From an optimization exercise on the open Yosys and OpenROAD flow, aimed at small area and a short achievable clock period; shortcuts taken in it are not production practice. Only simulation tests tie the RTL to the original design; equivalence was not proved. Some runs may be left out. An edit can pass the tests and still lose a function that they never use. Power and IR drop assume default switching activity.

### Sequential cells colored by netlist name, run 1

(2 px per µm) Other sequential cells in the stronger gray, the rest of the logic in the fainter gray.
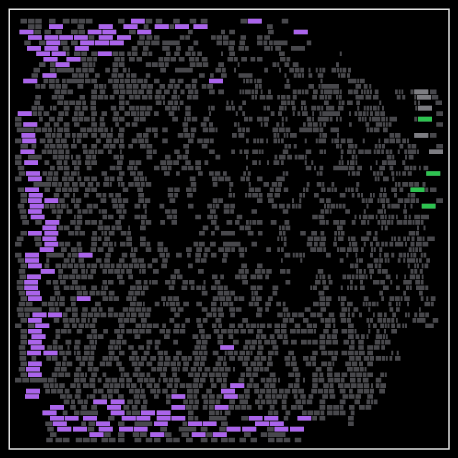
### Sizing map, run 1

(3 px per µm)
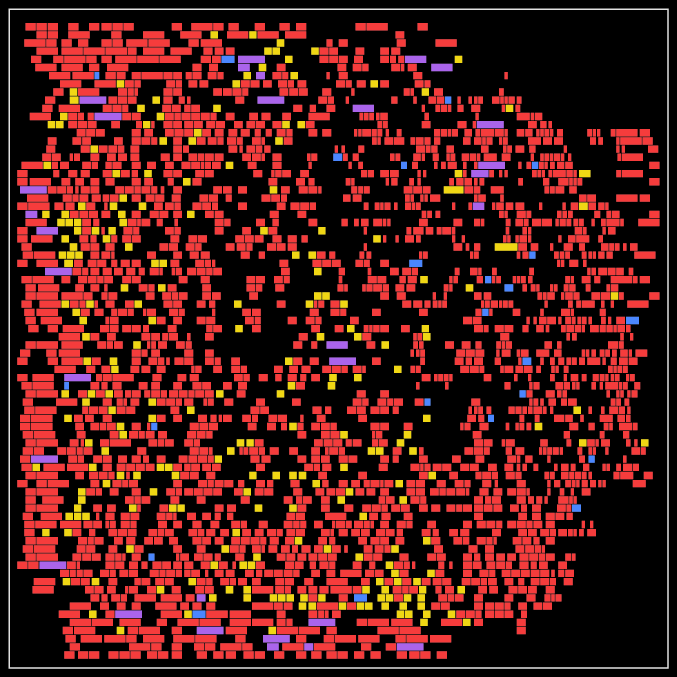
### Local utilization, run 1

(1.5 px per µm) 22 x 22 tiles, from dark blue (low) to red (high), 0 to 100% covered.
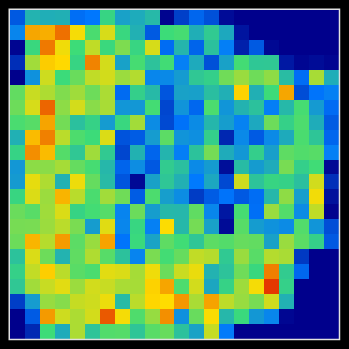
### Wiring heat map, run 1

(1.5 px per µm) 22 x 22 tiles, from dark blue (low) to red (high), scaled to the fullest tile. Values are wire area over tile area, all layers added.
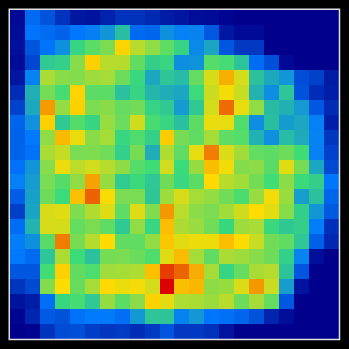
### design.v
  module pri_encoder(
  binary_out ,  
  encoder_in    
  );
  output [3:0] binary_out ;
  input [14:0] encoder_in ; 
  reg [3:0] binary_out ;
  always @ (encoder_in)
  begin
    binary_out = 0;
     if (encoder_in[0] == 1) begin
      binary_out = 4'h0; 
     end else if (encoder_in[1] == 1) begin
      binary_out = 4'h1; 
     end else if (encoder_in[2] == 1) begin
      binary_out = 4'h2; 
     end else if (encoder_in[3] == 1) begin
      binary_out = 4'h3; 
     end else if (encoder_in[4] == 1) begin
      binary_out = 4'h4; 
     end else if (encoder_in[5] == 1) begin
      binary_out = 4'h5; 
     end else if (encoder_in[6] == 1) begin
      binary_out = 4'h6; 
     end else if (encoder_in[7] == 1) begin
      binary_out = 4'h7; 
     end else if (encoder_in[8] == 1) begin
      binary_out = 4'h8; 
     end else if (encoder_in[9] == 1) begin
      binary_out = 4'h9; 
     end else if (encoder_in[10] == 1) begin
      binary_out = 4'ha; 
     end else if (encoder_in[11] == 1) begin
      binary_out = 4'hb; 
     end else if (encoder_in[12] == 1) begin
      binary_out = 4'hc; 
     end else if (encoder_in[13] == 1) begin
      binary_out = 4'hd; 
     end else if (encoder_in[14] == 1) begin
      binary_out = 4'he;
     end
  end
  endmodule
module compare15(compare_input, in0, in1, in2,
 in3, in4, in5,in6, in7, in8, in9, ina, inb,
 inc, ind, ine, match,num_match_low);
  input  [7:0] compare_input;
  input  [7:0] in0, in1, in2, in3, in4, in5, in6, in7,
              in8, in9, ina, inb, inc, ind, ine;  
  output match;  
  output [3:0] num_match_low;
  reg [14:0] num_match_low0,num_match_low1,num_match_low2,num_match_low3,num_match_low4,
             num_match_low5,num_match_low6,num_match_low7,num_match_low8,num_match_low9,
             num_match_low10,num_match_low11,num_match_low12,num_match_low13,num_match_low14;
  reg [14:0] all;				 
  reg match;
  always@(*)begin
        num_match_low0 = 15'b000_0000_0000_0000;
		  num_match_low1 = 15'b000_0000_0000_0000;
		  num_match_low2 = 15'b000_0000_0000_0000;
		  num_match_low3 = 15'b000_0000_0000_0000;
		  num_match_low4 = 15'b000_0000_0000_0000;
		  num_match_low5 = 15'b000_0000_0000_0000;
		  num_match_low6 = 15'b000_0000_0000_0000;
		  num_match_low7 = 15'b000_0000_0000_0000;
		  num_match_low8 = 15'b000_0000_0000_0000;
		  num_match_low9 = 15'b000_0000_0000_0000;
		  num_match_low10 = 15'b000_0000_0000_0000;
		  num_match_low11 = 15'b000_0000_0000_0000;
		  num_match_low12 = 15'b000_0000_0000_0000;
		  num_match_low13 = 15'b000_0000_0000_0000;
		  num_match_low14 = 15'b000_0000_0000_0000;
		  match=0;
        all= 15'b000_0000_0000_0000;
      if(((~(compare_input)^in0))==8'b1111_1111)begin
		  num_match_low0 = 15'b000_0000_0000_0001;
		  match = 1;
		end
		else if((~((compare_input)^in1))==8'b1111_1111)begin
		  num_match_low1 = 15'b000_0000_0000_0010;
		  match = 1; 
		end
		else if(~((compare_input)^in2)==8'b1111_1111)begin
		  num_match_low2 = 15'b000_0000_0000_0100;
		  match = 1; 
		end
		else if(~((compare_input)^in3)==8'b1111_1111)begin
		  num_match_low3 = 15'b000_0000_0000_1000;
		  match = 1; 
		end
		else if(~((compare_input)^in4)==8'b1111_1111)begin
		  num_match_low4 = 15'b000_0000_0001_0000;
		  match = 1; 
		end
		else if(~((compare_input)^in5)==8'b1111_1111)begin
		  num_match_low5 = 15'b000_0000_0010_0000;
		  match = 1; 
		end
		else if(~((compare_input)^in6)==8'b1111_1111)begin
		  num_match_low6 = 15'b000_0000_0100_0000;
		  match = 1; 
		end
		else if(~((compare_input)^in7)==8'b1111_1111)begin
		  num_match_low7 = 15'b000_0000_1000_0000;
		  match = 1; 
		end
		else if(~((compare_input)^in8)==8'b1111_1111)begin
		  num_match_low8 = 15'b000_0001_0000_0000;
		  match = 1; 
		end
		else if(~((compare_input)^in9)==8'b1111_1111)begin
		  num_match_low9 = 15'b000_0010_0000_0000;
		  match = 1; 
		end
		else if(~((compare_input)^ina)==8'b1111_1111)begin
		  num_match_low10 = 15'b000_0100_0000_0000;
		  match = 1; 
		end
		else if(~((compare_input)^inb)==8'b1111_1111)begin
		  num_match_low11 = 15'b000_1000_0000_0000;
		  match = 1; 
		end
		else if(~((compare_input)^inc)==8'b1111_1111)begin
		  num_match_low12 = 15'b001_0000_0000_0000;
		  match = 1; 
		end
		else if(~((compare_input)^ind)==8'b1111_1111)begin
		  num_match_low13 = 15'b010_0000_0000_0000;
		  match = 1; 
		end
		else if(~((compare_input)^ine)==8'b1111_1111)begin
		  num_match_low14 = 15'b100_0000_0000_0000;
		  match = 1; 
		end
		 all = {num_match_low0}+{num_match_low1}+{num_match_low2}+{num_match_low3}+{num_match_low4}+
             {num_match_low5}+{num_match_low6}+{num_match_low7}+{num_match_low8}+{num_match_low9}+
             {num_match_low10}+{num_match_low11}+{num_match_low12}+{num_match_low13}+{num_match_low14};
  end
pri_encoder pri_encoder1(.binary_out(num_match_low), .encoder_in(all));
endmodule
module compare_top(in0, in1, in2, in3, in4, in5, in6, in7, in8, in9, ina, inb, inc, ind, ine,inf, match, num_match_low, num_match_2nd_low);
input  [7:0] in0, in1, in2, in3, in4, in5, in6, in7, in8, in9, ina, inb, inc, ind, ine,inf;
output match;
output  [3:0] num_match_low;
output  [3:0] num_match_2nd_low;
reg  [3:0] num_match_low;
reg  [3:0] num_match_2nd_low;
wire match0,match1,match2,match3,match4,
     match5,match6,match7,match8,match9,
	  match10,match11,match12,match13,match14,match15;
wire [3:0] num_match_low0,num_match_low1,num_match_low2,num_match_low3,num_match_low4 ,
           num_match_low5,num_match_low6,num_match_low7,num_match_low8,num_match_low9,
			  num_match_low10,num_match_low11,num_match_low12,num_match_low13,num_match_low14,num_match_low15;
compare15 comp0(.compare_input(in0), .in0(in1), .in1(in2), .in2(in3), 
               .in3(in4), .in4(in5), .in5(in6), .in6(in7), 
               .in7(in8), .in8(in9), .in9(ina), .ina(inb),
               .inb(inc), .inc(ind), .ind(ine), .ine(inf),  
					.match(match0), .num_match_low(num_match_low0));
compare15 comp1(.compare_input(in1), .in0(in0), .in1(in2), .in2(in3), 
               .in3(in4), .in4(in5), .in5(in6), .in6(in7), 
               .in7(in8), .in8(in9), .in9(ina), .ina(inb),
               .inb(inc), .inc(ind), .ind(ine), .ine(inf),  
					.match(match1), .num_match_low(num_match_low1));
compare15 comp2(.compare_input(in2), .in0(in0), .in1(in1), .in2(in3), 
               .in3(in4), .in4(in5), .in5(in6), .in6(in7), 
               .in7(in8), .in8(in9), .in9(ina), .ina(inb),
               .inb(inc), .inc(ind), .ind(ine), .ine(inf),  
					.match(match2), .num_match_low(num_match_low2));
compare15 comp3(.compare_input(in3), .in0(in0), .in1(in1), .in2(in2), 
               .in3(in4), .in4(in5), .in5(in6), .in6(in7), 
               .in7(in8), .in8(in9), .in9(ina), .ina(inb),
               .inb(inc), .inc(ind), .ind(ine), .ine(inf),  
					.match(match3), .num_match_low(num_match_low3));
compare15 comp4(.compare_input(in4), .in0(in0), .in1(in1), .in2(in2), 
               .in3(in3), .in4(in5), .in5(in6), .in6(in7), 
               .in7(in8), .in8(in9), .in9(ina), .ina(inb),
               .inb(inc), .inc(ind), .ind(ine), .ine(inf),  
					.match(match4), .num_match_low(num_match_low4));
compare15 comp5(.compare_input(in5), .in0(in0), .in1(in1), .in2(in2), 
               .in3(in3), .in4(in4), .in5(in6), .in6(in7), 
               .in7(in8), .in8(in9), .in9(ina), .ina(inb),
               .inb(inc), .inc(ind), .ind(ine), .ine(inf),  
					.match(match5), .num_match_low(num_match_low5));
compare15 comp6(.compare_input(in6), .in0(in0), .in1(in1), .in2(in2), 
               .in3(in3), .in4(in4), .in5(in5), .in6(in7), 
               .in7(in8), .in8(in9), .in9(ina), .ina(inb),
               .inb(inc), .inc(ind), .ind(ine), .ine(inf),  
					.match(match6), .num_match_low(num_match_low6));
compare15 comp7(.compare_input(in7), .in0(in0), .in1(in1), .in2(in2), 
               .in3(in3), .in4(in4), .in5(in5), .in6(in6), 
               .in7(in8), .in8(in9), .in9(ina), .ina(inb),
               .inb(inc), .inc(ind), .ind(ine), .ine(inf),  
					.match(match7), .num_match_low(num_match_low7));
compare15 comp8(.compare_input(in8), .in0(in0), .in1(in1), .in2(in2), 
               .in3(in3), .in4(in4), .in5(in5), .in6(in6), 
               .in7(in7), .in8(in9), .in9(ina), .ina(inb),
               .inb(inc), .inc(ind), .ind(ine), .ine(inf),  
					.match(match8), .num_match_low(num_match_low8));
compare15 comp9(.compare_input(in9), .in0(in0), .in1(in1), .in2(in2), 
               .in3(in3), .in4(in4), .in5(in5), .in6(in6), 
               .in7(in7), .in8(in8), .in9(ina), .ina(inb),
               .inb(inc), .inc(ind), .ind(ine), .ine(inf),  
					.match(match9), .num_match_low(num_match_low9));
compare15 comp10(.compare_input(ina), .in0(in0), .in1(in1), .in2(in2), 
               .in3(in3), .in4(in4), .in5(in5), .in6(in6), 
               .in7(in7), .in8(in8), .in9(in9), .ina(inb),
               .inb(inc), .inc(ind), .ind(ine), .ine(inf),  
					.match(match10), .num_match_low(num_match_low10));
compare15 comp11(.compare_input(inb), .in0(in0), .in1(in1), .in2(in2), 
               .in3(in3), .in4(in4), .in5(in5), .in6(in6), 
               .in7(in7), .in8(in8), .in9(in9), .ina(ina),
               .inb(inc), .inc(ind), .ind(ine), .ine(inf),  
					.match(match11), .num_match_low(num_match_low11));
compare15 comp12(.compare_input(inc), .in0(in0), .in1(in1), .in2(in2), 
               .in3(in3), .in4(in4), .in5(in5), .in6(in6), 
               .in7(in7), .in8(in8), .in9(in9), .ina(ina),
               .inb(inb), .inc(ind), .ind(ine), .ine(inf),  
					.match(match12), .num_match_low(num_match_low12));
compare15 comp13(.compare_input(ind), .in0(in0), .in1(in1), .in2(in2), 
               .in3(in3), .in4(in4), .in5(in5), .in6(in6), 
               .in7(in7), .in8(in8), .in9(in9), .ina(ina),
               .inb(inb), .inc(inc), .ind(ine), .ine(inf),  
					.match(match13), .num_match_low(num_match_low13));
compare15 comp14(.compare_input(ine), .in0(in0), .in1(in1), .in2(in2), 
               .in3(in3), .in4(in4), .in5(in5), .in6(in6), 
               .in7(in7), .in8(in8), .in9(in9), .ina(ina),
               .inb(inb), .inc(inc), .ind(ind), .ine(inf),  
					.match(match14), .num_match_low(num_match_low14));
compare15 comp15( .compare_input(inf), .in0(in0), .in1(in1), .in2(in2), 
               .in3(in3), .in4(in4), .in5(in5), .in6(in6), 
               .in7(in7), .in8(in8), .in9(in9), .ina(ina),
               .inb(inb), .inc(inc), .ind(ind), .ine(ine),  
					.match(match15), .num_match_low(num_match_low15));					
always@(*)begin
 begin:loop
 num_match_low = 4'h0;
 num_match_2nd_low = 4'h0;
 if(match0==1)begin
  num_match_low =4'h0;
  num_match_2nd_low = num_match_low0 + 4'h1;
 end
 else if(match1==1)begin
  num_match_low =4'h1;
  num_match_2nd_low = num_match_low1 + 4'h1;
 end
 else if(match2==1)begin
  num_match_low =4'h2;
  num_match_2nd_low = num_match_low2 + 4'h1;
 end
 else if(match3==1)begin
  num_match_low =4'h3;
  num_match_2nd_low = num_match_low3 + 4'h1;
 end
 else if(match4==1)begin
  num_match_low =4'h4;
  num_match_2nd_low = num_match_low4 + 4'h1;
 end
 else if(match5==1)begin
  num_match_low =4'h5;
  num_match_2nd_low = num_match_low5 + 4'h1;
 end
 else if(match6==1)begin
  num_match_low =4'h6;
  num_match_2nd_low = num_match_low6 + 4'h1;
 end
 else if(match7==1)begin
  num_match_low =4'h7;
  num_match_2nd_low = num_match_low7 + 4'h1;
 end
 else if(match8==1)begin
  num_match_low =4'h8;
  num_match_2nd_low = num_match_low8 + 4'h1;
 end
 else if(match9==1)begin
  num_match_low =4'h9;
  num_match_2nd_low = num_match_low9 + 4'h1;
 end
 else if(match10==1)begin
  num_match_low =4'ha;
  num_match_2nd_low = num_match_low10 + 4'h1;
 end
 else if(match11==1)begin
  num_match_low =4'hb;
  num_match_2nd_low = num_match_low11 + 4'h1;
 end
 else if(match12==1)begin
  num_match_low =4'hc;
  num_match_2nd_low = num_match_low12 + 4'h1;
 end
 else if(match13==1)begin
  num_match_low =4'hd;
  num_match_2nd_low = num_match_low13 + 4'h1;
 end
 else if(match14==1)begin
  num_match_low =4'he;
  num_match_2nd_low = num_match_low14 + 4'h1;
 end
 else if(match15==1)begin
  num_match_low =4'hf;
  num_match_2nd_low = num_match_low15 + 4'h1;
 end
 end 
end
assign match = match0|match1|match2|match3|match4|
               match5|match6|match7|match8|match9|
	            match10|match11|match12|match13|match14|match15;
endmodule
module dup_finder (
    input          clk,
    input  [127:0] in_data,
    output reg     match,
    output reg [3:0] num_match_low,
    output reg [3:0] num_match_2nd_low
);
reg  [127:0] data_q;
wire         match_c;
wire [3:0]   low_c, low2_c;
compare_top cmptp (
    .in0(data_q[7:0]),     .in1(data_q[15:8]),    .in2(data_q[23:16]),
    .in3(data_q[31:24]),   .in4(data_q[39:32]),   .in5(data_q[47:40]),
    .in6(data_q[55:48]),   .in7(data_q[63:56]),   .in8(data_q[71:64]),
    .in9(data_q[79:72]),   .ina(data_q[87:80]),   .inb(data_q[95:88]),
    .inc(data_q[103:96]),  .ind(data_q[111:104]), .ine(data_q[119:112]),
    .inf(data_q[127:120]),
    .match(match_c), .num_match_low(low_c), .num_match_2nd_low(low2_c)
);
always @(posedge clk) begin
    data_q            <= in_data;
    match             <= match_c;
    num_match_low     <= low_c;
    num_match_2nd_low <= low2_c;
end
endmodule
### run.sh
#!/bin/bash
# synth_recipe.tcl (not shown) runs the flow's synth.tcl, then flattens the netlist and writes it again
# the make line also repeats each setting of config.mk as NAME=value (left out here)
make -C /OpenROAD-flow-scripts/flow DESIGN_CONFIG=/design/flow/config.mk WORK_HOME=/design/flow/orfs CLKGATE_MAP_FILE= SYNTH_SCRIPT=/design/flow/synth_recipe.tcl finish
### config.mk
export PLATFORM = sky130hd
export DESIGN_NAME = dup_finder
export DESIGN_NICKNAME = dup_finder
export VERILOG_FILES = /design/flow/design.v
export SDC_FILE = /design/flow/constraint.sdc
export NUM_CORES = 4
export LEC_CHECK = 0
export CAP_MARGIN = 20
export CORE_MARGIN = 2
export CORE_UTILIZATION = 40
export PLACE_DENSITY = 0.6
export SLEW_MARGIN = 20
### constraint.sdc
create_clock -name core_clock -period 5.5 [get_ports {clk}]
set_input_delay 1.1000 -clock core_clock [delete_from_list [all_inputs] [get_ports {clk}]]
set_output_delay 1.1000 -clock core_clock [all_outputs]
set_load 0.01 [all_outputs]
==> impl_results.rst, run 1 <==
.. list-table::
   :header-rows: 1

   * - Metric
     - Value
   * - Status
     - no timing/DRC/antenna violations
   * - Buffers and inverters on the worst path
     - 1
   * - Number of storage elements in the synthesis netlist
     - between 100 and 150
   * - Number of non-clock buffers in the layout
     - 365
   * - Placed standard-cell area
     - 20790 µm²
   * - Post-CTS Setup Repair Bufs
     - 0
   * - Synth unique cells
     - 73
   * - Number of antenna violations at the first check in global routing
     - 1
   * - Placed wire-length estimate after detailed placement
     - 78.24 mm
   * - Register share of the cell area
     - 0.1284
   * - Setup slack, reg-to-reg
     - 0.42 ns
   * - Endpoint of the worst-slack reg-to-reg timing path
     - num_match_2nd_low[2]
   * - Average cell area after synthesis
     - 7.818 µm²
   * - Post-Layout Cell Count
     - 3104
   * - Slowest CP cell
     - sky130_fd_sc_hd__dfxtp_1
   * - GRT overflow
     - 0
   * - Setup-failing EPs final
     - 0
   * - CLK BUF
     - 17
   * - # rows
     - 78
   * - Count of endpoints failing hold in the final timing report
     - 0
   * - Top-level port count
     - 138
   * - Data arrival time of the critical path
     - 5.51 ns
   * - Switching component of the power
     - ~0.0016 W
   * - CP startpoint kind
     - register
   * - Critical path class
     - register to register
   * - Top contributor to total power
     - combinational logic
   * - Simple-gate area share of the yosys netlist
     - 0.2049
   * - Share of the core filled with cells in the final layout
     - 0.4696
   * - Maximum clock insertion buffer count
     - 2
   * - Leakage
     - 8.428 nW
   * - Relative contribution of the clock network to total power
     - 0.278
   * - Combinational family with the most area after synthesis
     - XOR/XNOR gates
   * - Skew-Pair Late Insertion Delay
     - about 0.5 ns
   * - Seq pwr share
     - 0.331
   * - Via count of the first global-routing pass
     - 18590
   * - Count of multi-input gates
     - 1946
   * - Post-synthesis mux area share
     - 0
   * - ClkCell Share
     - 0.02636
   * - Fin crit share
     - 0.9244
   * - Top class by area
     - multi-input combinational cells
   * - Filler cells
     - between 4000 and 5000
   * - Clock Root Buffer
     - sky130_fd_sc_hd__clkbuf_16
   * - FF/Latch Area
     - 2743 µm²
   * - Final critical-path required period
     - 5.084 ns
   * - Total DRC errors in the routed layout
     - 0
   * - Hold path depth
     - 1
   * - Timing endpoint of the critical path
     - num_match_2nd_low[2]
   * - Port bufs
     - approximately 140
   * - Critical path cell sequence
     - buf_4, xor2_1, nor4_1, and2_1, nor4_1, and2_1, and3_1, a22o_1, a211oi_1, nor3_1, ha_1, xnor2_1, a21oi_1, o311a_1, or4_1, a22oi_2
   * - Number of clock sinks seen by CTS
     - between 100 and 150
   * - RSZ-0062 raised after global routing
     - false
   * - Seq group
     - 0.00133 W
   * - Worst IR drop on VDD
     - 0.0002506 V
   * - Placer's final routability congestion estimate
     - about 1.0
   * - GRT Util Overall
     - 0.4145
   * - Top Family by Delay on Critical Path
     - simple AND/OR/NAND/NOR gates
   * - Count of warnings emitted by yosys
     - 4
   * - Element type at the critical path end
     - register
   * - Clock group
     - 0.00111 W
   * - Setup TNS
     - 0 ns
   * - Max-slew violation total from the final report
     - 0
   * - Clock transition at the register clock pins on the worst setup and hold paths after CTS
     - 0.07 ns
   * - Primary FF master, synth
     - sky130_fd_sc_hd__dfxtp_1
   * - CTS tree
     - done
   * - Critical path depth
     - 16
   * - Top cells by area, synth
     - sky130_fd_sc_hd__xor2_1 25%, sky130_fd_sc_hd__xnor2_1 20%, sky130_fd_sc_hd__dfxtp_1 15%, sky130_fd_sc_hd__nor4_1 5.0%, sky130_fd_sc_hd__buf_2 4.2%
   * - Non-Clock Inverter Count
     - 23
   * - Share of post-route cells with drive strength above 1
     - 0.1139
   * - Max capacitance violation total
     - 0
   * - CTS buffer count
     - 17
   * - Total power per unit cell area
     - 187.7 nW/µm²
   * - Detailed-routing iteration count for the pre-antenna-repair pass
     - 5
   * - Cell Count Post-Placement
     - 3071
   * - Cell type with the largest total area after synthesis
     - sky130_fd_sc_hd__xor2_1
   * - Hold buffers post-CTS
     - 0
Notes on 'Sequential cells colored by netlist name' above:
Key: num_match_2nd_low = green [flops 4, where east]; data_q = purple [flops 128]

Notes on 'Sizing map' above:
Key: _0 and _1 cells = red [cells 2218, most used xor2_1]; _3 and _4 cells = yellow [cells 232, most used buf_4]; _6 and larger = purple [cells 30, most used clkbuf_16]; _2 cells = blue [cells 23, most used or2_2]

Notes on 'Local utilization' above:
The fullest tile reaches 94%. 10% of the tiles are nearly empty. The emptiest ninth of the die: north-east. 6.2% of the tiles are over 75% full. The mean over all tiles is 43%.

Notes on 'Wiring heat map' above:
47% of the tiles are over half the peak. The fullest tile reaches 0.87. The emptiest ninth of the die: north-east. The mean over all tiles is 0.37. 8.9% of the tiles are nearly empty.

run 1: layout by cell type, fill, tap and decap left out, drive strengths merged, types with 8 or more instances in the layout:
| cell | n |
|---|---|
| and3 | 10 |
| o211ai | 12 |
| a211oi | 10 |
| a31oi | 15 |
| nor2 | 143 |
| o21a | 8 |
| xor2 | 538 |
| dfxtp | 137 |
| ha | 16 |
| nor3 | 33 |
| o21ai | 64 |
| xnor2 | 427 |
| a21boi | 10 |
| buf | 228 |
| clkbuf | 17 |
| and2 | 27 |
| nand3 | 20 |
| nand2 | 152 |
| o31ai | 9 |
| or2 | 11 |
| a21oi | 65 |
| nand4 | 117 |
| clkdlybuf4s50 | 137 |
| inv | 30 |
| nor4 | 149 |
run 1: per-layer routing:
metal  wire (µm)  part of all wire  GRT usage  vias to the layer above
met5           0                 0          0                        -
met4        7006             0.070     0.2495                        0
met3       12020              0.12     0.1292                      391
met2       41450              0.42     0.6173                     1503
met1       39390              0.39     0.5215                     9276
li1            -                 -          -                     8184
run 1: state kept, by name (all words and copies together) (netlist names):
signal / cells
data_q: 128
match: 1
num_match_low: 4
num_match_2nd_low: 4
==> inputs of run 2 (changes only) <==
==> design.v (replaced) <==
module pri_encoder (
    input  [119:0] ne,
    output         match,
    output [3:0]   num_match_low,
    output [3:0]   num_match_2nd_low
);
reg [15:0] r, c;
reg [16:0] ng;
reg [15:0] pc;
integer i, j;
always @(*) begin
    r = 16'd0;
    for (i = 0; i < 16; i = i + 1)
        for (j = i + 1; j < 16; j = j + 1)
            r[i] = r[i] | ~ne[i*15 - i*(i-1)/2 + (j-i-1)];
    ng[0] = 1'b0;
    for (i = 1; i < 17; i = i + 1)
        ng[i] = ng[i-1] | r[i-1];
    c = 16'd0;
    for (i = 0; i < 16; i = i + 1)
        for (j = i + 1; j < 16; j = j + 1)
            c[j] = c[j] | ~(ng[i] | ne[i*15 - i*(i-1)/2 + (j-i-1)]);
    pc[0] = 1'b0;
    for (j = 1; j < 16; j = j + 1)
        pc[j] = pc[j-1] | c[j-1];
end
assign match = ng[16];
assign num_match_low[3] = ~ng[8] & ng[16];
assign num_match_low[2] = (~ng[4] & ng[8]) | (~ng[12] & ng[16]);
assign num_match_low[1] = (~ng[2] & ng[4]) | (~ng[6] & ng[8]) |
                          (~ng[10] & ng[12]) | (~ng[14] & ng[16]);
assign num_match_low[0] = (~ng[1] & ng[2]) | (~ng[3] & ng[4]) |
                          (~ng[5] & ng[6]) | (~ng[7] & ng[8]) |
                          (~ng[9] & ng[10]) | (~ng[11] & ng[12]) |
                          (~ng[13] & ng[14]) | (~ng[15] & ng[16]);
wire pc16 = match;
assign num_match_2nd_low[3] = ~pc[8] & pc16;
assign num_match_2nd_low[2] = (~pc[4] & pc[8]) | (~pc[12] & pc16);
assign num_match_2nd_low[1] = (~pc[2] & pc[4]) | (~pc[6] & pc[8]) |
                              (~pc[10] & pc[12]) | (~pc[14] & pc16);
assign num_match_2nd_low[0] = (~pc[1] & pc[2]) | (~pc[3] & pc[4]) |
                              (~pc[5] & pc[6]) | (~pc[7] & pc[8]) |
                              (~pc[9] & pc[10]) | (~pc[11] & pc[12]) |
                              (~pc[13] & pc[14]) | (~pc[15] & pc16);
endmodule
module compare15 (
    input  [7:0] a,
    input  [7:0] b,
    output       ne
);
assign ne = (a != b);
endmodule
module compare_top (
    input  [127:0] in_data,
    output [119:0] ne
);
genvar i, j;
generate
    for (i = 0; i < 16; i = i + 1) begin : row
        for (j = i + 1; j < 16; j = j + 1) begin : col
            compare15 c (.a(in_data[8*i +: 8]), .b(in_data[8*j +: 8]),
                         .ne(ne[i*15 - i*(i-1)/2 + (j-i-1)]));
        end
    end
endgenerate
endmodule
module dup_finder (
    input          clk,
    input  [127:0] in_data,
    output reg     match,
    output reg [3:0] num_match_low,
    output reg [3:0] num_match_2nd_low
);
wire [119:0] ne_c;
reg  [119:0] ne_q;
wire         match_c;
wire [3:0]   low_c, low2_c;
compare_top cmptp (.in_data(in_data), .ne(ne_c));
always @(posedge clk)
    ne_q <= ne_c;
pri_encoder prienc (
    .ne(ne_q), .match(match_c), .num_match_low(low_c), .num_match_2nd_low(low2_c)
);
always @(posedge clk) begin
    match             <= match_c;
    num_match_low     <= low_c;
    num_match_2nd_low <= low2_c;
end
endmodule
--- a/config.mk
+++ b/config.mk
@@ -8,5 +8,7 @@
 export CAP_MARGIN = 20
 export CORE_MARGIN = 2
-export CORE_UTILIZATION = 40
+export CORE_UTILIZATION = 30
 export PLACE_DENSITY = 0.6
+export SETUP_SLACK_MARGIN = 3.2
 export SLEW_MARGIN = 20
+export SYNTH_HIERARCHICAL = 1
### Local utilization, run 2

(1.5 px per µm) 22 x 22 tiles, from dark blue (low) to red (high), 0 to 100% covered.
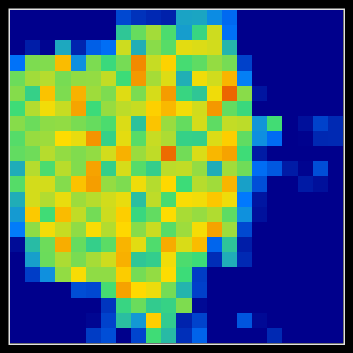
The emptiest ninth of the die: south-east. The mean over all tiles is 34%. The fullest tile reaches 88%. 8.3% of the tiles are over 75% full. 35% of the tiles are nearly empty.

### Sizing map, run 2

(3 px per µm)
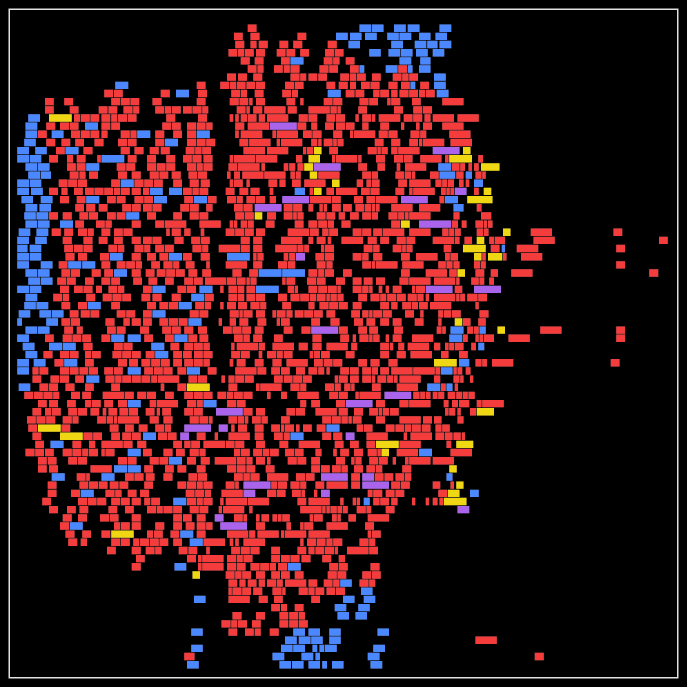
Key: _3 and _4 cells = yellow [cells 36, most used buf_4]; _2 cells = blue [cells 211, most used clkdlybuf4s15_2]; _0 and _1 cells = red [cells 1571, most used xor2_1]; _6 and larger = purple [cells 28, most used clkbuf_16]

==> run 2 against run 1 <==
Compared with the run above:
- die area grew 3.0%
- flip-flop and latch count shrank 8
- first-iteration DRC count shrank 22%
- routed wire length shrank 37%
- cell count shrank 21%
==> impl_results.rst, run 2 <==
.. list-table::
   :header-rows: 1

   * - Metric
     - Value
   * - Register name with the most flops
     - ne_q
   * - Share of async-settable or async-resettable flops after synthesis
     - 0
   * - Setup TNS
     - 0 ns (unchanged)
   * - Area of the multi-input gates
     - 12230 µm²
   * - Worst IR drop on VDD
     - 0.0001904 V (-24%)
   * - Most common library cell in the layout ignoring fill and taps
     - sky130_fd_sc_hd__xor2_1
   * - Cell Count Post-Placement
     - 2406 (-22%)
   * - GR peak layer
     - met2
   * - Top Family by Delay on Critical Path
     - simple AND/OR/NAND/NOR gates
   * - Top-area cell type share of the netlist area
     - 0.5880
   * - Worst slew margin relative to its limit
     - 0.4738
   * - Placed wire-length estimate after detailed placement
     - 44.22 mm (-43%)
   * - Fin crit share
     - 0.4857 (-0.4387)
   * - Die area
     - 49420 µm²
   * - Data required time at the worst endpoint
     - between 5 and 6 ns
   * - Top post-synthesis cells by count
     - 960 x sky130_fd_sc_hd__xor2_1, 244 x sky130_fd_sc_hd__nor4_1, 142 x sky130_fd_sc_hd__nand2_1, 129 x sky130_fd_sc_hd__dfxtp_1, 34 x sky130_fd_sc_hd__o21ai_0
   * - Count of warnings emitted by yosys
     - 8 (+4)
   * - Maximum clock insertion buffer count
     - 2 (unchanged)
   * - Combinational family with the most area after synthesis
     - XOR/XNOR gates
   * - Non-Clock Inverter Count
     - 8 (-65%)
   * - Buffers and inverters on the worst path
     - 2 (+1)
   * - CLK BUF
     - 18 (+1)
   * - Detailed-routing iteration count for the pre-antenna-repair pass
     - 6 (+1)
   * - GRT Util Overall
     - 0.2483 (-0.1661)
   * - # rows
     - 79 (+1.3%)
   * - Met2 routed WL
     - 28.04 mm (-32%)
   * - Signal buffers share of area
     - 0.08953
   * - Top class by area
     - multi-input combinational cells
   * - CTS buffer count
     - 17 (unchanged)
   * - Comb pwr
     - 0.00141 W
   * - Top cells by area, synth
     - sky130_fd_sc_hd__xor2_1 59%, sky130_fd_sc_hd__dfxtp_1 18%, sky130_fd_sc_hd__nor4_1 11%, sky130_fd_sc_hd__nand2_1 3.7%, sky130_fd_sc_hd__o21ai_0 1.2%
   * - Die Ht
     - ~220 µm
   * - GRT overflow
     - 0 (unchanged)
   * - Count of multi-input gates
     - 1524 (-22%)
   * - Number of storage elements in the synthesis netlist
     - 129 (-5.8%)
   * - Highest metal used
     - met5
   * - Xor/xnor cell area share of the yosys netlist
     - 0.5880
   * - Critical path class
     - register to register
   * - Largest incremental delay on the critical path
     - about 0.57 ns
   * - Met1 wire length
     - 26.18 mm (-34%)
   * - Actual slew at the worst max-slew pin
     - 0.7821 ns
   * - Setup slack, reg-to-reg
     - 2.83 ns (+2.41 ns)
   * - Element type at the critical path end
     - register
   * - Met3 routed wirelength
     - 6.957 mm (-42%)
   * - Count of endpoints failing hold in the final timing report
     - 0 (unchanged)
   * - Post-synthesis mux area share
     - 0 (unchanged)
   * - Final Net Count
     - 1962
   * - Data arrival time of the critical path
     - 3.00 ns (-2.51 ns)
   * - Post-Synthesis Cell Area
     - 14300 µm²
   * - Max capacitance violation total
     - 0 (unchanged)
   * - Number of non-clock buffers in the layout
     - 153 (-58%)
   * - Clock transition at the register clock pins on the worst setup and hold paths after CTS
     - 0.06 ns (about the same)
   * - Slowest CP cell
     - sky130_fd_sc_hd__or4_4
   * - Share of post-route cells with drive strength above 1
     - 0.1490 (+0.03511)
   * - Top-level port count
     - 138 (unchanged)
   * - RSZ-0062 raised after global routing
     - true
   * - Placed standard-cell area
     - 16400 µm² (-21%)
   * - Status
     - no timing/DRC/antenna violations
   * - Hold buffers post-CTS
     - 0 (unchanged)
   * - Port bufs
     - 137 (unchanged)
   * - Final critical-path required period
     - 2.671 ns (-2.413 ns)
   * - Filler cells
     - 4693 (+3.9%)
   * - ClkCell Share
     - 0.03231 (+0.005944)
   * - GR Util met2
     - 0.3948 (-0.2225)
   * - Placer's final routability congestion estimate
     - 0.9665 (-7.7%)
   * - CTS tree
     - done
   * - Leakage
     - 7.205 nW (-15%)
   * - Post-CTS Setup Repair Bufs
     - 11 (+11)
   * - Post-synth net total
     - 1793
   * - Seq group
     - 0.000989 W (-26%)
   * - Most used cells in the layout excluding fill and tap cells
     - 960 x sky130_fd_sc_hd__xor2_1, 177 x sky130_fd_sc_hd__nor4_1, 141 x sky130_fd_sc_hd__nand2_1
   * - Post-Layout Cell Count
     - 2453 (-21%)
   * - Clock Root Buffer
     - sky130_fd_sc_hd__clkbuf_16
   * - Register share of the cell area
     - 0.1456 (+0.01721)
   * - Cell type with the largest total area after synthesis
     - sky130_fd_sc_hd__xor2_1
   * - Number of antenna violations at the first check in global routing
     - 2 (+1)
   * - Critical path cell sequence
     - nand4_1, or4_4, nand4b_4, or3_4, nor4_4, buf_6, inv_2, a32o_1
   * - Average cell area after synthesis
     - 8.593 µm² (+9.9%)
   * - Seq pwr share
     - 0.279 (-0.052)
   * - Via count of the first global-routing pass
     - 13330 (-28%)
   * - Met3 GRT Util
     - 0.04496 (-0.08421)
   * - Synth unique cells
     - 47 (-36%)
   * - Max reg flops
     - 120 (-6.3%)
   * - Number of clock sinks seen by CTS
     - 129 (-5.8%)
   * - Worst path setup slack after routing
     - 2.829 ns
   * - Max-slew violation total from the final report
     - 0 (unchanged)
   * - Simple-gate area share of the yosys netlist
     - 0.1834 (-0.02153)
   * - Relative contribution of the clock network to total power
     - 0.322 (+0.044)
   * - FF/Latch Area
     - 2589 µm² (-5.6%)
   * - Adder and majority cell fraction of the synthesized area
     - 0
   * - Total DRC errors in the routed layout
     - 0 (unchanged)
   * - Skew-Pair Late Insertion Delay
     - 0.44 ns (-0.05 ns)
   * - Top contributor to total power
     - combinational logic
   * - CP startpoint kind
     - register
   * - Registers with the most flip-flops
     - ne_q (120), num_match_2nd_low (4), num_match_low (4)
   * - M1 GR Usage
     - 0.3451 (-0.1763)
   * - Global-route wire length before repair
     - 91.87 mm
   * - Setup-failing EPs final
     - 0 (unchanged)
   * - Clock group
     - 0.00114 W (about the same)
   * - Primary FF master, synth
     - sky130_fd_sc_hd__dfxtp_1
### Wiring heat map, run 2

(1.5 px per µm) 22 x 22 tiles, from dark blue (low) to red (high), scaled to the fullest tile. Values are wire area over tile area, all layers added.
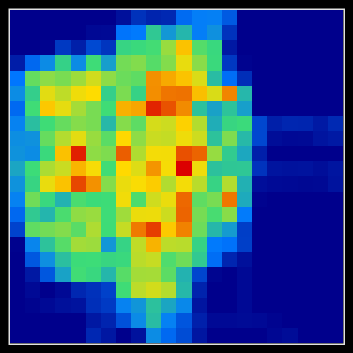
35% of the tiles are nearly empty. The mean over all tiles is 0.22. The emptiest ninth of the die: south-east.

### Supply voltage drop heat map, run 2

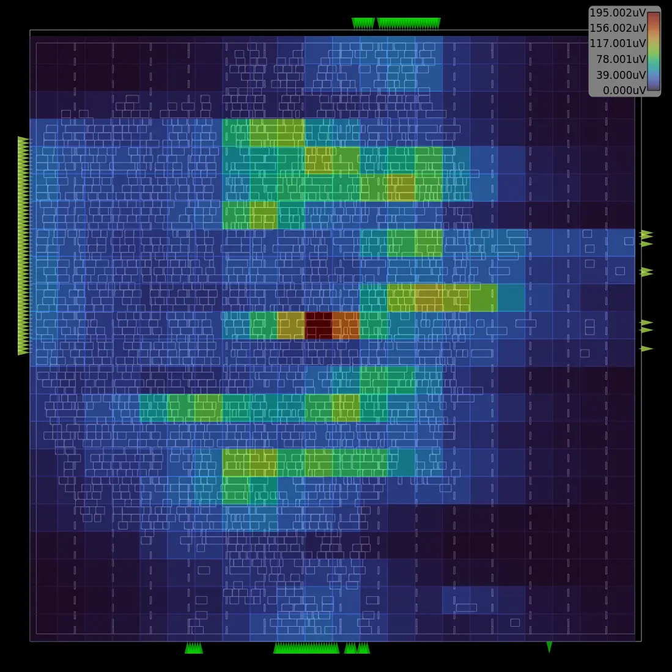
total power per unit cell area: 199.1 nW/µm²
internal power component: 0.002126 W
overall power: 0.003539 W
switching component of the power: 0.001413 W

-- run 2: changes by cell type in the layout (fill, tap and decap cells not counted), sizes merged, moves of 98 or more --
| cell | before | now |
|---|---|---|
| xnor2 | 427 | 0 |
| nor2 | 143 | 15 |
| clkdlybuf4s15 | 0 | 115 |
| clkdlybuf4s50 | 137 | 1 |
| nor4 | 149 | 247 |
| buf | 228 | 21 |
| xor2 | 538 | 960 |
-- run 2: worst paths after layout --
| check | to | depth (start not counted) | from |
|---|---|---|---|
| worst max-delay path | num_match_2nd_low[2] | 8 | ne_q[33] |
| worst min-delay path | num_match_2nd_low[1] | 2 | ne_q[0] |
| worst max register to register | num_match_2nd_low[2] | 8 | ne_q[33] |
| worst min register to register | num_match_2nd_low[1] | 2 | ne_q[0] |
-- run 2: metrics by stage --
stage                     utilization  hold WS, ns
after floorplan                     -       0.4623
after global placement         0.3512       0.5462
after detailed placement       0.3508       0.5303
after CTS                      0.3744       0.5470
after global routing           0.3802       0.5923
final                          0.3802       0.5582
==> inputs of run 3 (changes only) <==
--- a/design.v
+++ b/design.v
@@ -5,23 +5,49 @@
     output [3:0]   num_match_2nd_low
 );
-reg [15:0] r, c;
+function [4:0] lod16(input [15:0] v);
+    reg [7:0] a1, i1;
+    reg [3:0] a2;
+    reg [7:0] i2;
+    reg [1:0] a3;
+    reg [5:0] i3;
+    integer k;
+    begin
+        for (k = 0; k < 8; k = k + 1) begin
+            a1[k] = v[2*k] | v[2*k+1];
+            i1[k] = ~v[2*k];
+        end
+        for (k = 0; k < 4; k = k + 1) begin
+            a2[k] = a1[2*k] | a1[2*k+1];
+            i2[2*k +: 2] = a1[2*k] ? {1'b0, i1[2*k]} : {1'b1, i1[2*k+1]};
+        end
+        for (k = 0; k < 2; k = k + 1) begin
+            a3[k] = a2[2*k] | a2[2*k+1];
+            i3[3*k +: 3] = a2[2*k] ? {1'b0, i2[4*k +: 2]} : {1'b1, i2[4*k+2 +: 2]};
+        end
+        lod16 = {a3[0] | a3[1], a3[0] ? {1'b0, i3[2:0]} : {1'b1, i3[5:3]}};
+    end
+endfunction
+reg [15:0] r;
 reg [16:0] ng;
-reg [15:0] pc;
+reg [3:0]  jrow [0:15];
+reg [3:0]  hi;
+reg [15:0] row;
+reg [4:0]  l;
 integer i, j;
 always @(*) begin
-    r = 16'd0;
-    for (i = 0; i < 16; i = i + 1)
+    for (i = 0; i < 16; i = i + 1) begin
+        row = 16'd0;
         for (j = i + 1; j < 16; j = j + 1)
-            r[i] = r[i] | ~ne[i*15 - i*(i-1)/2 + (j-i-1)];
+            row[j] = ~ne[i*15 - i*(i-1)/2 + (j-i-1)];
+        l = lod16(row);
+        r[i] = l[4];
+        jrow[i] = l[3:0];
+    end
     ng[0] = 1'b0;
     for (i = 1; i < 17; i = i + 1)
         ng[i] = ng[i-1] | r[i-1];
-    c = 16'd0;
+    hi = 4'd0;
     for (i = 0; i < 16; i = i + 1)
-        for (j = i + 1; j < 16; j = j + 1)
-            c[j] = c[j] | ~(ng[i] | ne[i*15 - i*(i-1)/2 + (j-i-1)]);
-    pc[0] = 1'b0;
-    for (j = 1; j < 16; j = j + 1)
-        pc[j] = pc[j-1] | c[j-1];
+        hi = hi | ({4{r[i] & ~ng[i]}} & jrow[i]);
 end
 assign match = ng[16];
@@ -34,13 +60,5 @@
                           (~ng[9] & ng[10]) | (~ng[11] & ng[12]) |
                           (~ng[13] & ng[14]) | (~ng[15] & ng[16]);
-wire pc16 = match;
-assign num_match_2nd_low[3] = ~pc[8] & pc16;
-assign num_match_2nd_low[2] = (~pc[4] & pc[8]) | (~pc[12] & pc16);
-assign num_match_2nd_low[1] = (~pc[2] & pc[4]) | (~pc[6] & pc[8]) |
-                              (~pc[10] & pc[12]) | (~pc[14] & pc16);
-assign num_match_2nd_low[0] = (~pc[1] & pc[2]) | (~pc[3] & pc[4]) |
-                              (~pc[5] & pc[6]) | (~pc[7] & pc[8]) |
-                              (~pc[9] & pc[10]) | (~pc[11] & pc[12]) |
-                              (~pc[13] & pc[14]) | (~pc[15] & pc16);
+assign num_match_2nd_low = hi;
 endmodule
 module compare15 (
==> flow/run.sh (new file) <==
#!/bin/bash
# The standard layout (standard.sh), except that the input and output
# ports are buffered with sky130_fd_sc_hd__buf_1 cells, which timing repair
# then sizes as needed, instead of the delay-cell buffers buffer_ports picks
# by default. Every port still gets its own buffer.
set -euo pipefail
export BUFFER_PORTS_ARGS="-buffer_cell sky130_fd_sc_hd__buf_1"
bash standard.sh > standard_make.log 2>&1
==> standard.sh (new file) <==
#!/bin/bash
# synth_recipe.tcl (not shown) runs the flow's synth.tcl, then flattens the netlist and writes it again
# the make line also repeats each setting of config.mk as NAME=value (left out here)
make -C /OpenROAD-flow-scripts/flow DESIGN_CONFIG=/design/flow/config.mk WORK_HOME=/design/flow/orfs CLKGATE_MAP_FILE= SYNTH_SCRIPT=/design/flow/synth_recipe.tcl "${@:-finish}"
removed: run.sh
### Supply voltage drop heat map, run 3

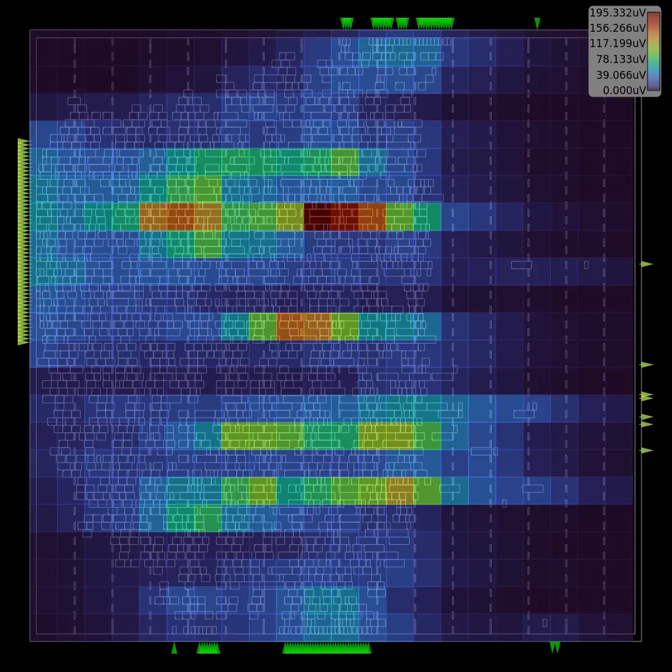
switching component of the power: 0.001360 W
internal power component: 0.002168 W
overall power: 0.003528 W

### Local utilization, run 3

(1.5 px per µm) 22 x 22 tiles, from dark blue (low) to red (high), 0 to 100% covered.
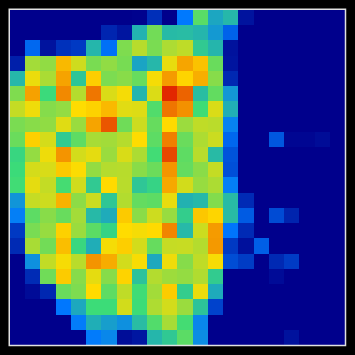
37% of the tiles are nearly empty. 9.5% of the tiles are over 75% full. The fullest tile reaches 96%. The mean over all tiles is 34%.

==> run 3 against run 2 <==
Compared with the run above:
- worst hold slack worse by 0.028 ns
- clock power hardly changed
- sequential share of layout area is 0.22 points higher
- cell count is 6.2% higher
- die area is 0.75% higher
- combinational power hardly changed
- first-iteration DRC count is 24% lower
- maximum frequency is 13% higher
- flip-flop and latch count stayed put
- setup slack better by 0.30 ns
- register-to-register slack better by 0.38 ns
- critical endpoint is now ne_q[45]
==> impl_results.rst, run 3 <==
.. list-table::
   :header-rows: 1

   * - Metric
     - Value
   * - Status
     - no timing/DRC/antenna violations
   * - Comb pwr
     - 0.00138 W (about the same)
   * - Number of non-clock buffers in the layout
     - 249 (+63%)
   * - Placer's final routability congestion estimate
     - 0.9455 (-2.2%)
   * - Worst slew margin relative to its limit
     - 0.3363 (-0.1375)
   * - GRT overflow
     - 0 (unchanged)
   * - Worst IR drop on VDD
     - 0.0002023 V (+6.3%)
   * - Count of endpoints failing hold in the final timing report
     - 0 (unchanged)
   * - Worst path setup slack after routing
     - 3.128 ns (+0.2991 ns)
   * - Total power per unit cell area
     - 200.1 nW/µm² (+0.49%)
   * - GRT Util Overall
     - 0.2513 (+0.002923)
   * - M1 GR Usage
     - 0.3278 (-0.01735)
   * - Buffers and inverters on the worst path
     - 1 (-1)
   * - Post-CTS Setup Repair Bufs
     - 8 (-3)
   * - Hold buffers post-CTS
     - 0 (unchanged)
   * - Die area
     - 49790 µm² (+0.75%)
   * - Number of clock sinks seen by CTS
     - 129 (unchanged)
   * - Seq pwr share
     - 0.278 (about the same)
   * - Skew-Pair Late Insertion Delay
     - 0.44 ns (about the same)
   * - Registers with the most flip-flops
     - ne_q (120), num_match_2nd_low (4), num_match_low (4)
   * - Top-area cell type share of the netlist area
     - 0.5836 (-0.004443)
   * - Average cell area after synthesis
     - 8.425 µm² (-1.9%)
   * - Register share of the cell area
     - 0.1479 (+0.002231)
   * - Met3 GRT Util
     - 0.05637 (+0.01141)
   * - Fin crit share
     - 0.4313 (-0.05438)
   * - Setup TNS
     - 0 ns (unchanged)
   * - Adder and majority cell fraction of the synthesized area
     - 0 (unchanged)
   * - Top contributor to total power
     - combinational logic
   * - Most used cells in the layout excluding fill and tap cells
     - 960 x sky130_fd_sc_hd__xor2_1, 214 x sky130_fd_sc_hd__nor4_1, 163 x sky130_fd_sc_hd__nand2_1
   * - Share of the core filled with cells in the final layout
     - 0.3709 (-0.009308)
   * - Count of warnings emitted by yosys
     - 9 (+1)
   * - Final critical-path required period
     - 2.372 ns (-0.2991 ns)
   * - Relative contribution of the clock network to total power
     - 0.330 (+0.008)
   * - Max capacitance violation total
     - 0 (unchanged)
   * - Clock transition at the register clock pins on the worst setup and hold paths after CTS
     - 0.06 ns (about the same)
   * - Post-Synthesis Cell Area
     - 14410 µm² (+0.76%)
   * - Most common library cell in the layout ignoring fill and taps
     - sky130_fd_sc_hd__xor2_1
   * - Xor/xnor cell area share of the yosys netlist
     - 0.5836 (-0.004443)
   * - Via count of the first global-routing pass
     - 14130 (+6.0%)
   * - Top post-synthesis cells by count
     - 960 x sky130_fd_sc_hd__xor2_1, 242 x sky130_fd_sc_hd__nor4_1, 164 x sky130_fd_sc_hd__nand2_1, 129 x sky130_fd_sc_hd__dfxtp_1, 31 x sky130_fd_sc_hd__o21ai_0
   * - Seq group
     - 0.000982 W (-0.7%)
   * - Top-level port count
     - 138 (unchanged)
   * - Count of multi-input gates
     - 1558 (+2.2%)
   * - Global-route wire length before repair
     - 93.35 mm (+1.6%)
   * - RSZ-0062 raised after global routing
     - true
   * - CP startpoint kind
     - primary input
   * - Maximum clock insertion buffer count
     - 2 (unchanged)
   * - Cell type with the largest total area after synthesis
     - sky130_fd_sc_hd__xor2_1
   * - Die Span X
     - 223.1 µm
   * - Detailed-routing iteration count for the pre-antenna-repair pass
     - 5 (-1)
   * - Met2 routed WL
     - 27.68 mm (-1.3%)
   * - Primary FF master, synth
     - sky130_fd_sc_hd__dfxtp_1
   * - Signal buffers share of area
     - 0.08648 (-0.003043)
   * - Leakage
     - 7.524 nW (+4.4%)
   * - Number of antenna violations at the first check in global routing
     - 2 (unchanged)
   * - Clock Root Buffer
     - sky130_fd_sc_hd__clkbuf_16
   * - CLK BUF
     - 22 (+4)
   * - Register name with the most flops
     - ne_q
   * - Total DRC errors in the routed layout
     - 0 (unchanged)
   * - Number of storage elements in the synthesis netlist
     - 129 (unchanged)
   * - Simple-gate area share of the yosys netlist
     - 0.1923 (+0.008862)
   * - Placed standard-cell area
     - 16470 µm² (+0.41%)
   * - Critical path class
     - primary input to register
   * - Non-Clock Inverter Count
     - 21 (+13)
   * - Post-Layout Cell Count
     - 2604 (+6.2%)
   * - Data arrival time of the critical path
     - 2.65 ns (-0.35 ns)
   * - Combinational family with the most area after synthesis
     - XOR/XNOR gates
   * - # rows
     - 80 (+1.3%)
   * - CTS tree
     - done
   * - Top cells by area, synth
     - sky130_fd_sc_hd__xor2_1 58%, sky130_fd_sc_hd__dfxtp_1 18%, sky130_fd_sc_hd__nor4_1 11%, sky130_fd_sc_hd__nand2_1 4.3%, sky130_fd_sc_hd__o21ai_0 1.1%
   * - Top Family by Delay on Critical Path
     - simple AND/OR/NAND/NOR gates
   * - Synth unique cells
     - 46 (-2.1%)
   * - Max reg flops
     - 120 (unchanged)
   * - ClkCell Share
     - 0.03349 (+0.001181)
   * - GR peak layer
     - met2
   * - Area of the multi-input gates
     - 12060 µm² (-1.4%)
   * - Port bufs
     - 137 (unchanged)
   * - Clock group
     - 0.00116 W (about the same)
   * - Slowest CP cell
     - sky130_fd_sc_hd__nor4_1
   * - Element type at the critical path end
     - register
   * - Share of async-settable or async-resettable flops after synthesis
     - 0 (unchanged)
   * - Max-slew violation total from the final report
     - 0 (unchanged)
   * - Met1 wire length
     - 26.28 mm (+0.37%)
   * - Data required time at the worst endpoint
     - 5.78 ns (-0.05 ns)
   * - Post-synth net total
     - 1839 (+2.6%)
   * - Filler cells
     - 4782 (+1.9%)
   * - CTS buffer count
     - 17 (unchanged)
   * - Setup-failing EPs final
     - 0 (unchanged)
### Wiring heat map, run 3

(1.5 px per µm) 22 x 22 tiles, from dark blue (low) to red (high), scaled to the fullest tile. Values are wire area over tile area, all layers added.
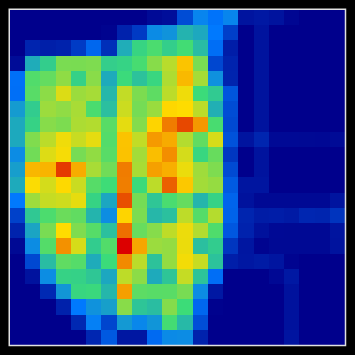
The fullest tile reaches 0.75. 32% of the tiles are nearly empty. The mean over all tiles is 0.22. 32% of the tiles are over half the peak.

### Sequential cells colored by netlist name, run 3

(2 px per µm) Other sequential cells in the stronger gray, the rest of the logic in the fainter gray.
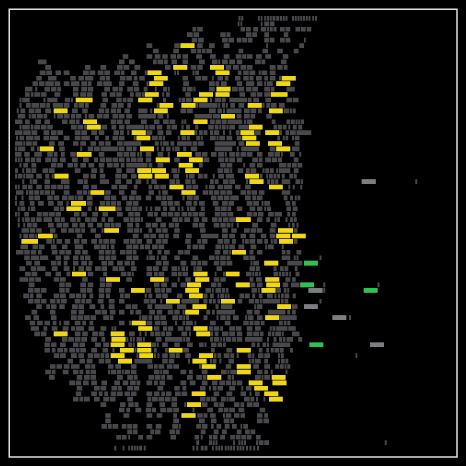
Key: ne_q = yellow [flops 120]; num_match_2nd_low = green [flops 4]
Another 5 sequential cells are not colored.

==> run 3: cell types whose count changed in the layout (fill, tap and decap cells not counted), moves of 14 or more <==
cell / delta
sky130_fd_sc_hd__clkdlybuf4s15_2: -98
sky130_fd_sc_hd__buf_1: +105
sky130_fd_sc_hd__buf_4: +95
sky130_fd_sc_hd__inv_1: +14
sky130_fd_sc_hd__nand2_1: +22
sky130_fd_sc_hd__nor4_1: +37
sky130_fd_sc_hd__nor4_2: -33
==> run 3: cell families after synthesis <==
group	Yosys count
xor gates and xnor gates	960
and+or+nand+nor	510
DFF	129
AOI/OAI and AO/OA	88
buffers and inverters	23
==> run 3: final timing paths <==
check / start / end / slack (ns) / cells past startpoint
min: ne_q[65] / num_match_2nd_low[0] / 0.53 / 2
max: in_data[26] / ne_q[45] / 3.13 / 4
max reg2reg: ne_q[38] / num_match_2nd_low[3] / 3.21 / 7
min reg2reg: ne_q[65] / num_match_2nd_low[0] / 0.53 / 2
==> run 3: worst reg2reg max path, delay by kind of cell, from the launching register on <==
| family | cells | cell delay, ns |
|---|---|---|
| flops | 1 | 0.43 |
| simple gates | 2 | 0.59 |
| buf+inv | 1 | 0.20 |
| compound gates | 4 | 0.89 |
==> inputs of run 4 (changes only) <==
--- a/design.v
+++ b/design.v
@@ -1,4 +1,5 @@
 module pri_encoder (
-    input  [119:0] ne,
+    input  [119:0] eq,
+    input  [14:0]  any,
     output         match,
     output [3:0]   num_match_low,
@@ -39,9 +40,9 @@
         row = 16'd0;
         for (j = i + 1; j < 16; j = j + 1)
-            row[j] = ~ne[i*15 - i*(i-1)/2 + (j-i-1)];
+            row[j] = eq[i*15 - i*(i-1)/2 + (j-i-1)];
         l = lod16(row);
-        r[i] = l[4];
         jrow[i] = l[3:0];
     end
+    r = {1'b0, any};
     ng[0] = 1'b0;
     for (i = 1; i < 17; i = i + 1)
@@ -65,11 +66,12 @@
     input  [7:0] a,
     input  [7:0] b,
-    output       ne
+    output       eq
 );
-assign ne = (a != b);
+assign eq = (a == b);
 endmodule
 module compare_top (
     input  [127:0] in_data,
-    output [119:0] ne
+    output [119:0] eq,
+    output [14:0]  any
 );
 genvar i, j;
@@ -78,5 +80,8 @@
         for (j = i + 1; j < 16; j = j + 1) begin : col
             compare15 c (.a(in_data[8*i +: 8]), .b(in_data[8*j +: 8]),
-                         .ne(ne[i*15 - i*(i-1)/2 + (j-i-1)]));
+                         .eq(eq[i*15 - i*(i-1)/2 + (j-i-1)]));
+        end
+        if (i < 15) begin : rany
+            assign any[i] = |eq[i*15 - i*(i-1)/2 +: 15 - i];
         end
     end
@@ -90,13 +95,18 @@
     output reg [3:0] num_match_2nd_low
 );
-wire [119:0] ne_c;
-reg  [119:0] ne_q;
+wire [119:0] eq_c;
+wire [14:0]  any_c;
+reg  [119:0] eq_q;
+reg  [14:0]  any_q;
 wire         match_c;
 wire [3:0]   low_c, low2_c;
-compare_top cmptp (.in_data(in_data), .ne(ne_c));
-always @(posedge clk)
-    ne_q <= ne_c;
+compare_top cmptp (.in_data(in_data), .eq(eq_c), .any(any_c));
+always @(posedge clk) begin
+    eq_q  <= eq_c;
+    any_q <= any_c;
+end
 pri_encoder prienc (
-    .ne(ne_q), .match(match_c), .num_match_low(low_c), .num_match_2nd_low(low2_c)
+    .eq(eq_q), .any(any_q),
+    .match(match_c), .num_match_low(low_c), .num_match_2nd_low(low2_c)
 );
 always @(posedge clk) begin
--- a/config.mk
+++ b/config.mk
@@ -10,5 +10,5 @@
 export CORE_UTILIZATION = 30
 export PLACE_DENSITY = 0.6
-export SETUP_SLACK_MARGIN = 3.2
+export SETUP_SLACK_MARGIN = 3.4
 export SLEW_MARGIN = 20
 export SYNTH_HIERARCHICAL = 1
### Supply voltage drop heat map, run 4

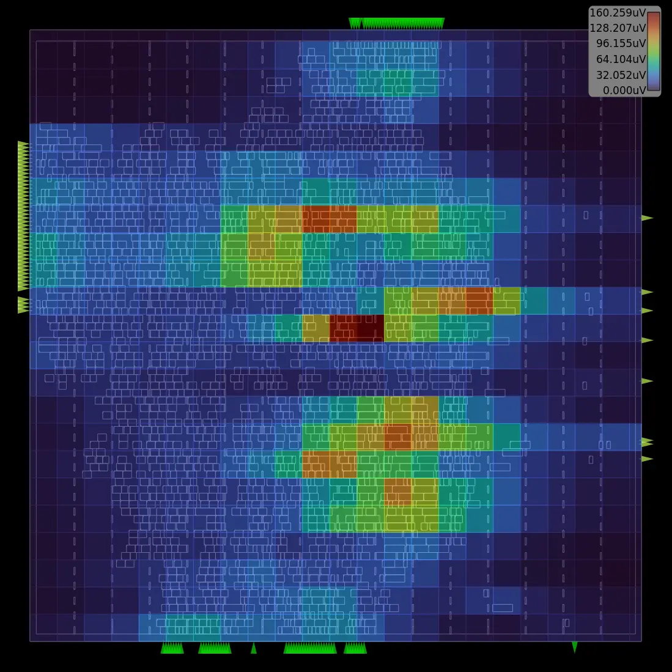
overall power: 0.003708 W
switching component of the power: 0.001313 W
internal power component: 0.002395 W
total power per unit cell area: 201.0 nW/µm²

### Local utilization, run 4

(1.5 px per µm) 22 x 22 tiles, from dark blue (low) to red (high), 0 to 100% covered.
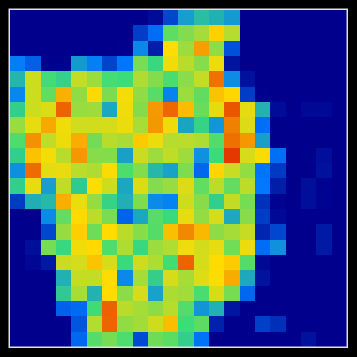
8.7% of the tiles are over 75% full. 35% of the tiles are nearly empty. The fullest tile reaches 94%. The emptiest ninth of the die: north-east. The mean over all tiles is 35%.

==> run 4 against run 3 <==
Compared with the run above:
- via count up 1.6%
- global-route usage down 1.0 points
- critical path depth up 3
- maximum frequency up 11%
- final area up 4.6%
- register-to-register slack better by 0.27 ns
- setup slack better by 0.23 ns
==> impl_results.rst, run 4 <==
.. list-table::
   :header-rows: 1

   * - Metric
     - Value
   * - CP startpoint kind
     - primary input
   * - Placed standard-cell area
     - 16650 µm² (+1.1%)
   * - Detailed-routing iteration count for the pre-antenna-repair pass
     - 5 (unchanged)
   * - GRT Util Overall
     - 0.2410 (-0.01030)
   * - Post-CTS Setup Repair Bufs
     - 0 (-8)
   * - Maximum clock insertion buffer count
     - 2 (unchanged)
   * - Via count of the first global-routing pass
     - 13720 (-2.8%)
   * - CTS buffer count
     - 17 (unchanged)
   * - Seq group
     - 0.00101 W (about the same)
   * - Worst slew margin relative to its limit
     - 0.5479 (+0.2116)
   * - Count of endpoints failing hold in the final timing report
     - 0 (unchanged)
   * - Fin crit share
     - 0.3888 (-0.04256)
   * - GRT overflow
     - 0 (unchanged)
   * - Hold buffers post-CTS
     - 0 (unchanged)
   * - Count of warnings emitted by yosys
     - 9 (unchanged)
   * - Worst path setup slack after routing
     - 3.362 ns (+0.2341 ns)
   * - Skew-Pair Late Insertion Delay
     - 0.42 ns (-0.02 ns)
   * - Top Family by Delay on Critical Path
     - simple AND/OR/NAND/NOR gates
   * - Die area
     - 50340 µm² (+1.1%)
   * - Timing endpoint of the critical path
     - any_q[0]
   * - Hold-critical path endpoint
     - match
   * - Leakage
     - 5.397 nW (-28%)
   * - CTS tree
     - done
   * - Port bufs
     - 137 (unchanged)
   * - Most used cells in the layout excluding fill and tap cells
     - 960 x sky130_fd_sc_hd__xnor2_1, 246 x sky130_fd_sc_hd__nand4_1, 161 x sky130_fd_sc_hd__nor2_1
   * - Max reg flops
     - 105 (-13%)
   * - Met3 GRT Util
     - 0.03697 (-0.01940)
   * - Data required time at the worst endpoint
     - 5.86 ns (+0.08 ns)
   * - Share of the core filled with cells in the final layout
     - 0.3855 (+0.01462)
   * - Worst IR drop on VDD
     - 0.0002023 V (about the same)
   * - Buffers and inverters on the worst path
     - 2 (+1)
   * - Hold Path Origin
     - any_q[14]
   * - Register name with the most flops
     - eq_q
   * - Status
     - no timing/DRC/antenna violations
   * - Element type at the critical path end
     - register
   * - Setup slack, reg-to-reg
     - 3.48 ns (+0.27 ns)
   * - Comb pwr
     - 0.00154 W (+12%)
   * - Global-route wire length before repair
     - 91.56 mm (-1.9%)
   * - Worst R2R Start
     - any_q[2]
   * - Endpoint of the worst-slack reg-to-reg timing path
     - num_match_2nd_low[2]
   * - Top-level port count
     - 138 (unchanged)
   * - Die Span X
     - 224.4 µm (+0.54%)
   * - Seq pwr share
     - 0.271 (-0.007)
   * - GR peak layer
     - met2
   * - Hold path depth
     - 2 (unchanged)
   * - Critical path depth
     - 7 (+3)
   * - Average cell area after synthesis
     - 8.392 µm² (-0.40%)
### Sequential cells colored by netlist name, run 4

(2 px per µm) Other sequential cells in the stronger gray, the rest of the logic in the fainter gray.
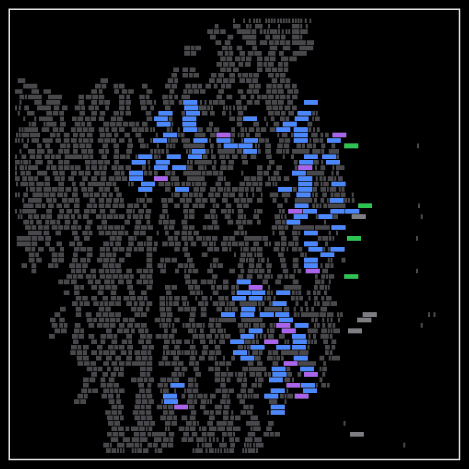
Key: any_q = purple [flops 15]; num_match_2nd_low = green [flops 4, where east]; eq_q = blue [flops 105]
Another 5 sequential cells are not colored.

### Wiring heat map, run 4

(1.5 px per µm) 22 x 22 tiles, from dark blue (low) to red (high), scaled to the fullest tile. Values are wire area over tile area, all layers added.
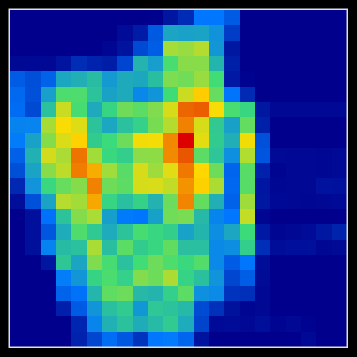
34% of the tiles are nearly empty. The mean over all tiles is 0.21. 23% of the tiles are over half the peak. The densest ninth of the die: center. The fullest tile reaches 0.80. The emptiest ninth of the die: north-east.

-- run 4: changes by cell type in the layout (fill, tap and decap cells not counted), moves of 17 or more --
cell / previous run / this run
sky130_fd_sc_hd__nor4_1: 214 / 20
sky130_fd_sc_hd__clkdlybuf4s15_2: 17 / 0
sky130_fd_sc_hd__buf_12: 0 / 20
sky130_fd_sc_hd__nand2_1: 163 / 16
sky130_fd_sc_hd__nor2_1: 14 / 161
sky130_fd_sc_hd__a21oi_1: 11 / 30
sky130_fd_sc_hd__nand4_1: 24 / 246
sky130_fd_sc_hd__xnor2_1: 0 / 960
sky130_fd_sc_hd__nor3_1: 3 / 21
sky130_fd_sc_hd__nor4_2: 27 / 9
sky130_fd_sc_hd__buf_6: 1 / 56
sky130_fd_sc_hd__xor2_1: 960 / 0
-- run 4: cell type report --
cell class / count / area [µm²]
clock buffer: 18 / 439.2
clock inverter: 13 / 161.4
fill: 4837 / 29400
inverter: 28 / 105.1
multi-input combinational: 1576 / 11940
sequential: 129 / 2582
tap: 615 / 769.5
timing repair buffer: 306 / 2451
-- run 4: routing by layer --
layer,vias to the layer above,wire [µm]
met1,7243,25600
met3,176,6067
met2,889,28120
met5,-,0
li1,6618,-
met4,0,2679
==> inputs of run 5 (changes only) <==
--- a/config.mk
+++ b/config.mk
@@ -9,4 +9,5 @@
 export CORE_MARGIN = 2
 export CORE_UTILIZATION = 30
+export CTS_BUF_LIST = sky130_fd_sc_hd__clkbuf_8
 export PLACE_DENSITY = 0.6
 export SETUP_SLACK_MARGIN = 3.4
### Wiring heat map, run 5

(1.5 px per µm) 22 x 22 tiles, from dark blue (low) to red (high), scaled to the fullest tile. Values are wire area over tile area, all layers added.
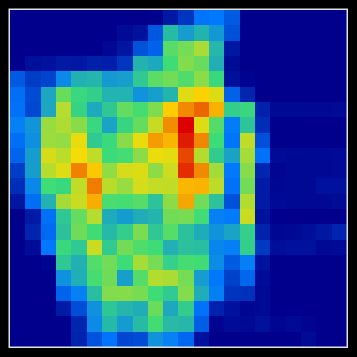
The mean over all tiles is 0.20. The densest ninth of the die: center. The fullest tile reaches 0.76.

### Sizing map, run 5

(3 px per µm)
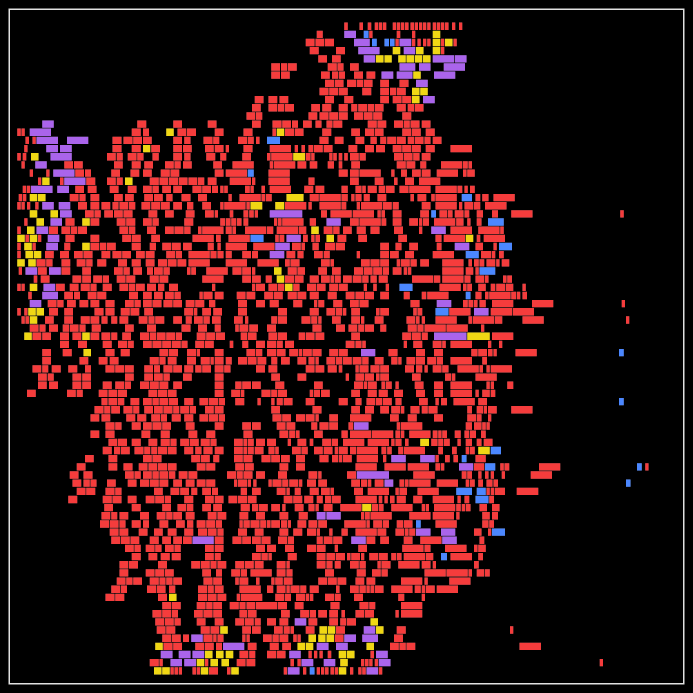
Key: _6 and larger = purple [cells 84, most used buf_6]; _3 and _4 cells = yellow [cells 85, most used buf_4]; _2 cells = blue [cells 30, most used nor4_2]; _0 and _1 cells = red [cells 1817, most used xnor2_1]

==> run 5 against run 4 <==
Compared with the run above:
- via count is 2.7% lower
- sequential share of layout area is 0.66 points higher
- first-iteration DRC count is 7.2% lower
- global-route usage is 0.091 points lower
- still clean on timing, DRC and antenna
- flip-flop and latch count stayed put
- maximum frequency is 2.4% higher
- clock skew is 0.0038 ns higher
- total power is 9.8% lower
- register-to-register slack better by 0.02 ns
- synthesized cell count stayed put
- worst hold slack better by 0.0038 ns
- critical endpoint unchanged
==> impl_results.rst, run 5 <==
.. list-table::
   :header-rows: 1

   * - Metric
     - Value
   * - Placer's final routability congestion estimate
     - between 0.9 and 1
   * - Cell Count Post-Placement
     - about 2600
   * - Most common library cell in the layout ignoring fill and taps
     - sky130_fd_sc_hd__xnor2_1
   * - Met1 wire length
     - 25.71 mm (+0.43%)
   * - Register name with the most flops
     - eq_q
   * - Skew-Pair Late Insertion Delay
     - 0.45 ns (+0.03 ns)
   * - Clock transition at the register clock pins on the worst setup and hold paths after CTS
     - 0.07 ns
   * - Worst slew margin relative to its limit
     - 0.5062 (-0.04174)
   * - Placed wire-length estimate after detailed placement
     - 45.28 mm
   * - Total DRC errors in the routed layout
     - 0
   * - Post-detailed-route via-to-cell ratio
     - 5.520
   * - Mean routed wirelength per cell
     - 23.34 µm
   * - Number of antenna violations at the first check in global routing
     - 1
   * - Initial Utilization
     - 0.3045
   * - Setup-failing EPs final
     - 0
   * - H-tree levels
     - 4
   * - Design Area, Final
     - 17620 µm²
   * - Worst IR drop on VDD
     - 0.0001313 V (-35%)
   * - Critical path class
     - primary input to register
   * - Worst R2R Start
     - eq_q[16]
   * - Leakage
     - 4.976 nW (-7.8%)
   * - CP startpoint kind
     - primary input
   * - CTS tree
     - done
   * - Setup TNS
     - 0 ns
   * - GR peak layer
     - met2
   * - Maximum clock insertion buffer count
     - 2 (unchanged)
   * - Count of endpoints failing hold in the final timing report
     - 0 (unchanged)
   * - Buffers and inverters on the worst path
     - 2 (unchanged)
   * - Hold Path Origin
     - any_q[14]
   * - Largest incremental delay on the critical path
     - 0.37 ns
   * - Share of the core filled with cells in the final layout
     - 0.3682 (-0.01736)
   * - Final critical-path required period
     - 2.089 ns
   * - Port bufs
     - 137 (unchanged)
   * - Overall power
     - 0.003345 W (-9.8%)
   * - Total via count after detailed routing
     - roughly 15000
   * - Pre-CTS setup slack
     - between 2 and 2.5 ns
   * - Met3 routed wirelength
     - 5.516 mm (-9.1%)
   * - Average cell area after synthesis
     - 8.392 µm² (unchanged)
   * - Status
     - no timing/DRC/antenna violations
   * - Detailed-routing iteration count for the pre-antenna-repair pass
     - 5 (unchanged)
   * - Fin crit share
     - 0.3798 (-0.008927)
   * - Worst path setup slack after routing
     - 3.411 ns (+0.04910 ns)
   * - Final Net Count
     - 2133
   * - Area growth, synth to finish
     - 20.92%
   * - Pin count of the biggest net entering global routing
     - 17
   * - Placed standard-cell area
     - 16650 µm² (unchanged)
   * - Final wirelength
     - 61.41 mm
   * - Worst Hold Slack
     - 0.6076 ns
   * - Max reg flops
     - 105 (unchanged)
   * - Global-route wire length before repair
     - 91.34 mm (-0.23%)
   * - Crit-path most repeated cell
     - sky130_fd_sc_hd__nand4_1
   * - M1 GR Usage
     - 0.3271
   * - Mapped Cells
     - about 1700
   * - Max capacitance violation total
     - 0
   * - Skew final
     - 0.01334 ns
   * - CTS buffer count
     - 17 (unchanged)
   * - CORE AREA
     - ~48000 µm²
   * - GR Util met2
     - 0.3856
   * - Hold/Removal Path Class
     - register to register
   * - Clock Root Buffer
     - sky130_fd_sc_hd__clkbuf_8
   * - RSZ-0062 raised after global routing
     - true
   * - Element type at the critical path end
     - register
   * - # rows
     - 80
   * - Data arrival time of the critical path
     - 2.47 ns
   * - Die Ht
     - 224.4 µm
   * - GRT overflow
     - 0 (unchanged)
   * - Post-synth net total
     - 1865
   * - Top Family by Delay on Critical Path
     - simple AND/OR/NAND/NOR gates
   * - Slowest CP cell
     - sky130_fd_sc_hd__nor2_1
   * - Die area
     - 50340 µm² (unchanged)
   * - Count of warnings emitted by yosys
     - 9 (unchanged)
   * - Critical path cell sequence
     - buf_1, buf_4, xnor2_1, nand4_1, nor2_1, nor4_1, nand4_1
   * - Post-Layout Cell Count
     - 2631
   * - Die Span X
     - 224.4 µm (unchanged)
   * - Registers with the most flip-flops
     - eq_q (105), any_q (15)
   * - Top-level port count
     - 138 (unchanged)
   * - GRT Util Overall
     - 0.2401 (-0.0009061)
   * - Post-Synthesis Cell Area
     - 14570 µm²
   * - Total power per unit cell area
     - 189.9 nW/µm² (-5.5%)
   * - Most used cells in the layout excluding fill and tap cells
     - 960 x sky130_fd_sc_hd__xnor2_1, 246 x sky130_fd_sc_hd__nand4_1, 167 x sky130_fd_sc_hd__nor2_1
   * - Hold buffers post-CTS
     - 0 (unchanged)
   * - Max-slew violation total from the final report
     - 0
   * - Actual slew at the worst max-slew pin
     - 0.7304 ns
   * - Origin of the worst setup path
     - in_data[7]
   * - Iteration-0 DRC Markers
     - 1715
   * - Met2 routed WL
     - 27.60 mm (-1.8%)
   * - Maximum fanout along the worst path
     - 15
   * - Timing-limited maximum frequency
     - roughly 480 MHz
   * - Number of clock sinks seen by CTS
     - ~130
   * - Antenna cells
     - 0
   * - Number of antenna-violating nets in the routed design
     - 0
   * - Highest metal used
     - met5
   * - Via count of the first global-routing pass
     - 13680 (-0.29%)
   * - Met3 GRT Util
     - 0.03919 (+0.002221)
   * - Share of post-route cells with drive strength above 1
     - 0.09871
   * - Data required time at the worst endpoint
     - 5.88 ns (+0.02 ns)
### Local utilization, run 5

(1.5 px per µm) 22 x 22 tiles, from dark blue (low) to red (high), 0 to 100% covered.
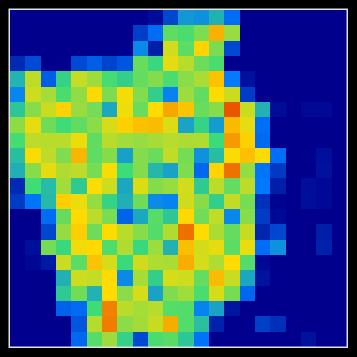
The mean over all tiles is 34%. The emptiest ninth of the die: north-east. 7.0% of the tiles are over 75% full. 35% of the tiles are nearly empty. The fullest tile reaches 90%.

### Sequential cells colored by netlist name, run 5

(2 px per µm) Other sequential cells in the stronger gray, the rest of the logic in the fainter gray.
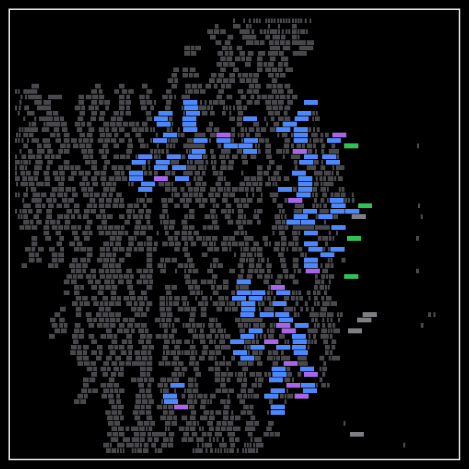
Key: any_q = purple [flops 15]; num_match_2nd_low = green [flops 4, where east]; eq_q = blue [flops 105]

==> run 5: power by group <==
part           internal [W]  total (W)  switching (W)  leakage (nW)
Clock              0.000459   0.000848       0.000389         0.209
Combinational      0.000658    0.00149       0.000834          3.72
Sequential         0.000975    0.00101      0.0000300          1.04
==> run 5: path summary, 6_finish.rpt <==
path | to | slack (ns) | cells after the start
worst min-delay path | match | 0.61 | 2
worst max-delay path | any_q[0] | 3.41 | 7
worst min register to register | match | 0.61 | 2
worst max register to register | num_match_2nd_low[2] | 3.50 | 6
==> run 5: timing repair <==
action / 4_1_cts / 5_1_grt
setup endpoints to repair: 73 / 16
hold endpoints to repair: 0 / 0
resized for setup: 104 / 108
setup buffers: 0 / 8
cloned: 0 / 0
pin swaps: 0 / 7
==> run 5: cell type report <==
type	count	area, µm²
Clock buffer	18	247.7
Clock inverter	13	161.4
Fill cell	4909	30230
Inverter	28	105.1
Multi-Input combinational cell	1576	11920
Sequential cell	129	2582
Tap cell	615	769.5
Timing Repair Buffer	252	1833
==> inputs of run 6 (changes only) <==
--- a/design.v
+++ b/design.v
@@ -1,4 +1,4 @@
 module pri_encoder (
-    input  [119:0] eq,
+    input  [104:0] eq,
     input  [14:0]  any,
     output         match,
@@ -39,6 +39,7 @@
     for (i = 0; i < 16; i = i + 1) begin
         row = 16'd0;
-        for (j = i + 1; j < 16; j = j + 1)
-            row[j] = eq[i*15 - i*(i-1)/2 + (j-i-1)];
+        for (j = i + 1; j < 15; j = j + 1)
+            row[j] = eq[i*14 - i*(i-1)/2 + (j-i-1)];
+        row[15] = 1'b1;
         l = lod16(row);
         jrow[i] = l[3:0];
@@ -97,13 +98,20 @@
 wire [119:0] eq_c;
 wire [14:0]  any_c;
-reg  [119:0] eq_q;
+reg  [104:0] eq_q;
 reg  [14:0]  any_q;
 wire         match_c;
 wire [3:0]   low_c, low2_c;
 compare_top cmptp (.in_data(in_data), .eq(eq_c), .any(any_c));
-always @(posedge clk) begin
-    eq_q  <= eq_c;
+genvar i, j;
+generate
+    for (i = 0; i < 14; i = i + 1) begin : row
+        for (j = i + 1; j < 15; j = j + 1) begin : col
+            always @(posedge clk)
+                eq_q[i*14 - i*(i-1)/2 + (j-i-1)] <= eq_c[i*15 - i*(i-1)/2 + (j-i-1)];
+        end
+    end
+endgenerate
+always @(posedge clk)
     any_q <= any_c;
-end
 pri_encoder prienc (
     .eq(eq_q), .any(any_q),
==> flow/run.sh (replaced) <==
#!/bin/bash
# The standard layout (standard.sh), except that the input and output
# ports are buffered with sky130_fd_sc_hd__buf_4 cells instead of the
# delay-cell buffers buffer_ports picks by default: each input drives
# fifteen comparators, and a stronger port buffer leaves timing repair less
# to do. Every port still gets its own buffer.
set -euo pipefail
export BUFFER_PORTS_ARGS="-buffer_cell sky130_fd_sc_hd__buf_4"
bash standard.sh > standard_make.log 2>&1
--- a/config.mk
+++ b/config.mk
@@ -10,4 +10,5 @@
 export CORE_UTILIZATION = 30
 export CTS_BUF_LIST = sky130_fd_sc_hd__clkbuf_8
+export GPL_TIMING_DRIVEN = 0
 export PLACE_DENSITY = 0.6
 export SETUP_SLACK_MARGIN = 3.4
### Wiring heat map, run 6

(1.5 px per µm) 22 x 22 tiles, from dark blue (low) to red (high), scaled to the fullest tile. Values are wire area over tile area, all layers added.
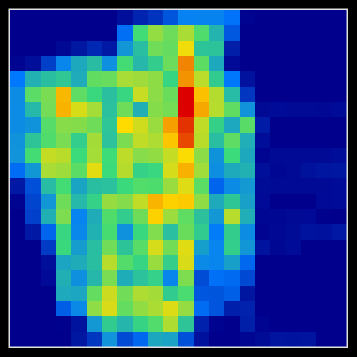
The emptiest ninth of the die: north-east. 30% of the tiles are nearly empty. The densest ninth of the die: center. 27% of the tiles are over half the peak. The mean over all tiles is 0.19. The fullest tile reaches 0.68.

### Supply voltage drop heat map, run 6

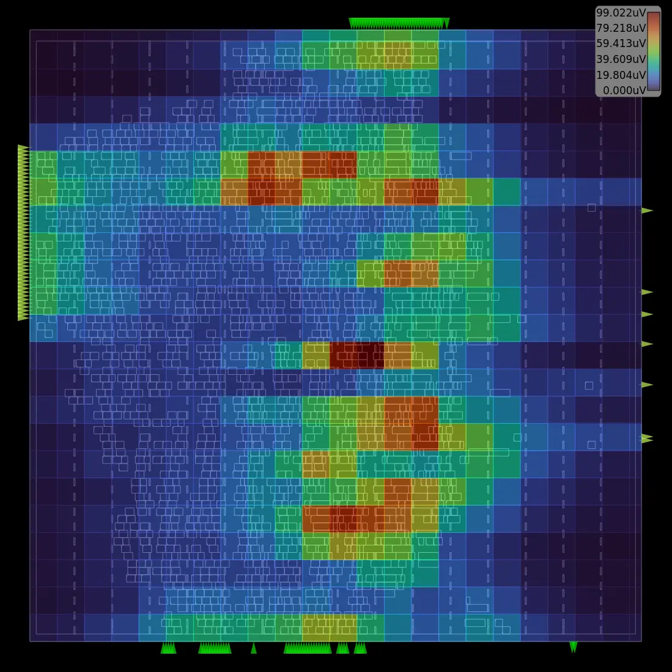
switching component of the power: 0.001204 W
overall power: 0.003173 W
internal power component: 0.001969 W
total power per unit cell area: 188.7 nW/µm²

==> run 6 against run 5 <==
Compared with the run above:
- final area down 4.6%
- area after synthesis stayed put
- total power decreased by 5.2%
- register-to-register slack got worse by 0.03 ns
- clock-buffer cell count unchanged
- clock power is 15% lower
==> impl_results.rst, run 6 <==
.. list-table::
   :header-rows: 1

   * - Metric
     - Value
   * - Status
     - no timing/DRC/antenna violations
   * - Hold Path Origin
     - any_q[12]
   * - Highest metal used
     - met5
   * - Top contributor to total power
     - combinational logic
   * - Top-level port count
     - 138 (unchanged)
   * - Post-Synthesis Cell Area
     - 14570 µm² (unchanged)
   * - Via count of the first global-routing pass
     - 13160 (-3.9%)
   * - Data arrival time of the critical path
     - 2.31 ns (-0.16 ns)
   * - Mapped Cells
     - 1736 (unchanged)
   * - Relative contribution of the clock network to total power
     - 0.227 (-0.026)
   * - Post-detailed-route via-to-cell ratio
     - 5.509 (-0.19%)
   * - Port bufs
     - 137 (unchanged)
   * - CTS tree
     - done
   * - Actual slew at the worst max-slew pin
     - 0.6634 ns (-0.06698 ns)
   * - Setup TNS
     - 0 ns (unchanged)
   * - Average cell area after synthesis
     - 8.392 µm² (unchanged)
   * - Seq group
     - 0.00100 W (about the same)
   * - Die Span X
     - 224.4 µm (unchanged)
   * - Area of the multi-input gates
     - 11910 µm² (about the same)
   * - # rows
     - 80 (unchanged)
   * - Placer's final routability congestion estimate
     - 0.9258 (-6.7%)
   * - Final critical-path required period
     - 2.061 ns (-0.02823 ns)
   * - Count of warnings emitted by yosys
     - 9 (unchanged)
   * - Leakage
     - 4.683 nW (-5.9%)
   * - Setup slack, reg-to-reg
     - 3.47 ns (-0.03 ns)
   * - Met3 routed wirelength
     - 4.285 mm (-22%)
   * - Total DRC errors in the routed layout
     - 0 (unchanged)
   * - GR Util met2
     - 0.3834 (-0.002197)
   * - Hold/Removal Path Class
     - register to register
   * - Area growth, synth to finish
     - 15.41%
   * - Worst Reg-to-Reg Cells
     - 6 (unchanged)
   * - CORE AREA
     - 47850 µm² (unchanged)
   * - Final wirelength
     - 59.19 mm (-3.6%)
   * - Placed standard-cell area
     - 16370 µm² (-1.7%)
   * - RSZ-0062 raised after global routing
     - true
   * - Max capacitance violation total
     - 0 (unchanged)
   * - Number of antenna violations at the first check in global routing
     - 1 (unchanged)
   * - Total via count after detailed routing
     - 13890 (-4.4%)
   * - Maximum fanout along the worst path
     - 15 (unchanged)
   * - Placed wire-length estimate after detailed placement
     - 43.96 mm (-2.9%)
   * - Die Ht
     - 224.4 µm (unchanged)
   * - Share of the core filled with cells in the final layout
     - 0.3514 (-0.01679)
   * - Iteration-0 DRC Markers
     - 1346 (-22%)
   * - Portion of total power attributed to combinational logic
     - 0.458 (+0.012)
   * - Initial Utilization
     - 0.3045 (unchanged)
   * - Critical path class
     - primary input to register
   * - Top Family by Delay on Critical Path
     - simple AND/OR/NAND/NOR gates
   * - Skew-Pair Late Insertion Delay
     - 0.45 ns (about the same)
   * - Maximum clock insertion buffer count
     - 2 (unchanged)
   * - Hold path depth
     - 2 (unchanged)
   * - Comb pwr
     - 0.00145 W (-3%)
   * - FF/Latch Area
     - 2582 µm² (unchanged)
   * - Share of post-route cells with drive strength above 1
     - 0.09969 (+0.0009749)
   * - Most common library cell in the layout ignoring fill and taps
     - sky130_fd_sc_hd__xnor2_1
   * - Number of clock sinks seen by CTS
     - 129 (unchanged)
   * - Clock transition at the register clock pins on the worst setup and hold paths after CTS
     - 0.08 ns (about the same)
   * - Slowest CP cell
     - sky130_fd_sc_hd__nor4_1
   * - Met3 GRT Util
     - 0.02913 (-0.01006)
   * - Registers with the most flip-flops
     - eq_q (105), any_q (15)
   * - Register name with the most flops
     - eq_q
   * - GR peak layer
     - met2
   * - H-tree levels
     - 4 (unchanged)
   * - GRT overflow
     - 0 (unchanged)
   * - Element type at the critical path end
     - register
   * - Endpoint of the worst-slack reg-to-reg timing path
     - num_match_2nd_low[1]
   * - Met1 wire length
     - 25.31 mm (-1.6%)
   * - Crit-path most repeated cell
     - sky130_fd_sc_hd__nand4_1
   * - Worst R2R Start
     - any_q[1]
   * - Post-synth net total
     - 1865 (unchanged)
   * - Pin count of the biggest net entering global routing
     - 17 (unchanged)
   * - CTS buffer count
     - 17 (unchanged)
   * - Setup-failing EPs final
     - 0 (unchanged)
   * - Met2 routed WL
     - 27.20 mm (-1.4%)
   * - Worst slew margin relative to its limit
     - 0.5515 (+0.04528)
   * - Die area
     - 50340 µm² (unchanged)
   * - Critical path cell sequence
     - buf_4, xnor2_1, nand4_1, nor2_1, nor4_1, nand4_1
   * - Final Net Count
     - 2024 (-5.1%)
   * - Fin crit share
     - 0.3747 (-0.005133)
   * - GRT Util Overall
     - 0.2308 (-0.009218)
   * - Timing-limited maximum frequency
     - 485.2 MHz (+1.4%)
   * - Pre-CTS setup slack
     - 2.931 ns (+0.7397 ns)
   * - Detailed-routing iteration count for the pre-antenna-repair pass
     - 5 (unchanged)
   * - Clock Root Buffer
     - sky130_fd_sc_hd__clkbuf_8
   * - Buffers and inverters on the worst path
     - 1 (-1)
   * - Largest incremental delay on the critical path
     - 0.32 ns (-0.05 ns)
   * - Data required time at the worst endpoint
     - 5.75 ns (-0.13 ns)
   * - Skew final
     - 0.01350 ns (+0.0001653 ns)
   * - Max reg flops
     - 105 (unchanged)
   * - Filler cells
     - 4967 (+1.2%)
   * - Global-route wire length before repair
     - 87.13 mm (-4.6%)
   * - Mean routed wirelength per cell
     - 23.48 µm (+0.58%)
   * - Clock group
     - 0.000719 W (-15%)
   * - CP startpoint kind
     - primary input
   * - Count of endpoints failing hold in the final timing report
     - 0 (unchanged)
   * - Hold buffers post-CTS
     - 0 (unchanged)
   * - Most used cells in the layout excluding fill and tap cells
     - 960 x sky130_fd_sc_hd__xnor2_1, 246 x sky130_fd_sc_hd__nand4_1, 167 x sky130_fd_sc_hd__nor2_1
   * - Design Area, Final
     - 16810 µm² (-4.6%)
   * - Antenna cells
     - 0 (unchanged)
   * - Seq pwr share
     - 0.315 (+0.015)
   * - Worst path setup slack after routing
     - 3.439 ns (+0.02823 ns)
   * - M1 GR Usage
     - 0.3068 (-0.02024)
### Sequential cells colored by netlist name, run 6

(2 px per µm) Other sequential cells in the stronger gray, the rest of the logic in the fainter gray.
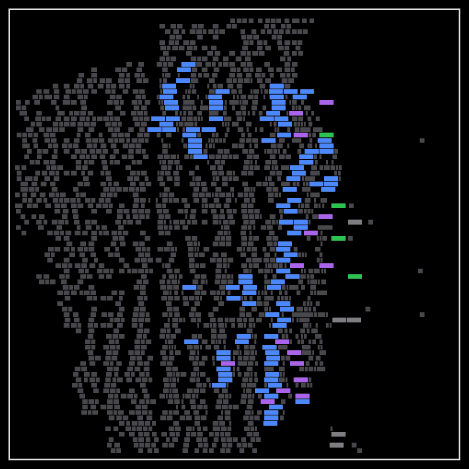
Key: num_match_2nd_low = green [flops 4, where east]; any_q = purple [flops 15]; eq_q = blue [flops 105]
Another 5 sequential cells are not colored.

### Sizing map, run 6

(3 px per µm)
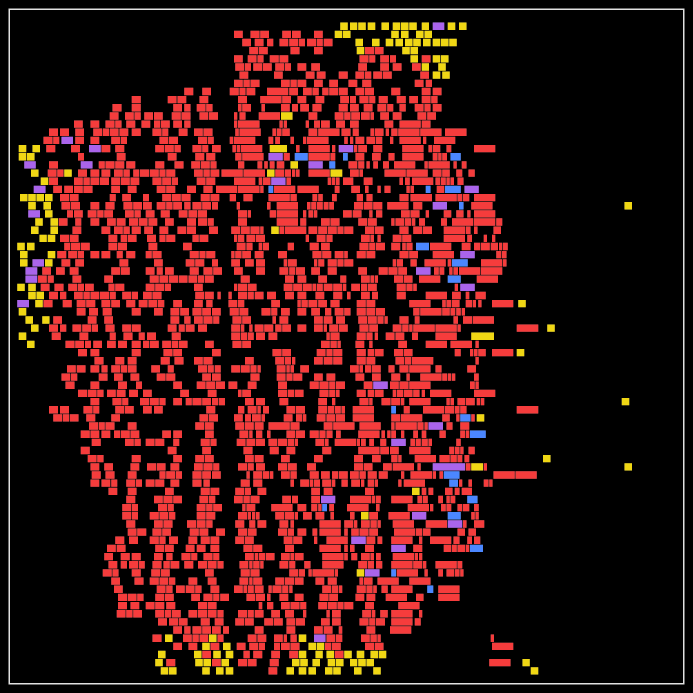
Key: _3 and _4 cells = yellow [cells 137, most used buf_4]; _2 cells = blue [cells 22, most used clkinv_2]; _6 and larger = purple [cells 31, most used clkbuf_8]; _0 and _1 cells = red [cells 1716, most used xnor2_1]

run 6: metrics by stage:
| stage | hold slack (ns) | instances |
|---|---|---|
| 5_1_grt | 0.6166 | 2521 |
| 2_1_floorplan | 0.4602 | 1736 |
| 3_3_place_gp | 0.5746 | 2488 |
| 3_5_place_dp | 0.5707 | 2488 |
| 4_1_cts | 0.5899 | 2518 |
| 6_report | 0.5783 | 2521 |
run 6: how the worst max path moves through the flow:
stage	start	endpoint	slack, ns	depth (start not counted)
detailed placement	in_data[104]	any_q[1]	2.93	6
finish	in_data[27]	any_q[1]	3.44	6
floorplan	in_data[91]	any_q[11]	3.55	4
CTS	any_q[0]	num_match_2nd_low[1]	3.39	6
global route	any_q[8]	num_match_2nd_low[1]	3.34	7
global placement	in_data[47]	any_q[3]	2.97	6
run 6: layout make-up:
class                      instances  area share
timing repair buffer             140     0.06519
buffer                             3   0.0006698
inverter                          28    0.006251
tap                              615     0.04577
clock buffer                      18     0.01474
multi-input combinational       1576      0.7081
sequential                       129      0.1536
clock inverter                    12    0.005656
run 6: timing repair:
item | CTS | global route
endpoints found under the setup margin | 2 | 6
pin swaps | 0 | 5
setup buffers | 0 | 3
resized for setup | 2 | 16

-- afterwards: timing with drivers on the ports --
The flow's constraints put no driver on any port. The routed layouts listed below were extracted and timed again, unchanged, in two steps.
Step 1 assumes that a clkbuf_16 drives the clock port and a buf_2 every other input.
Step 2 moves the port delays by t, midway between the first and last clock arrival at a register: inputs arrive t later, outputs are due t later. That takes back most of the time a late clock gives input paths.
Three values: ideal ports, drivers, drivers and shift; two values: the first two.
run | t (ns) | setup WS [ns] | pins driven straight from the clock port
run 1 | 0.540 | 0.416 / 0.416 / 0.416 | 1
run 2 | 0.483 | 2.829 / 2.829 / 2.656 | 1
run 3 | 0.486 | 3.128 / 3.151 / 2.665 | 1
run 4 | 0.468 | 3.362 / 3.392 / 2.924 | 1
run 5 | 0.488 | 3.411 / 3.403 / 2.945 | 1
run 6 | 0.490 | 3.439 / 3.436 / 2.963 | 1
After both steps setup and hold are still met in every run listed. The setup slack of run 6, which loses most, moves by -0.003 ns with the drivers and by -0.476 ns with both steps.
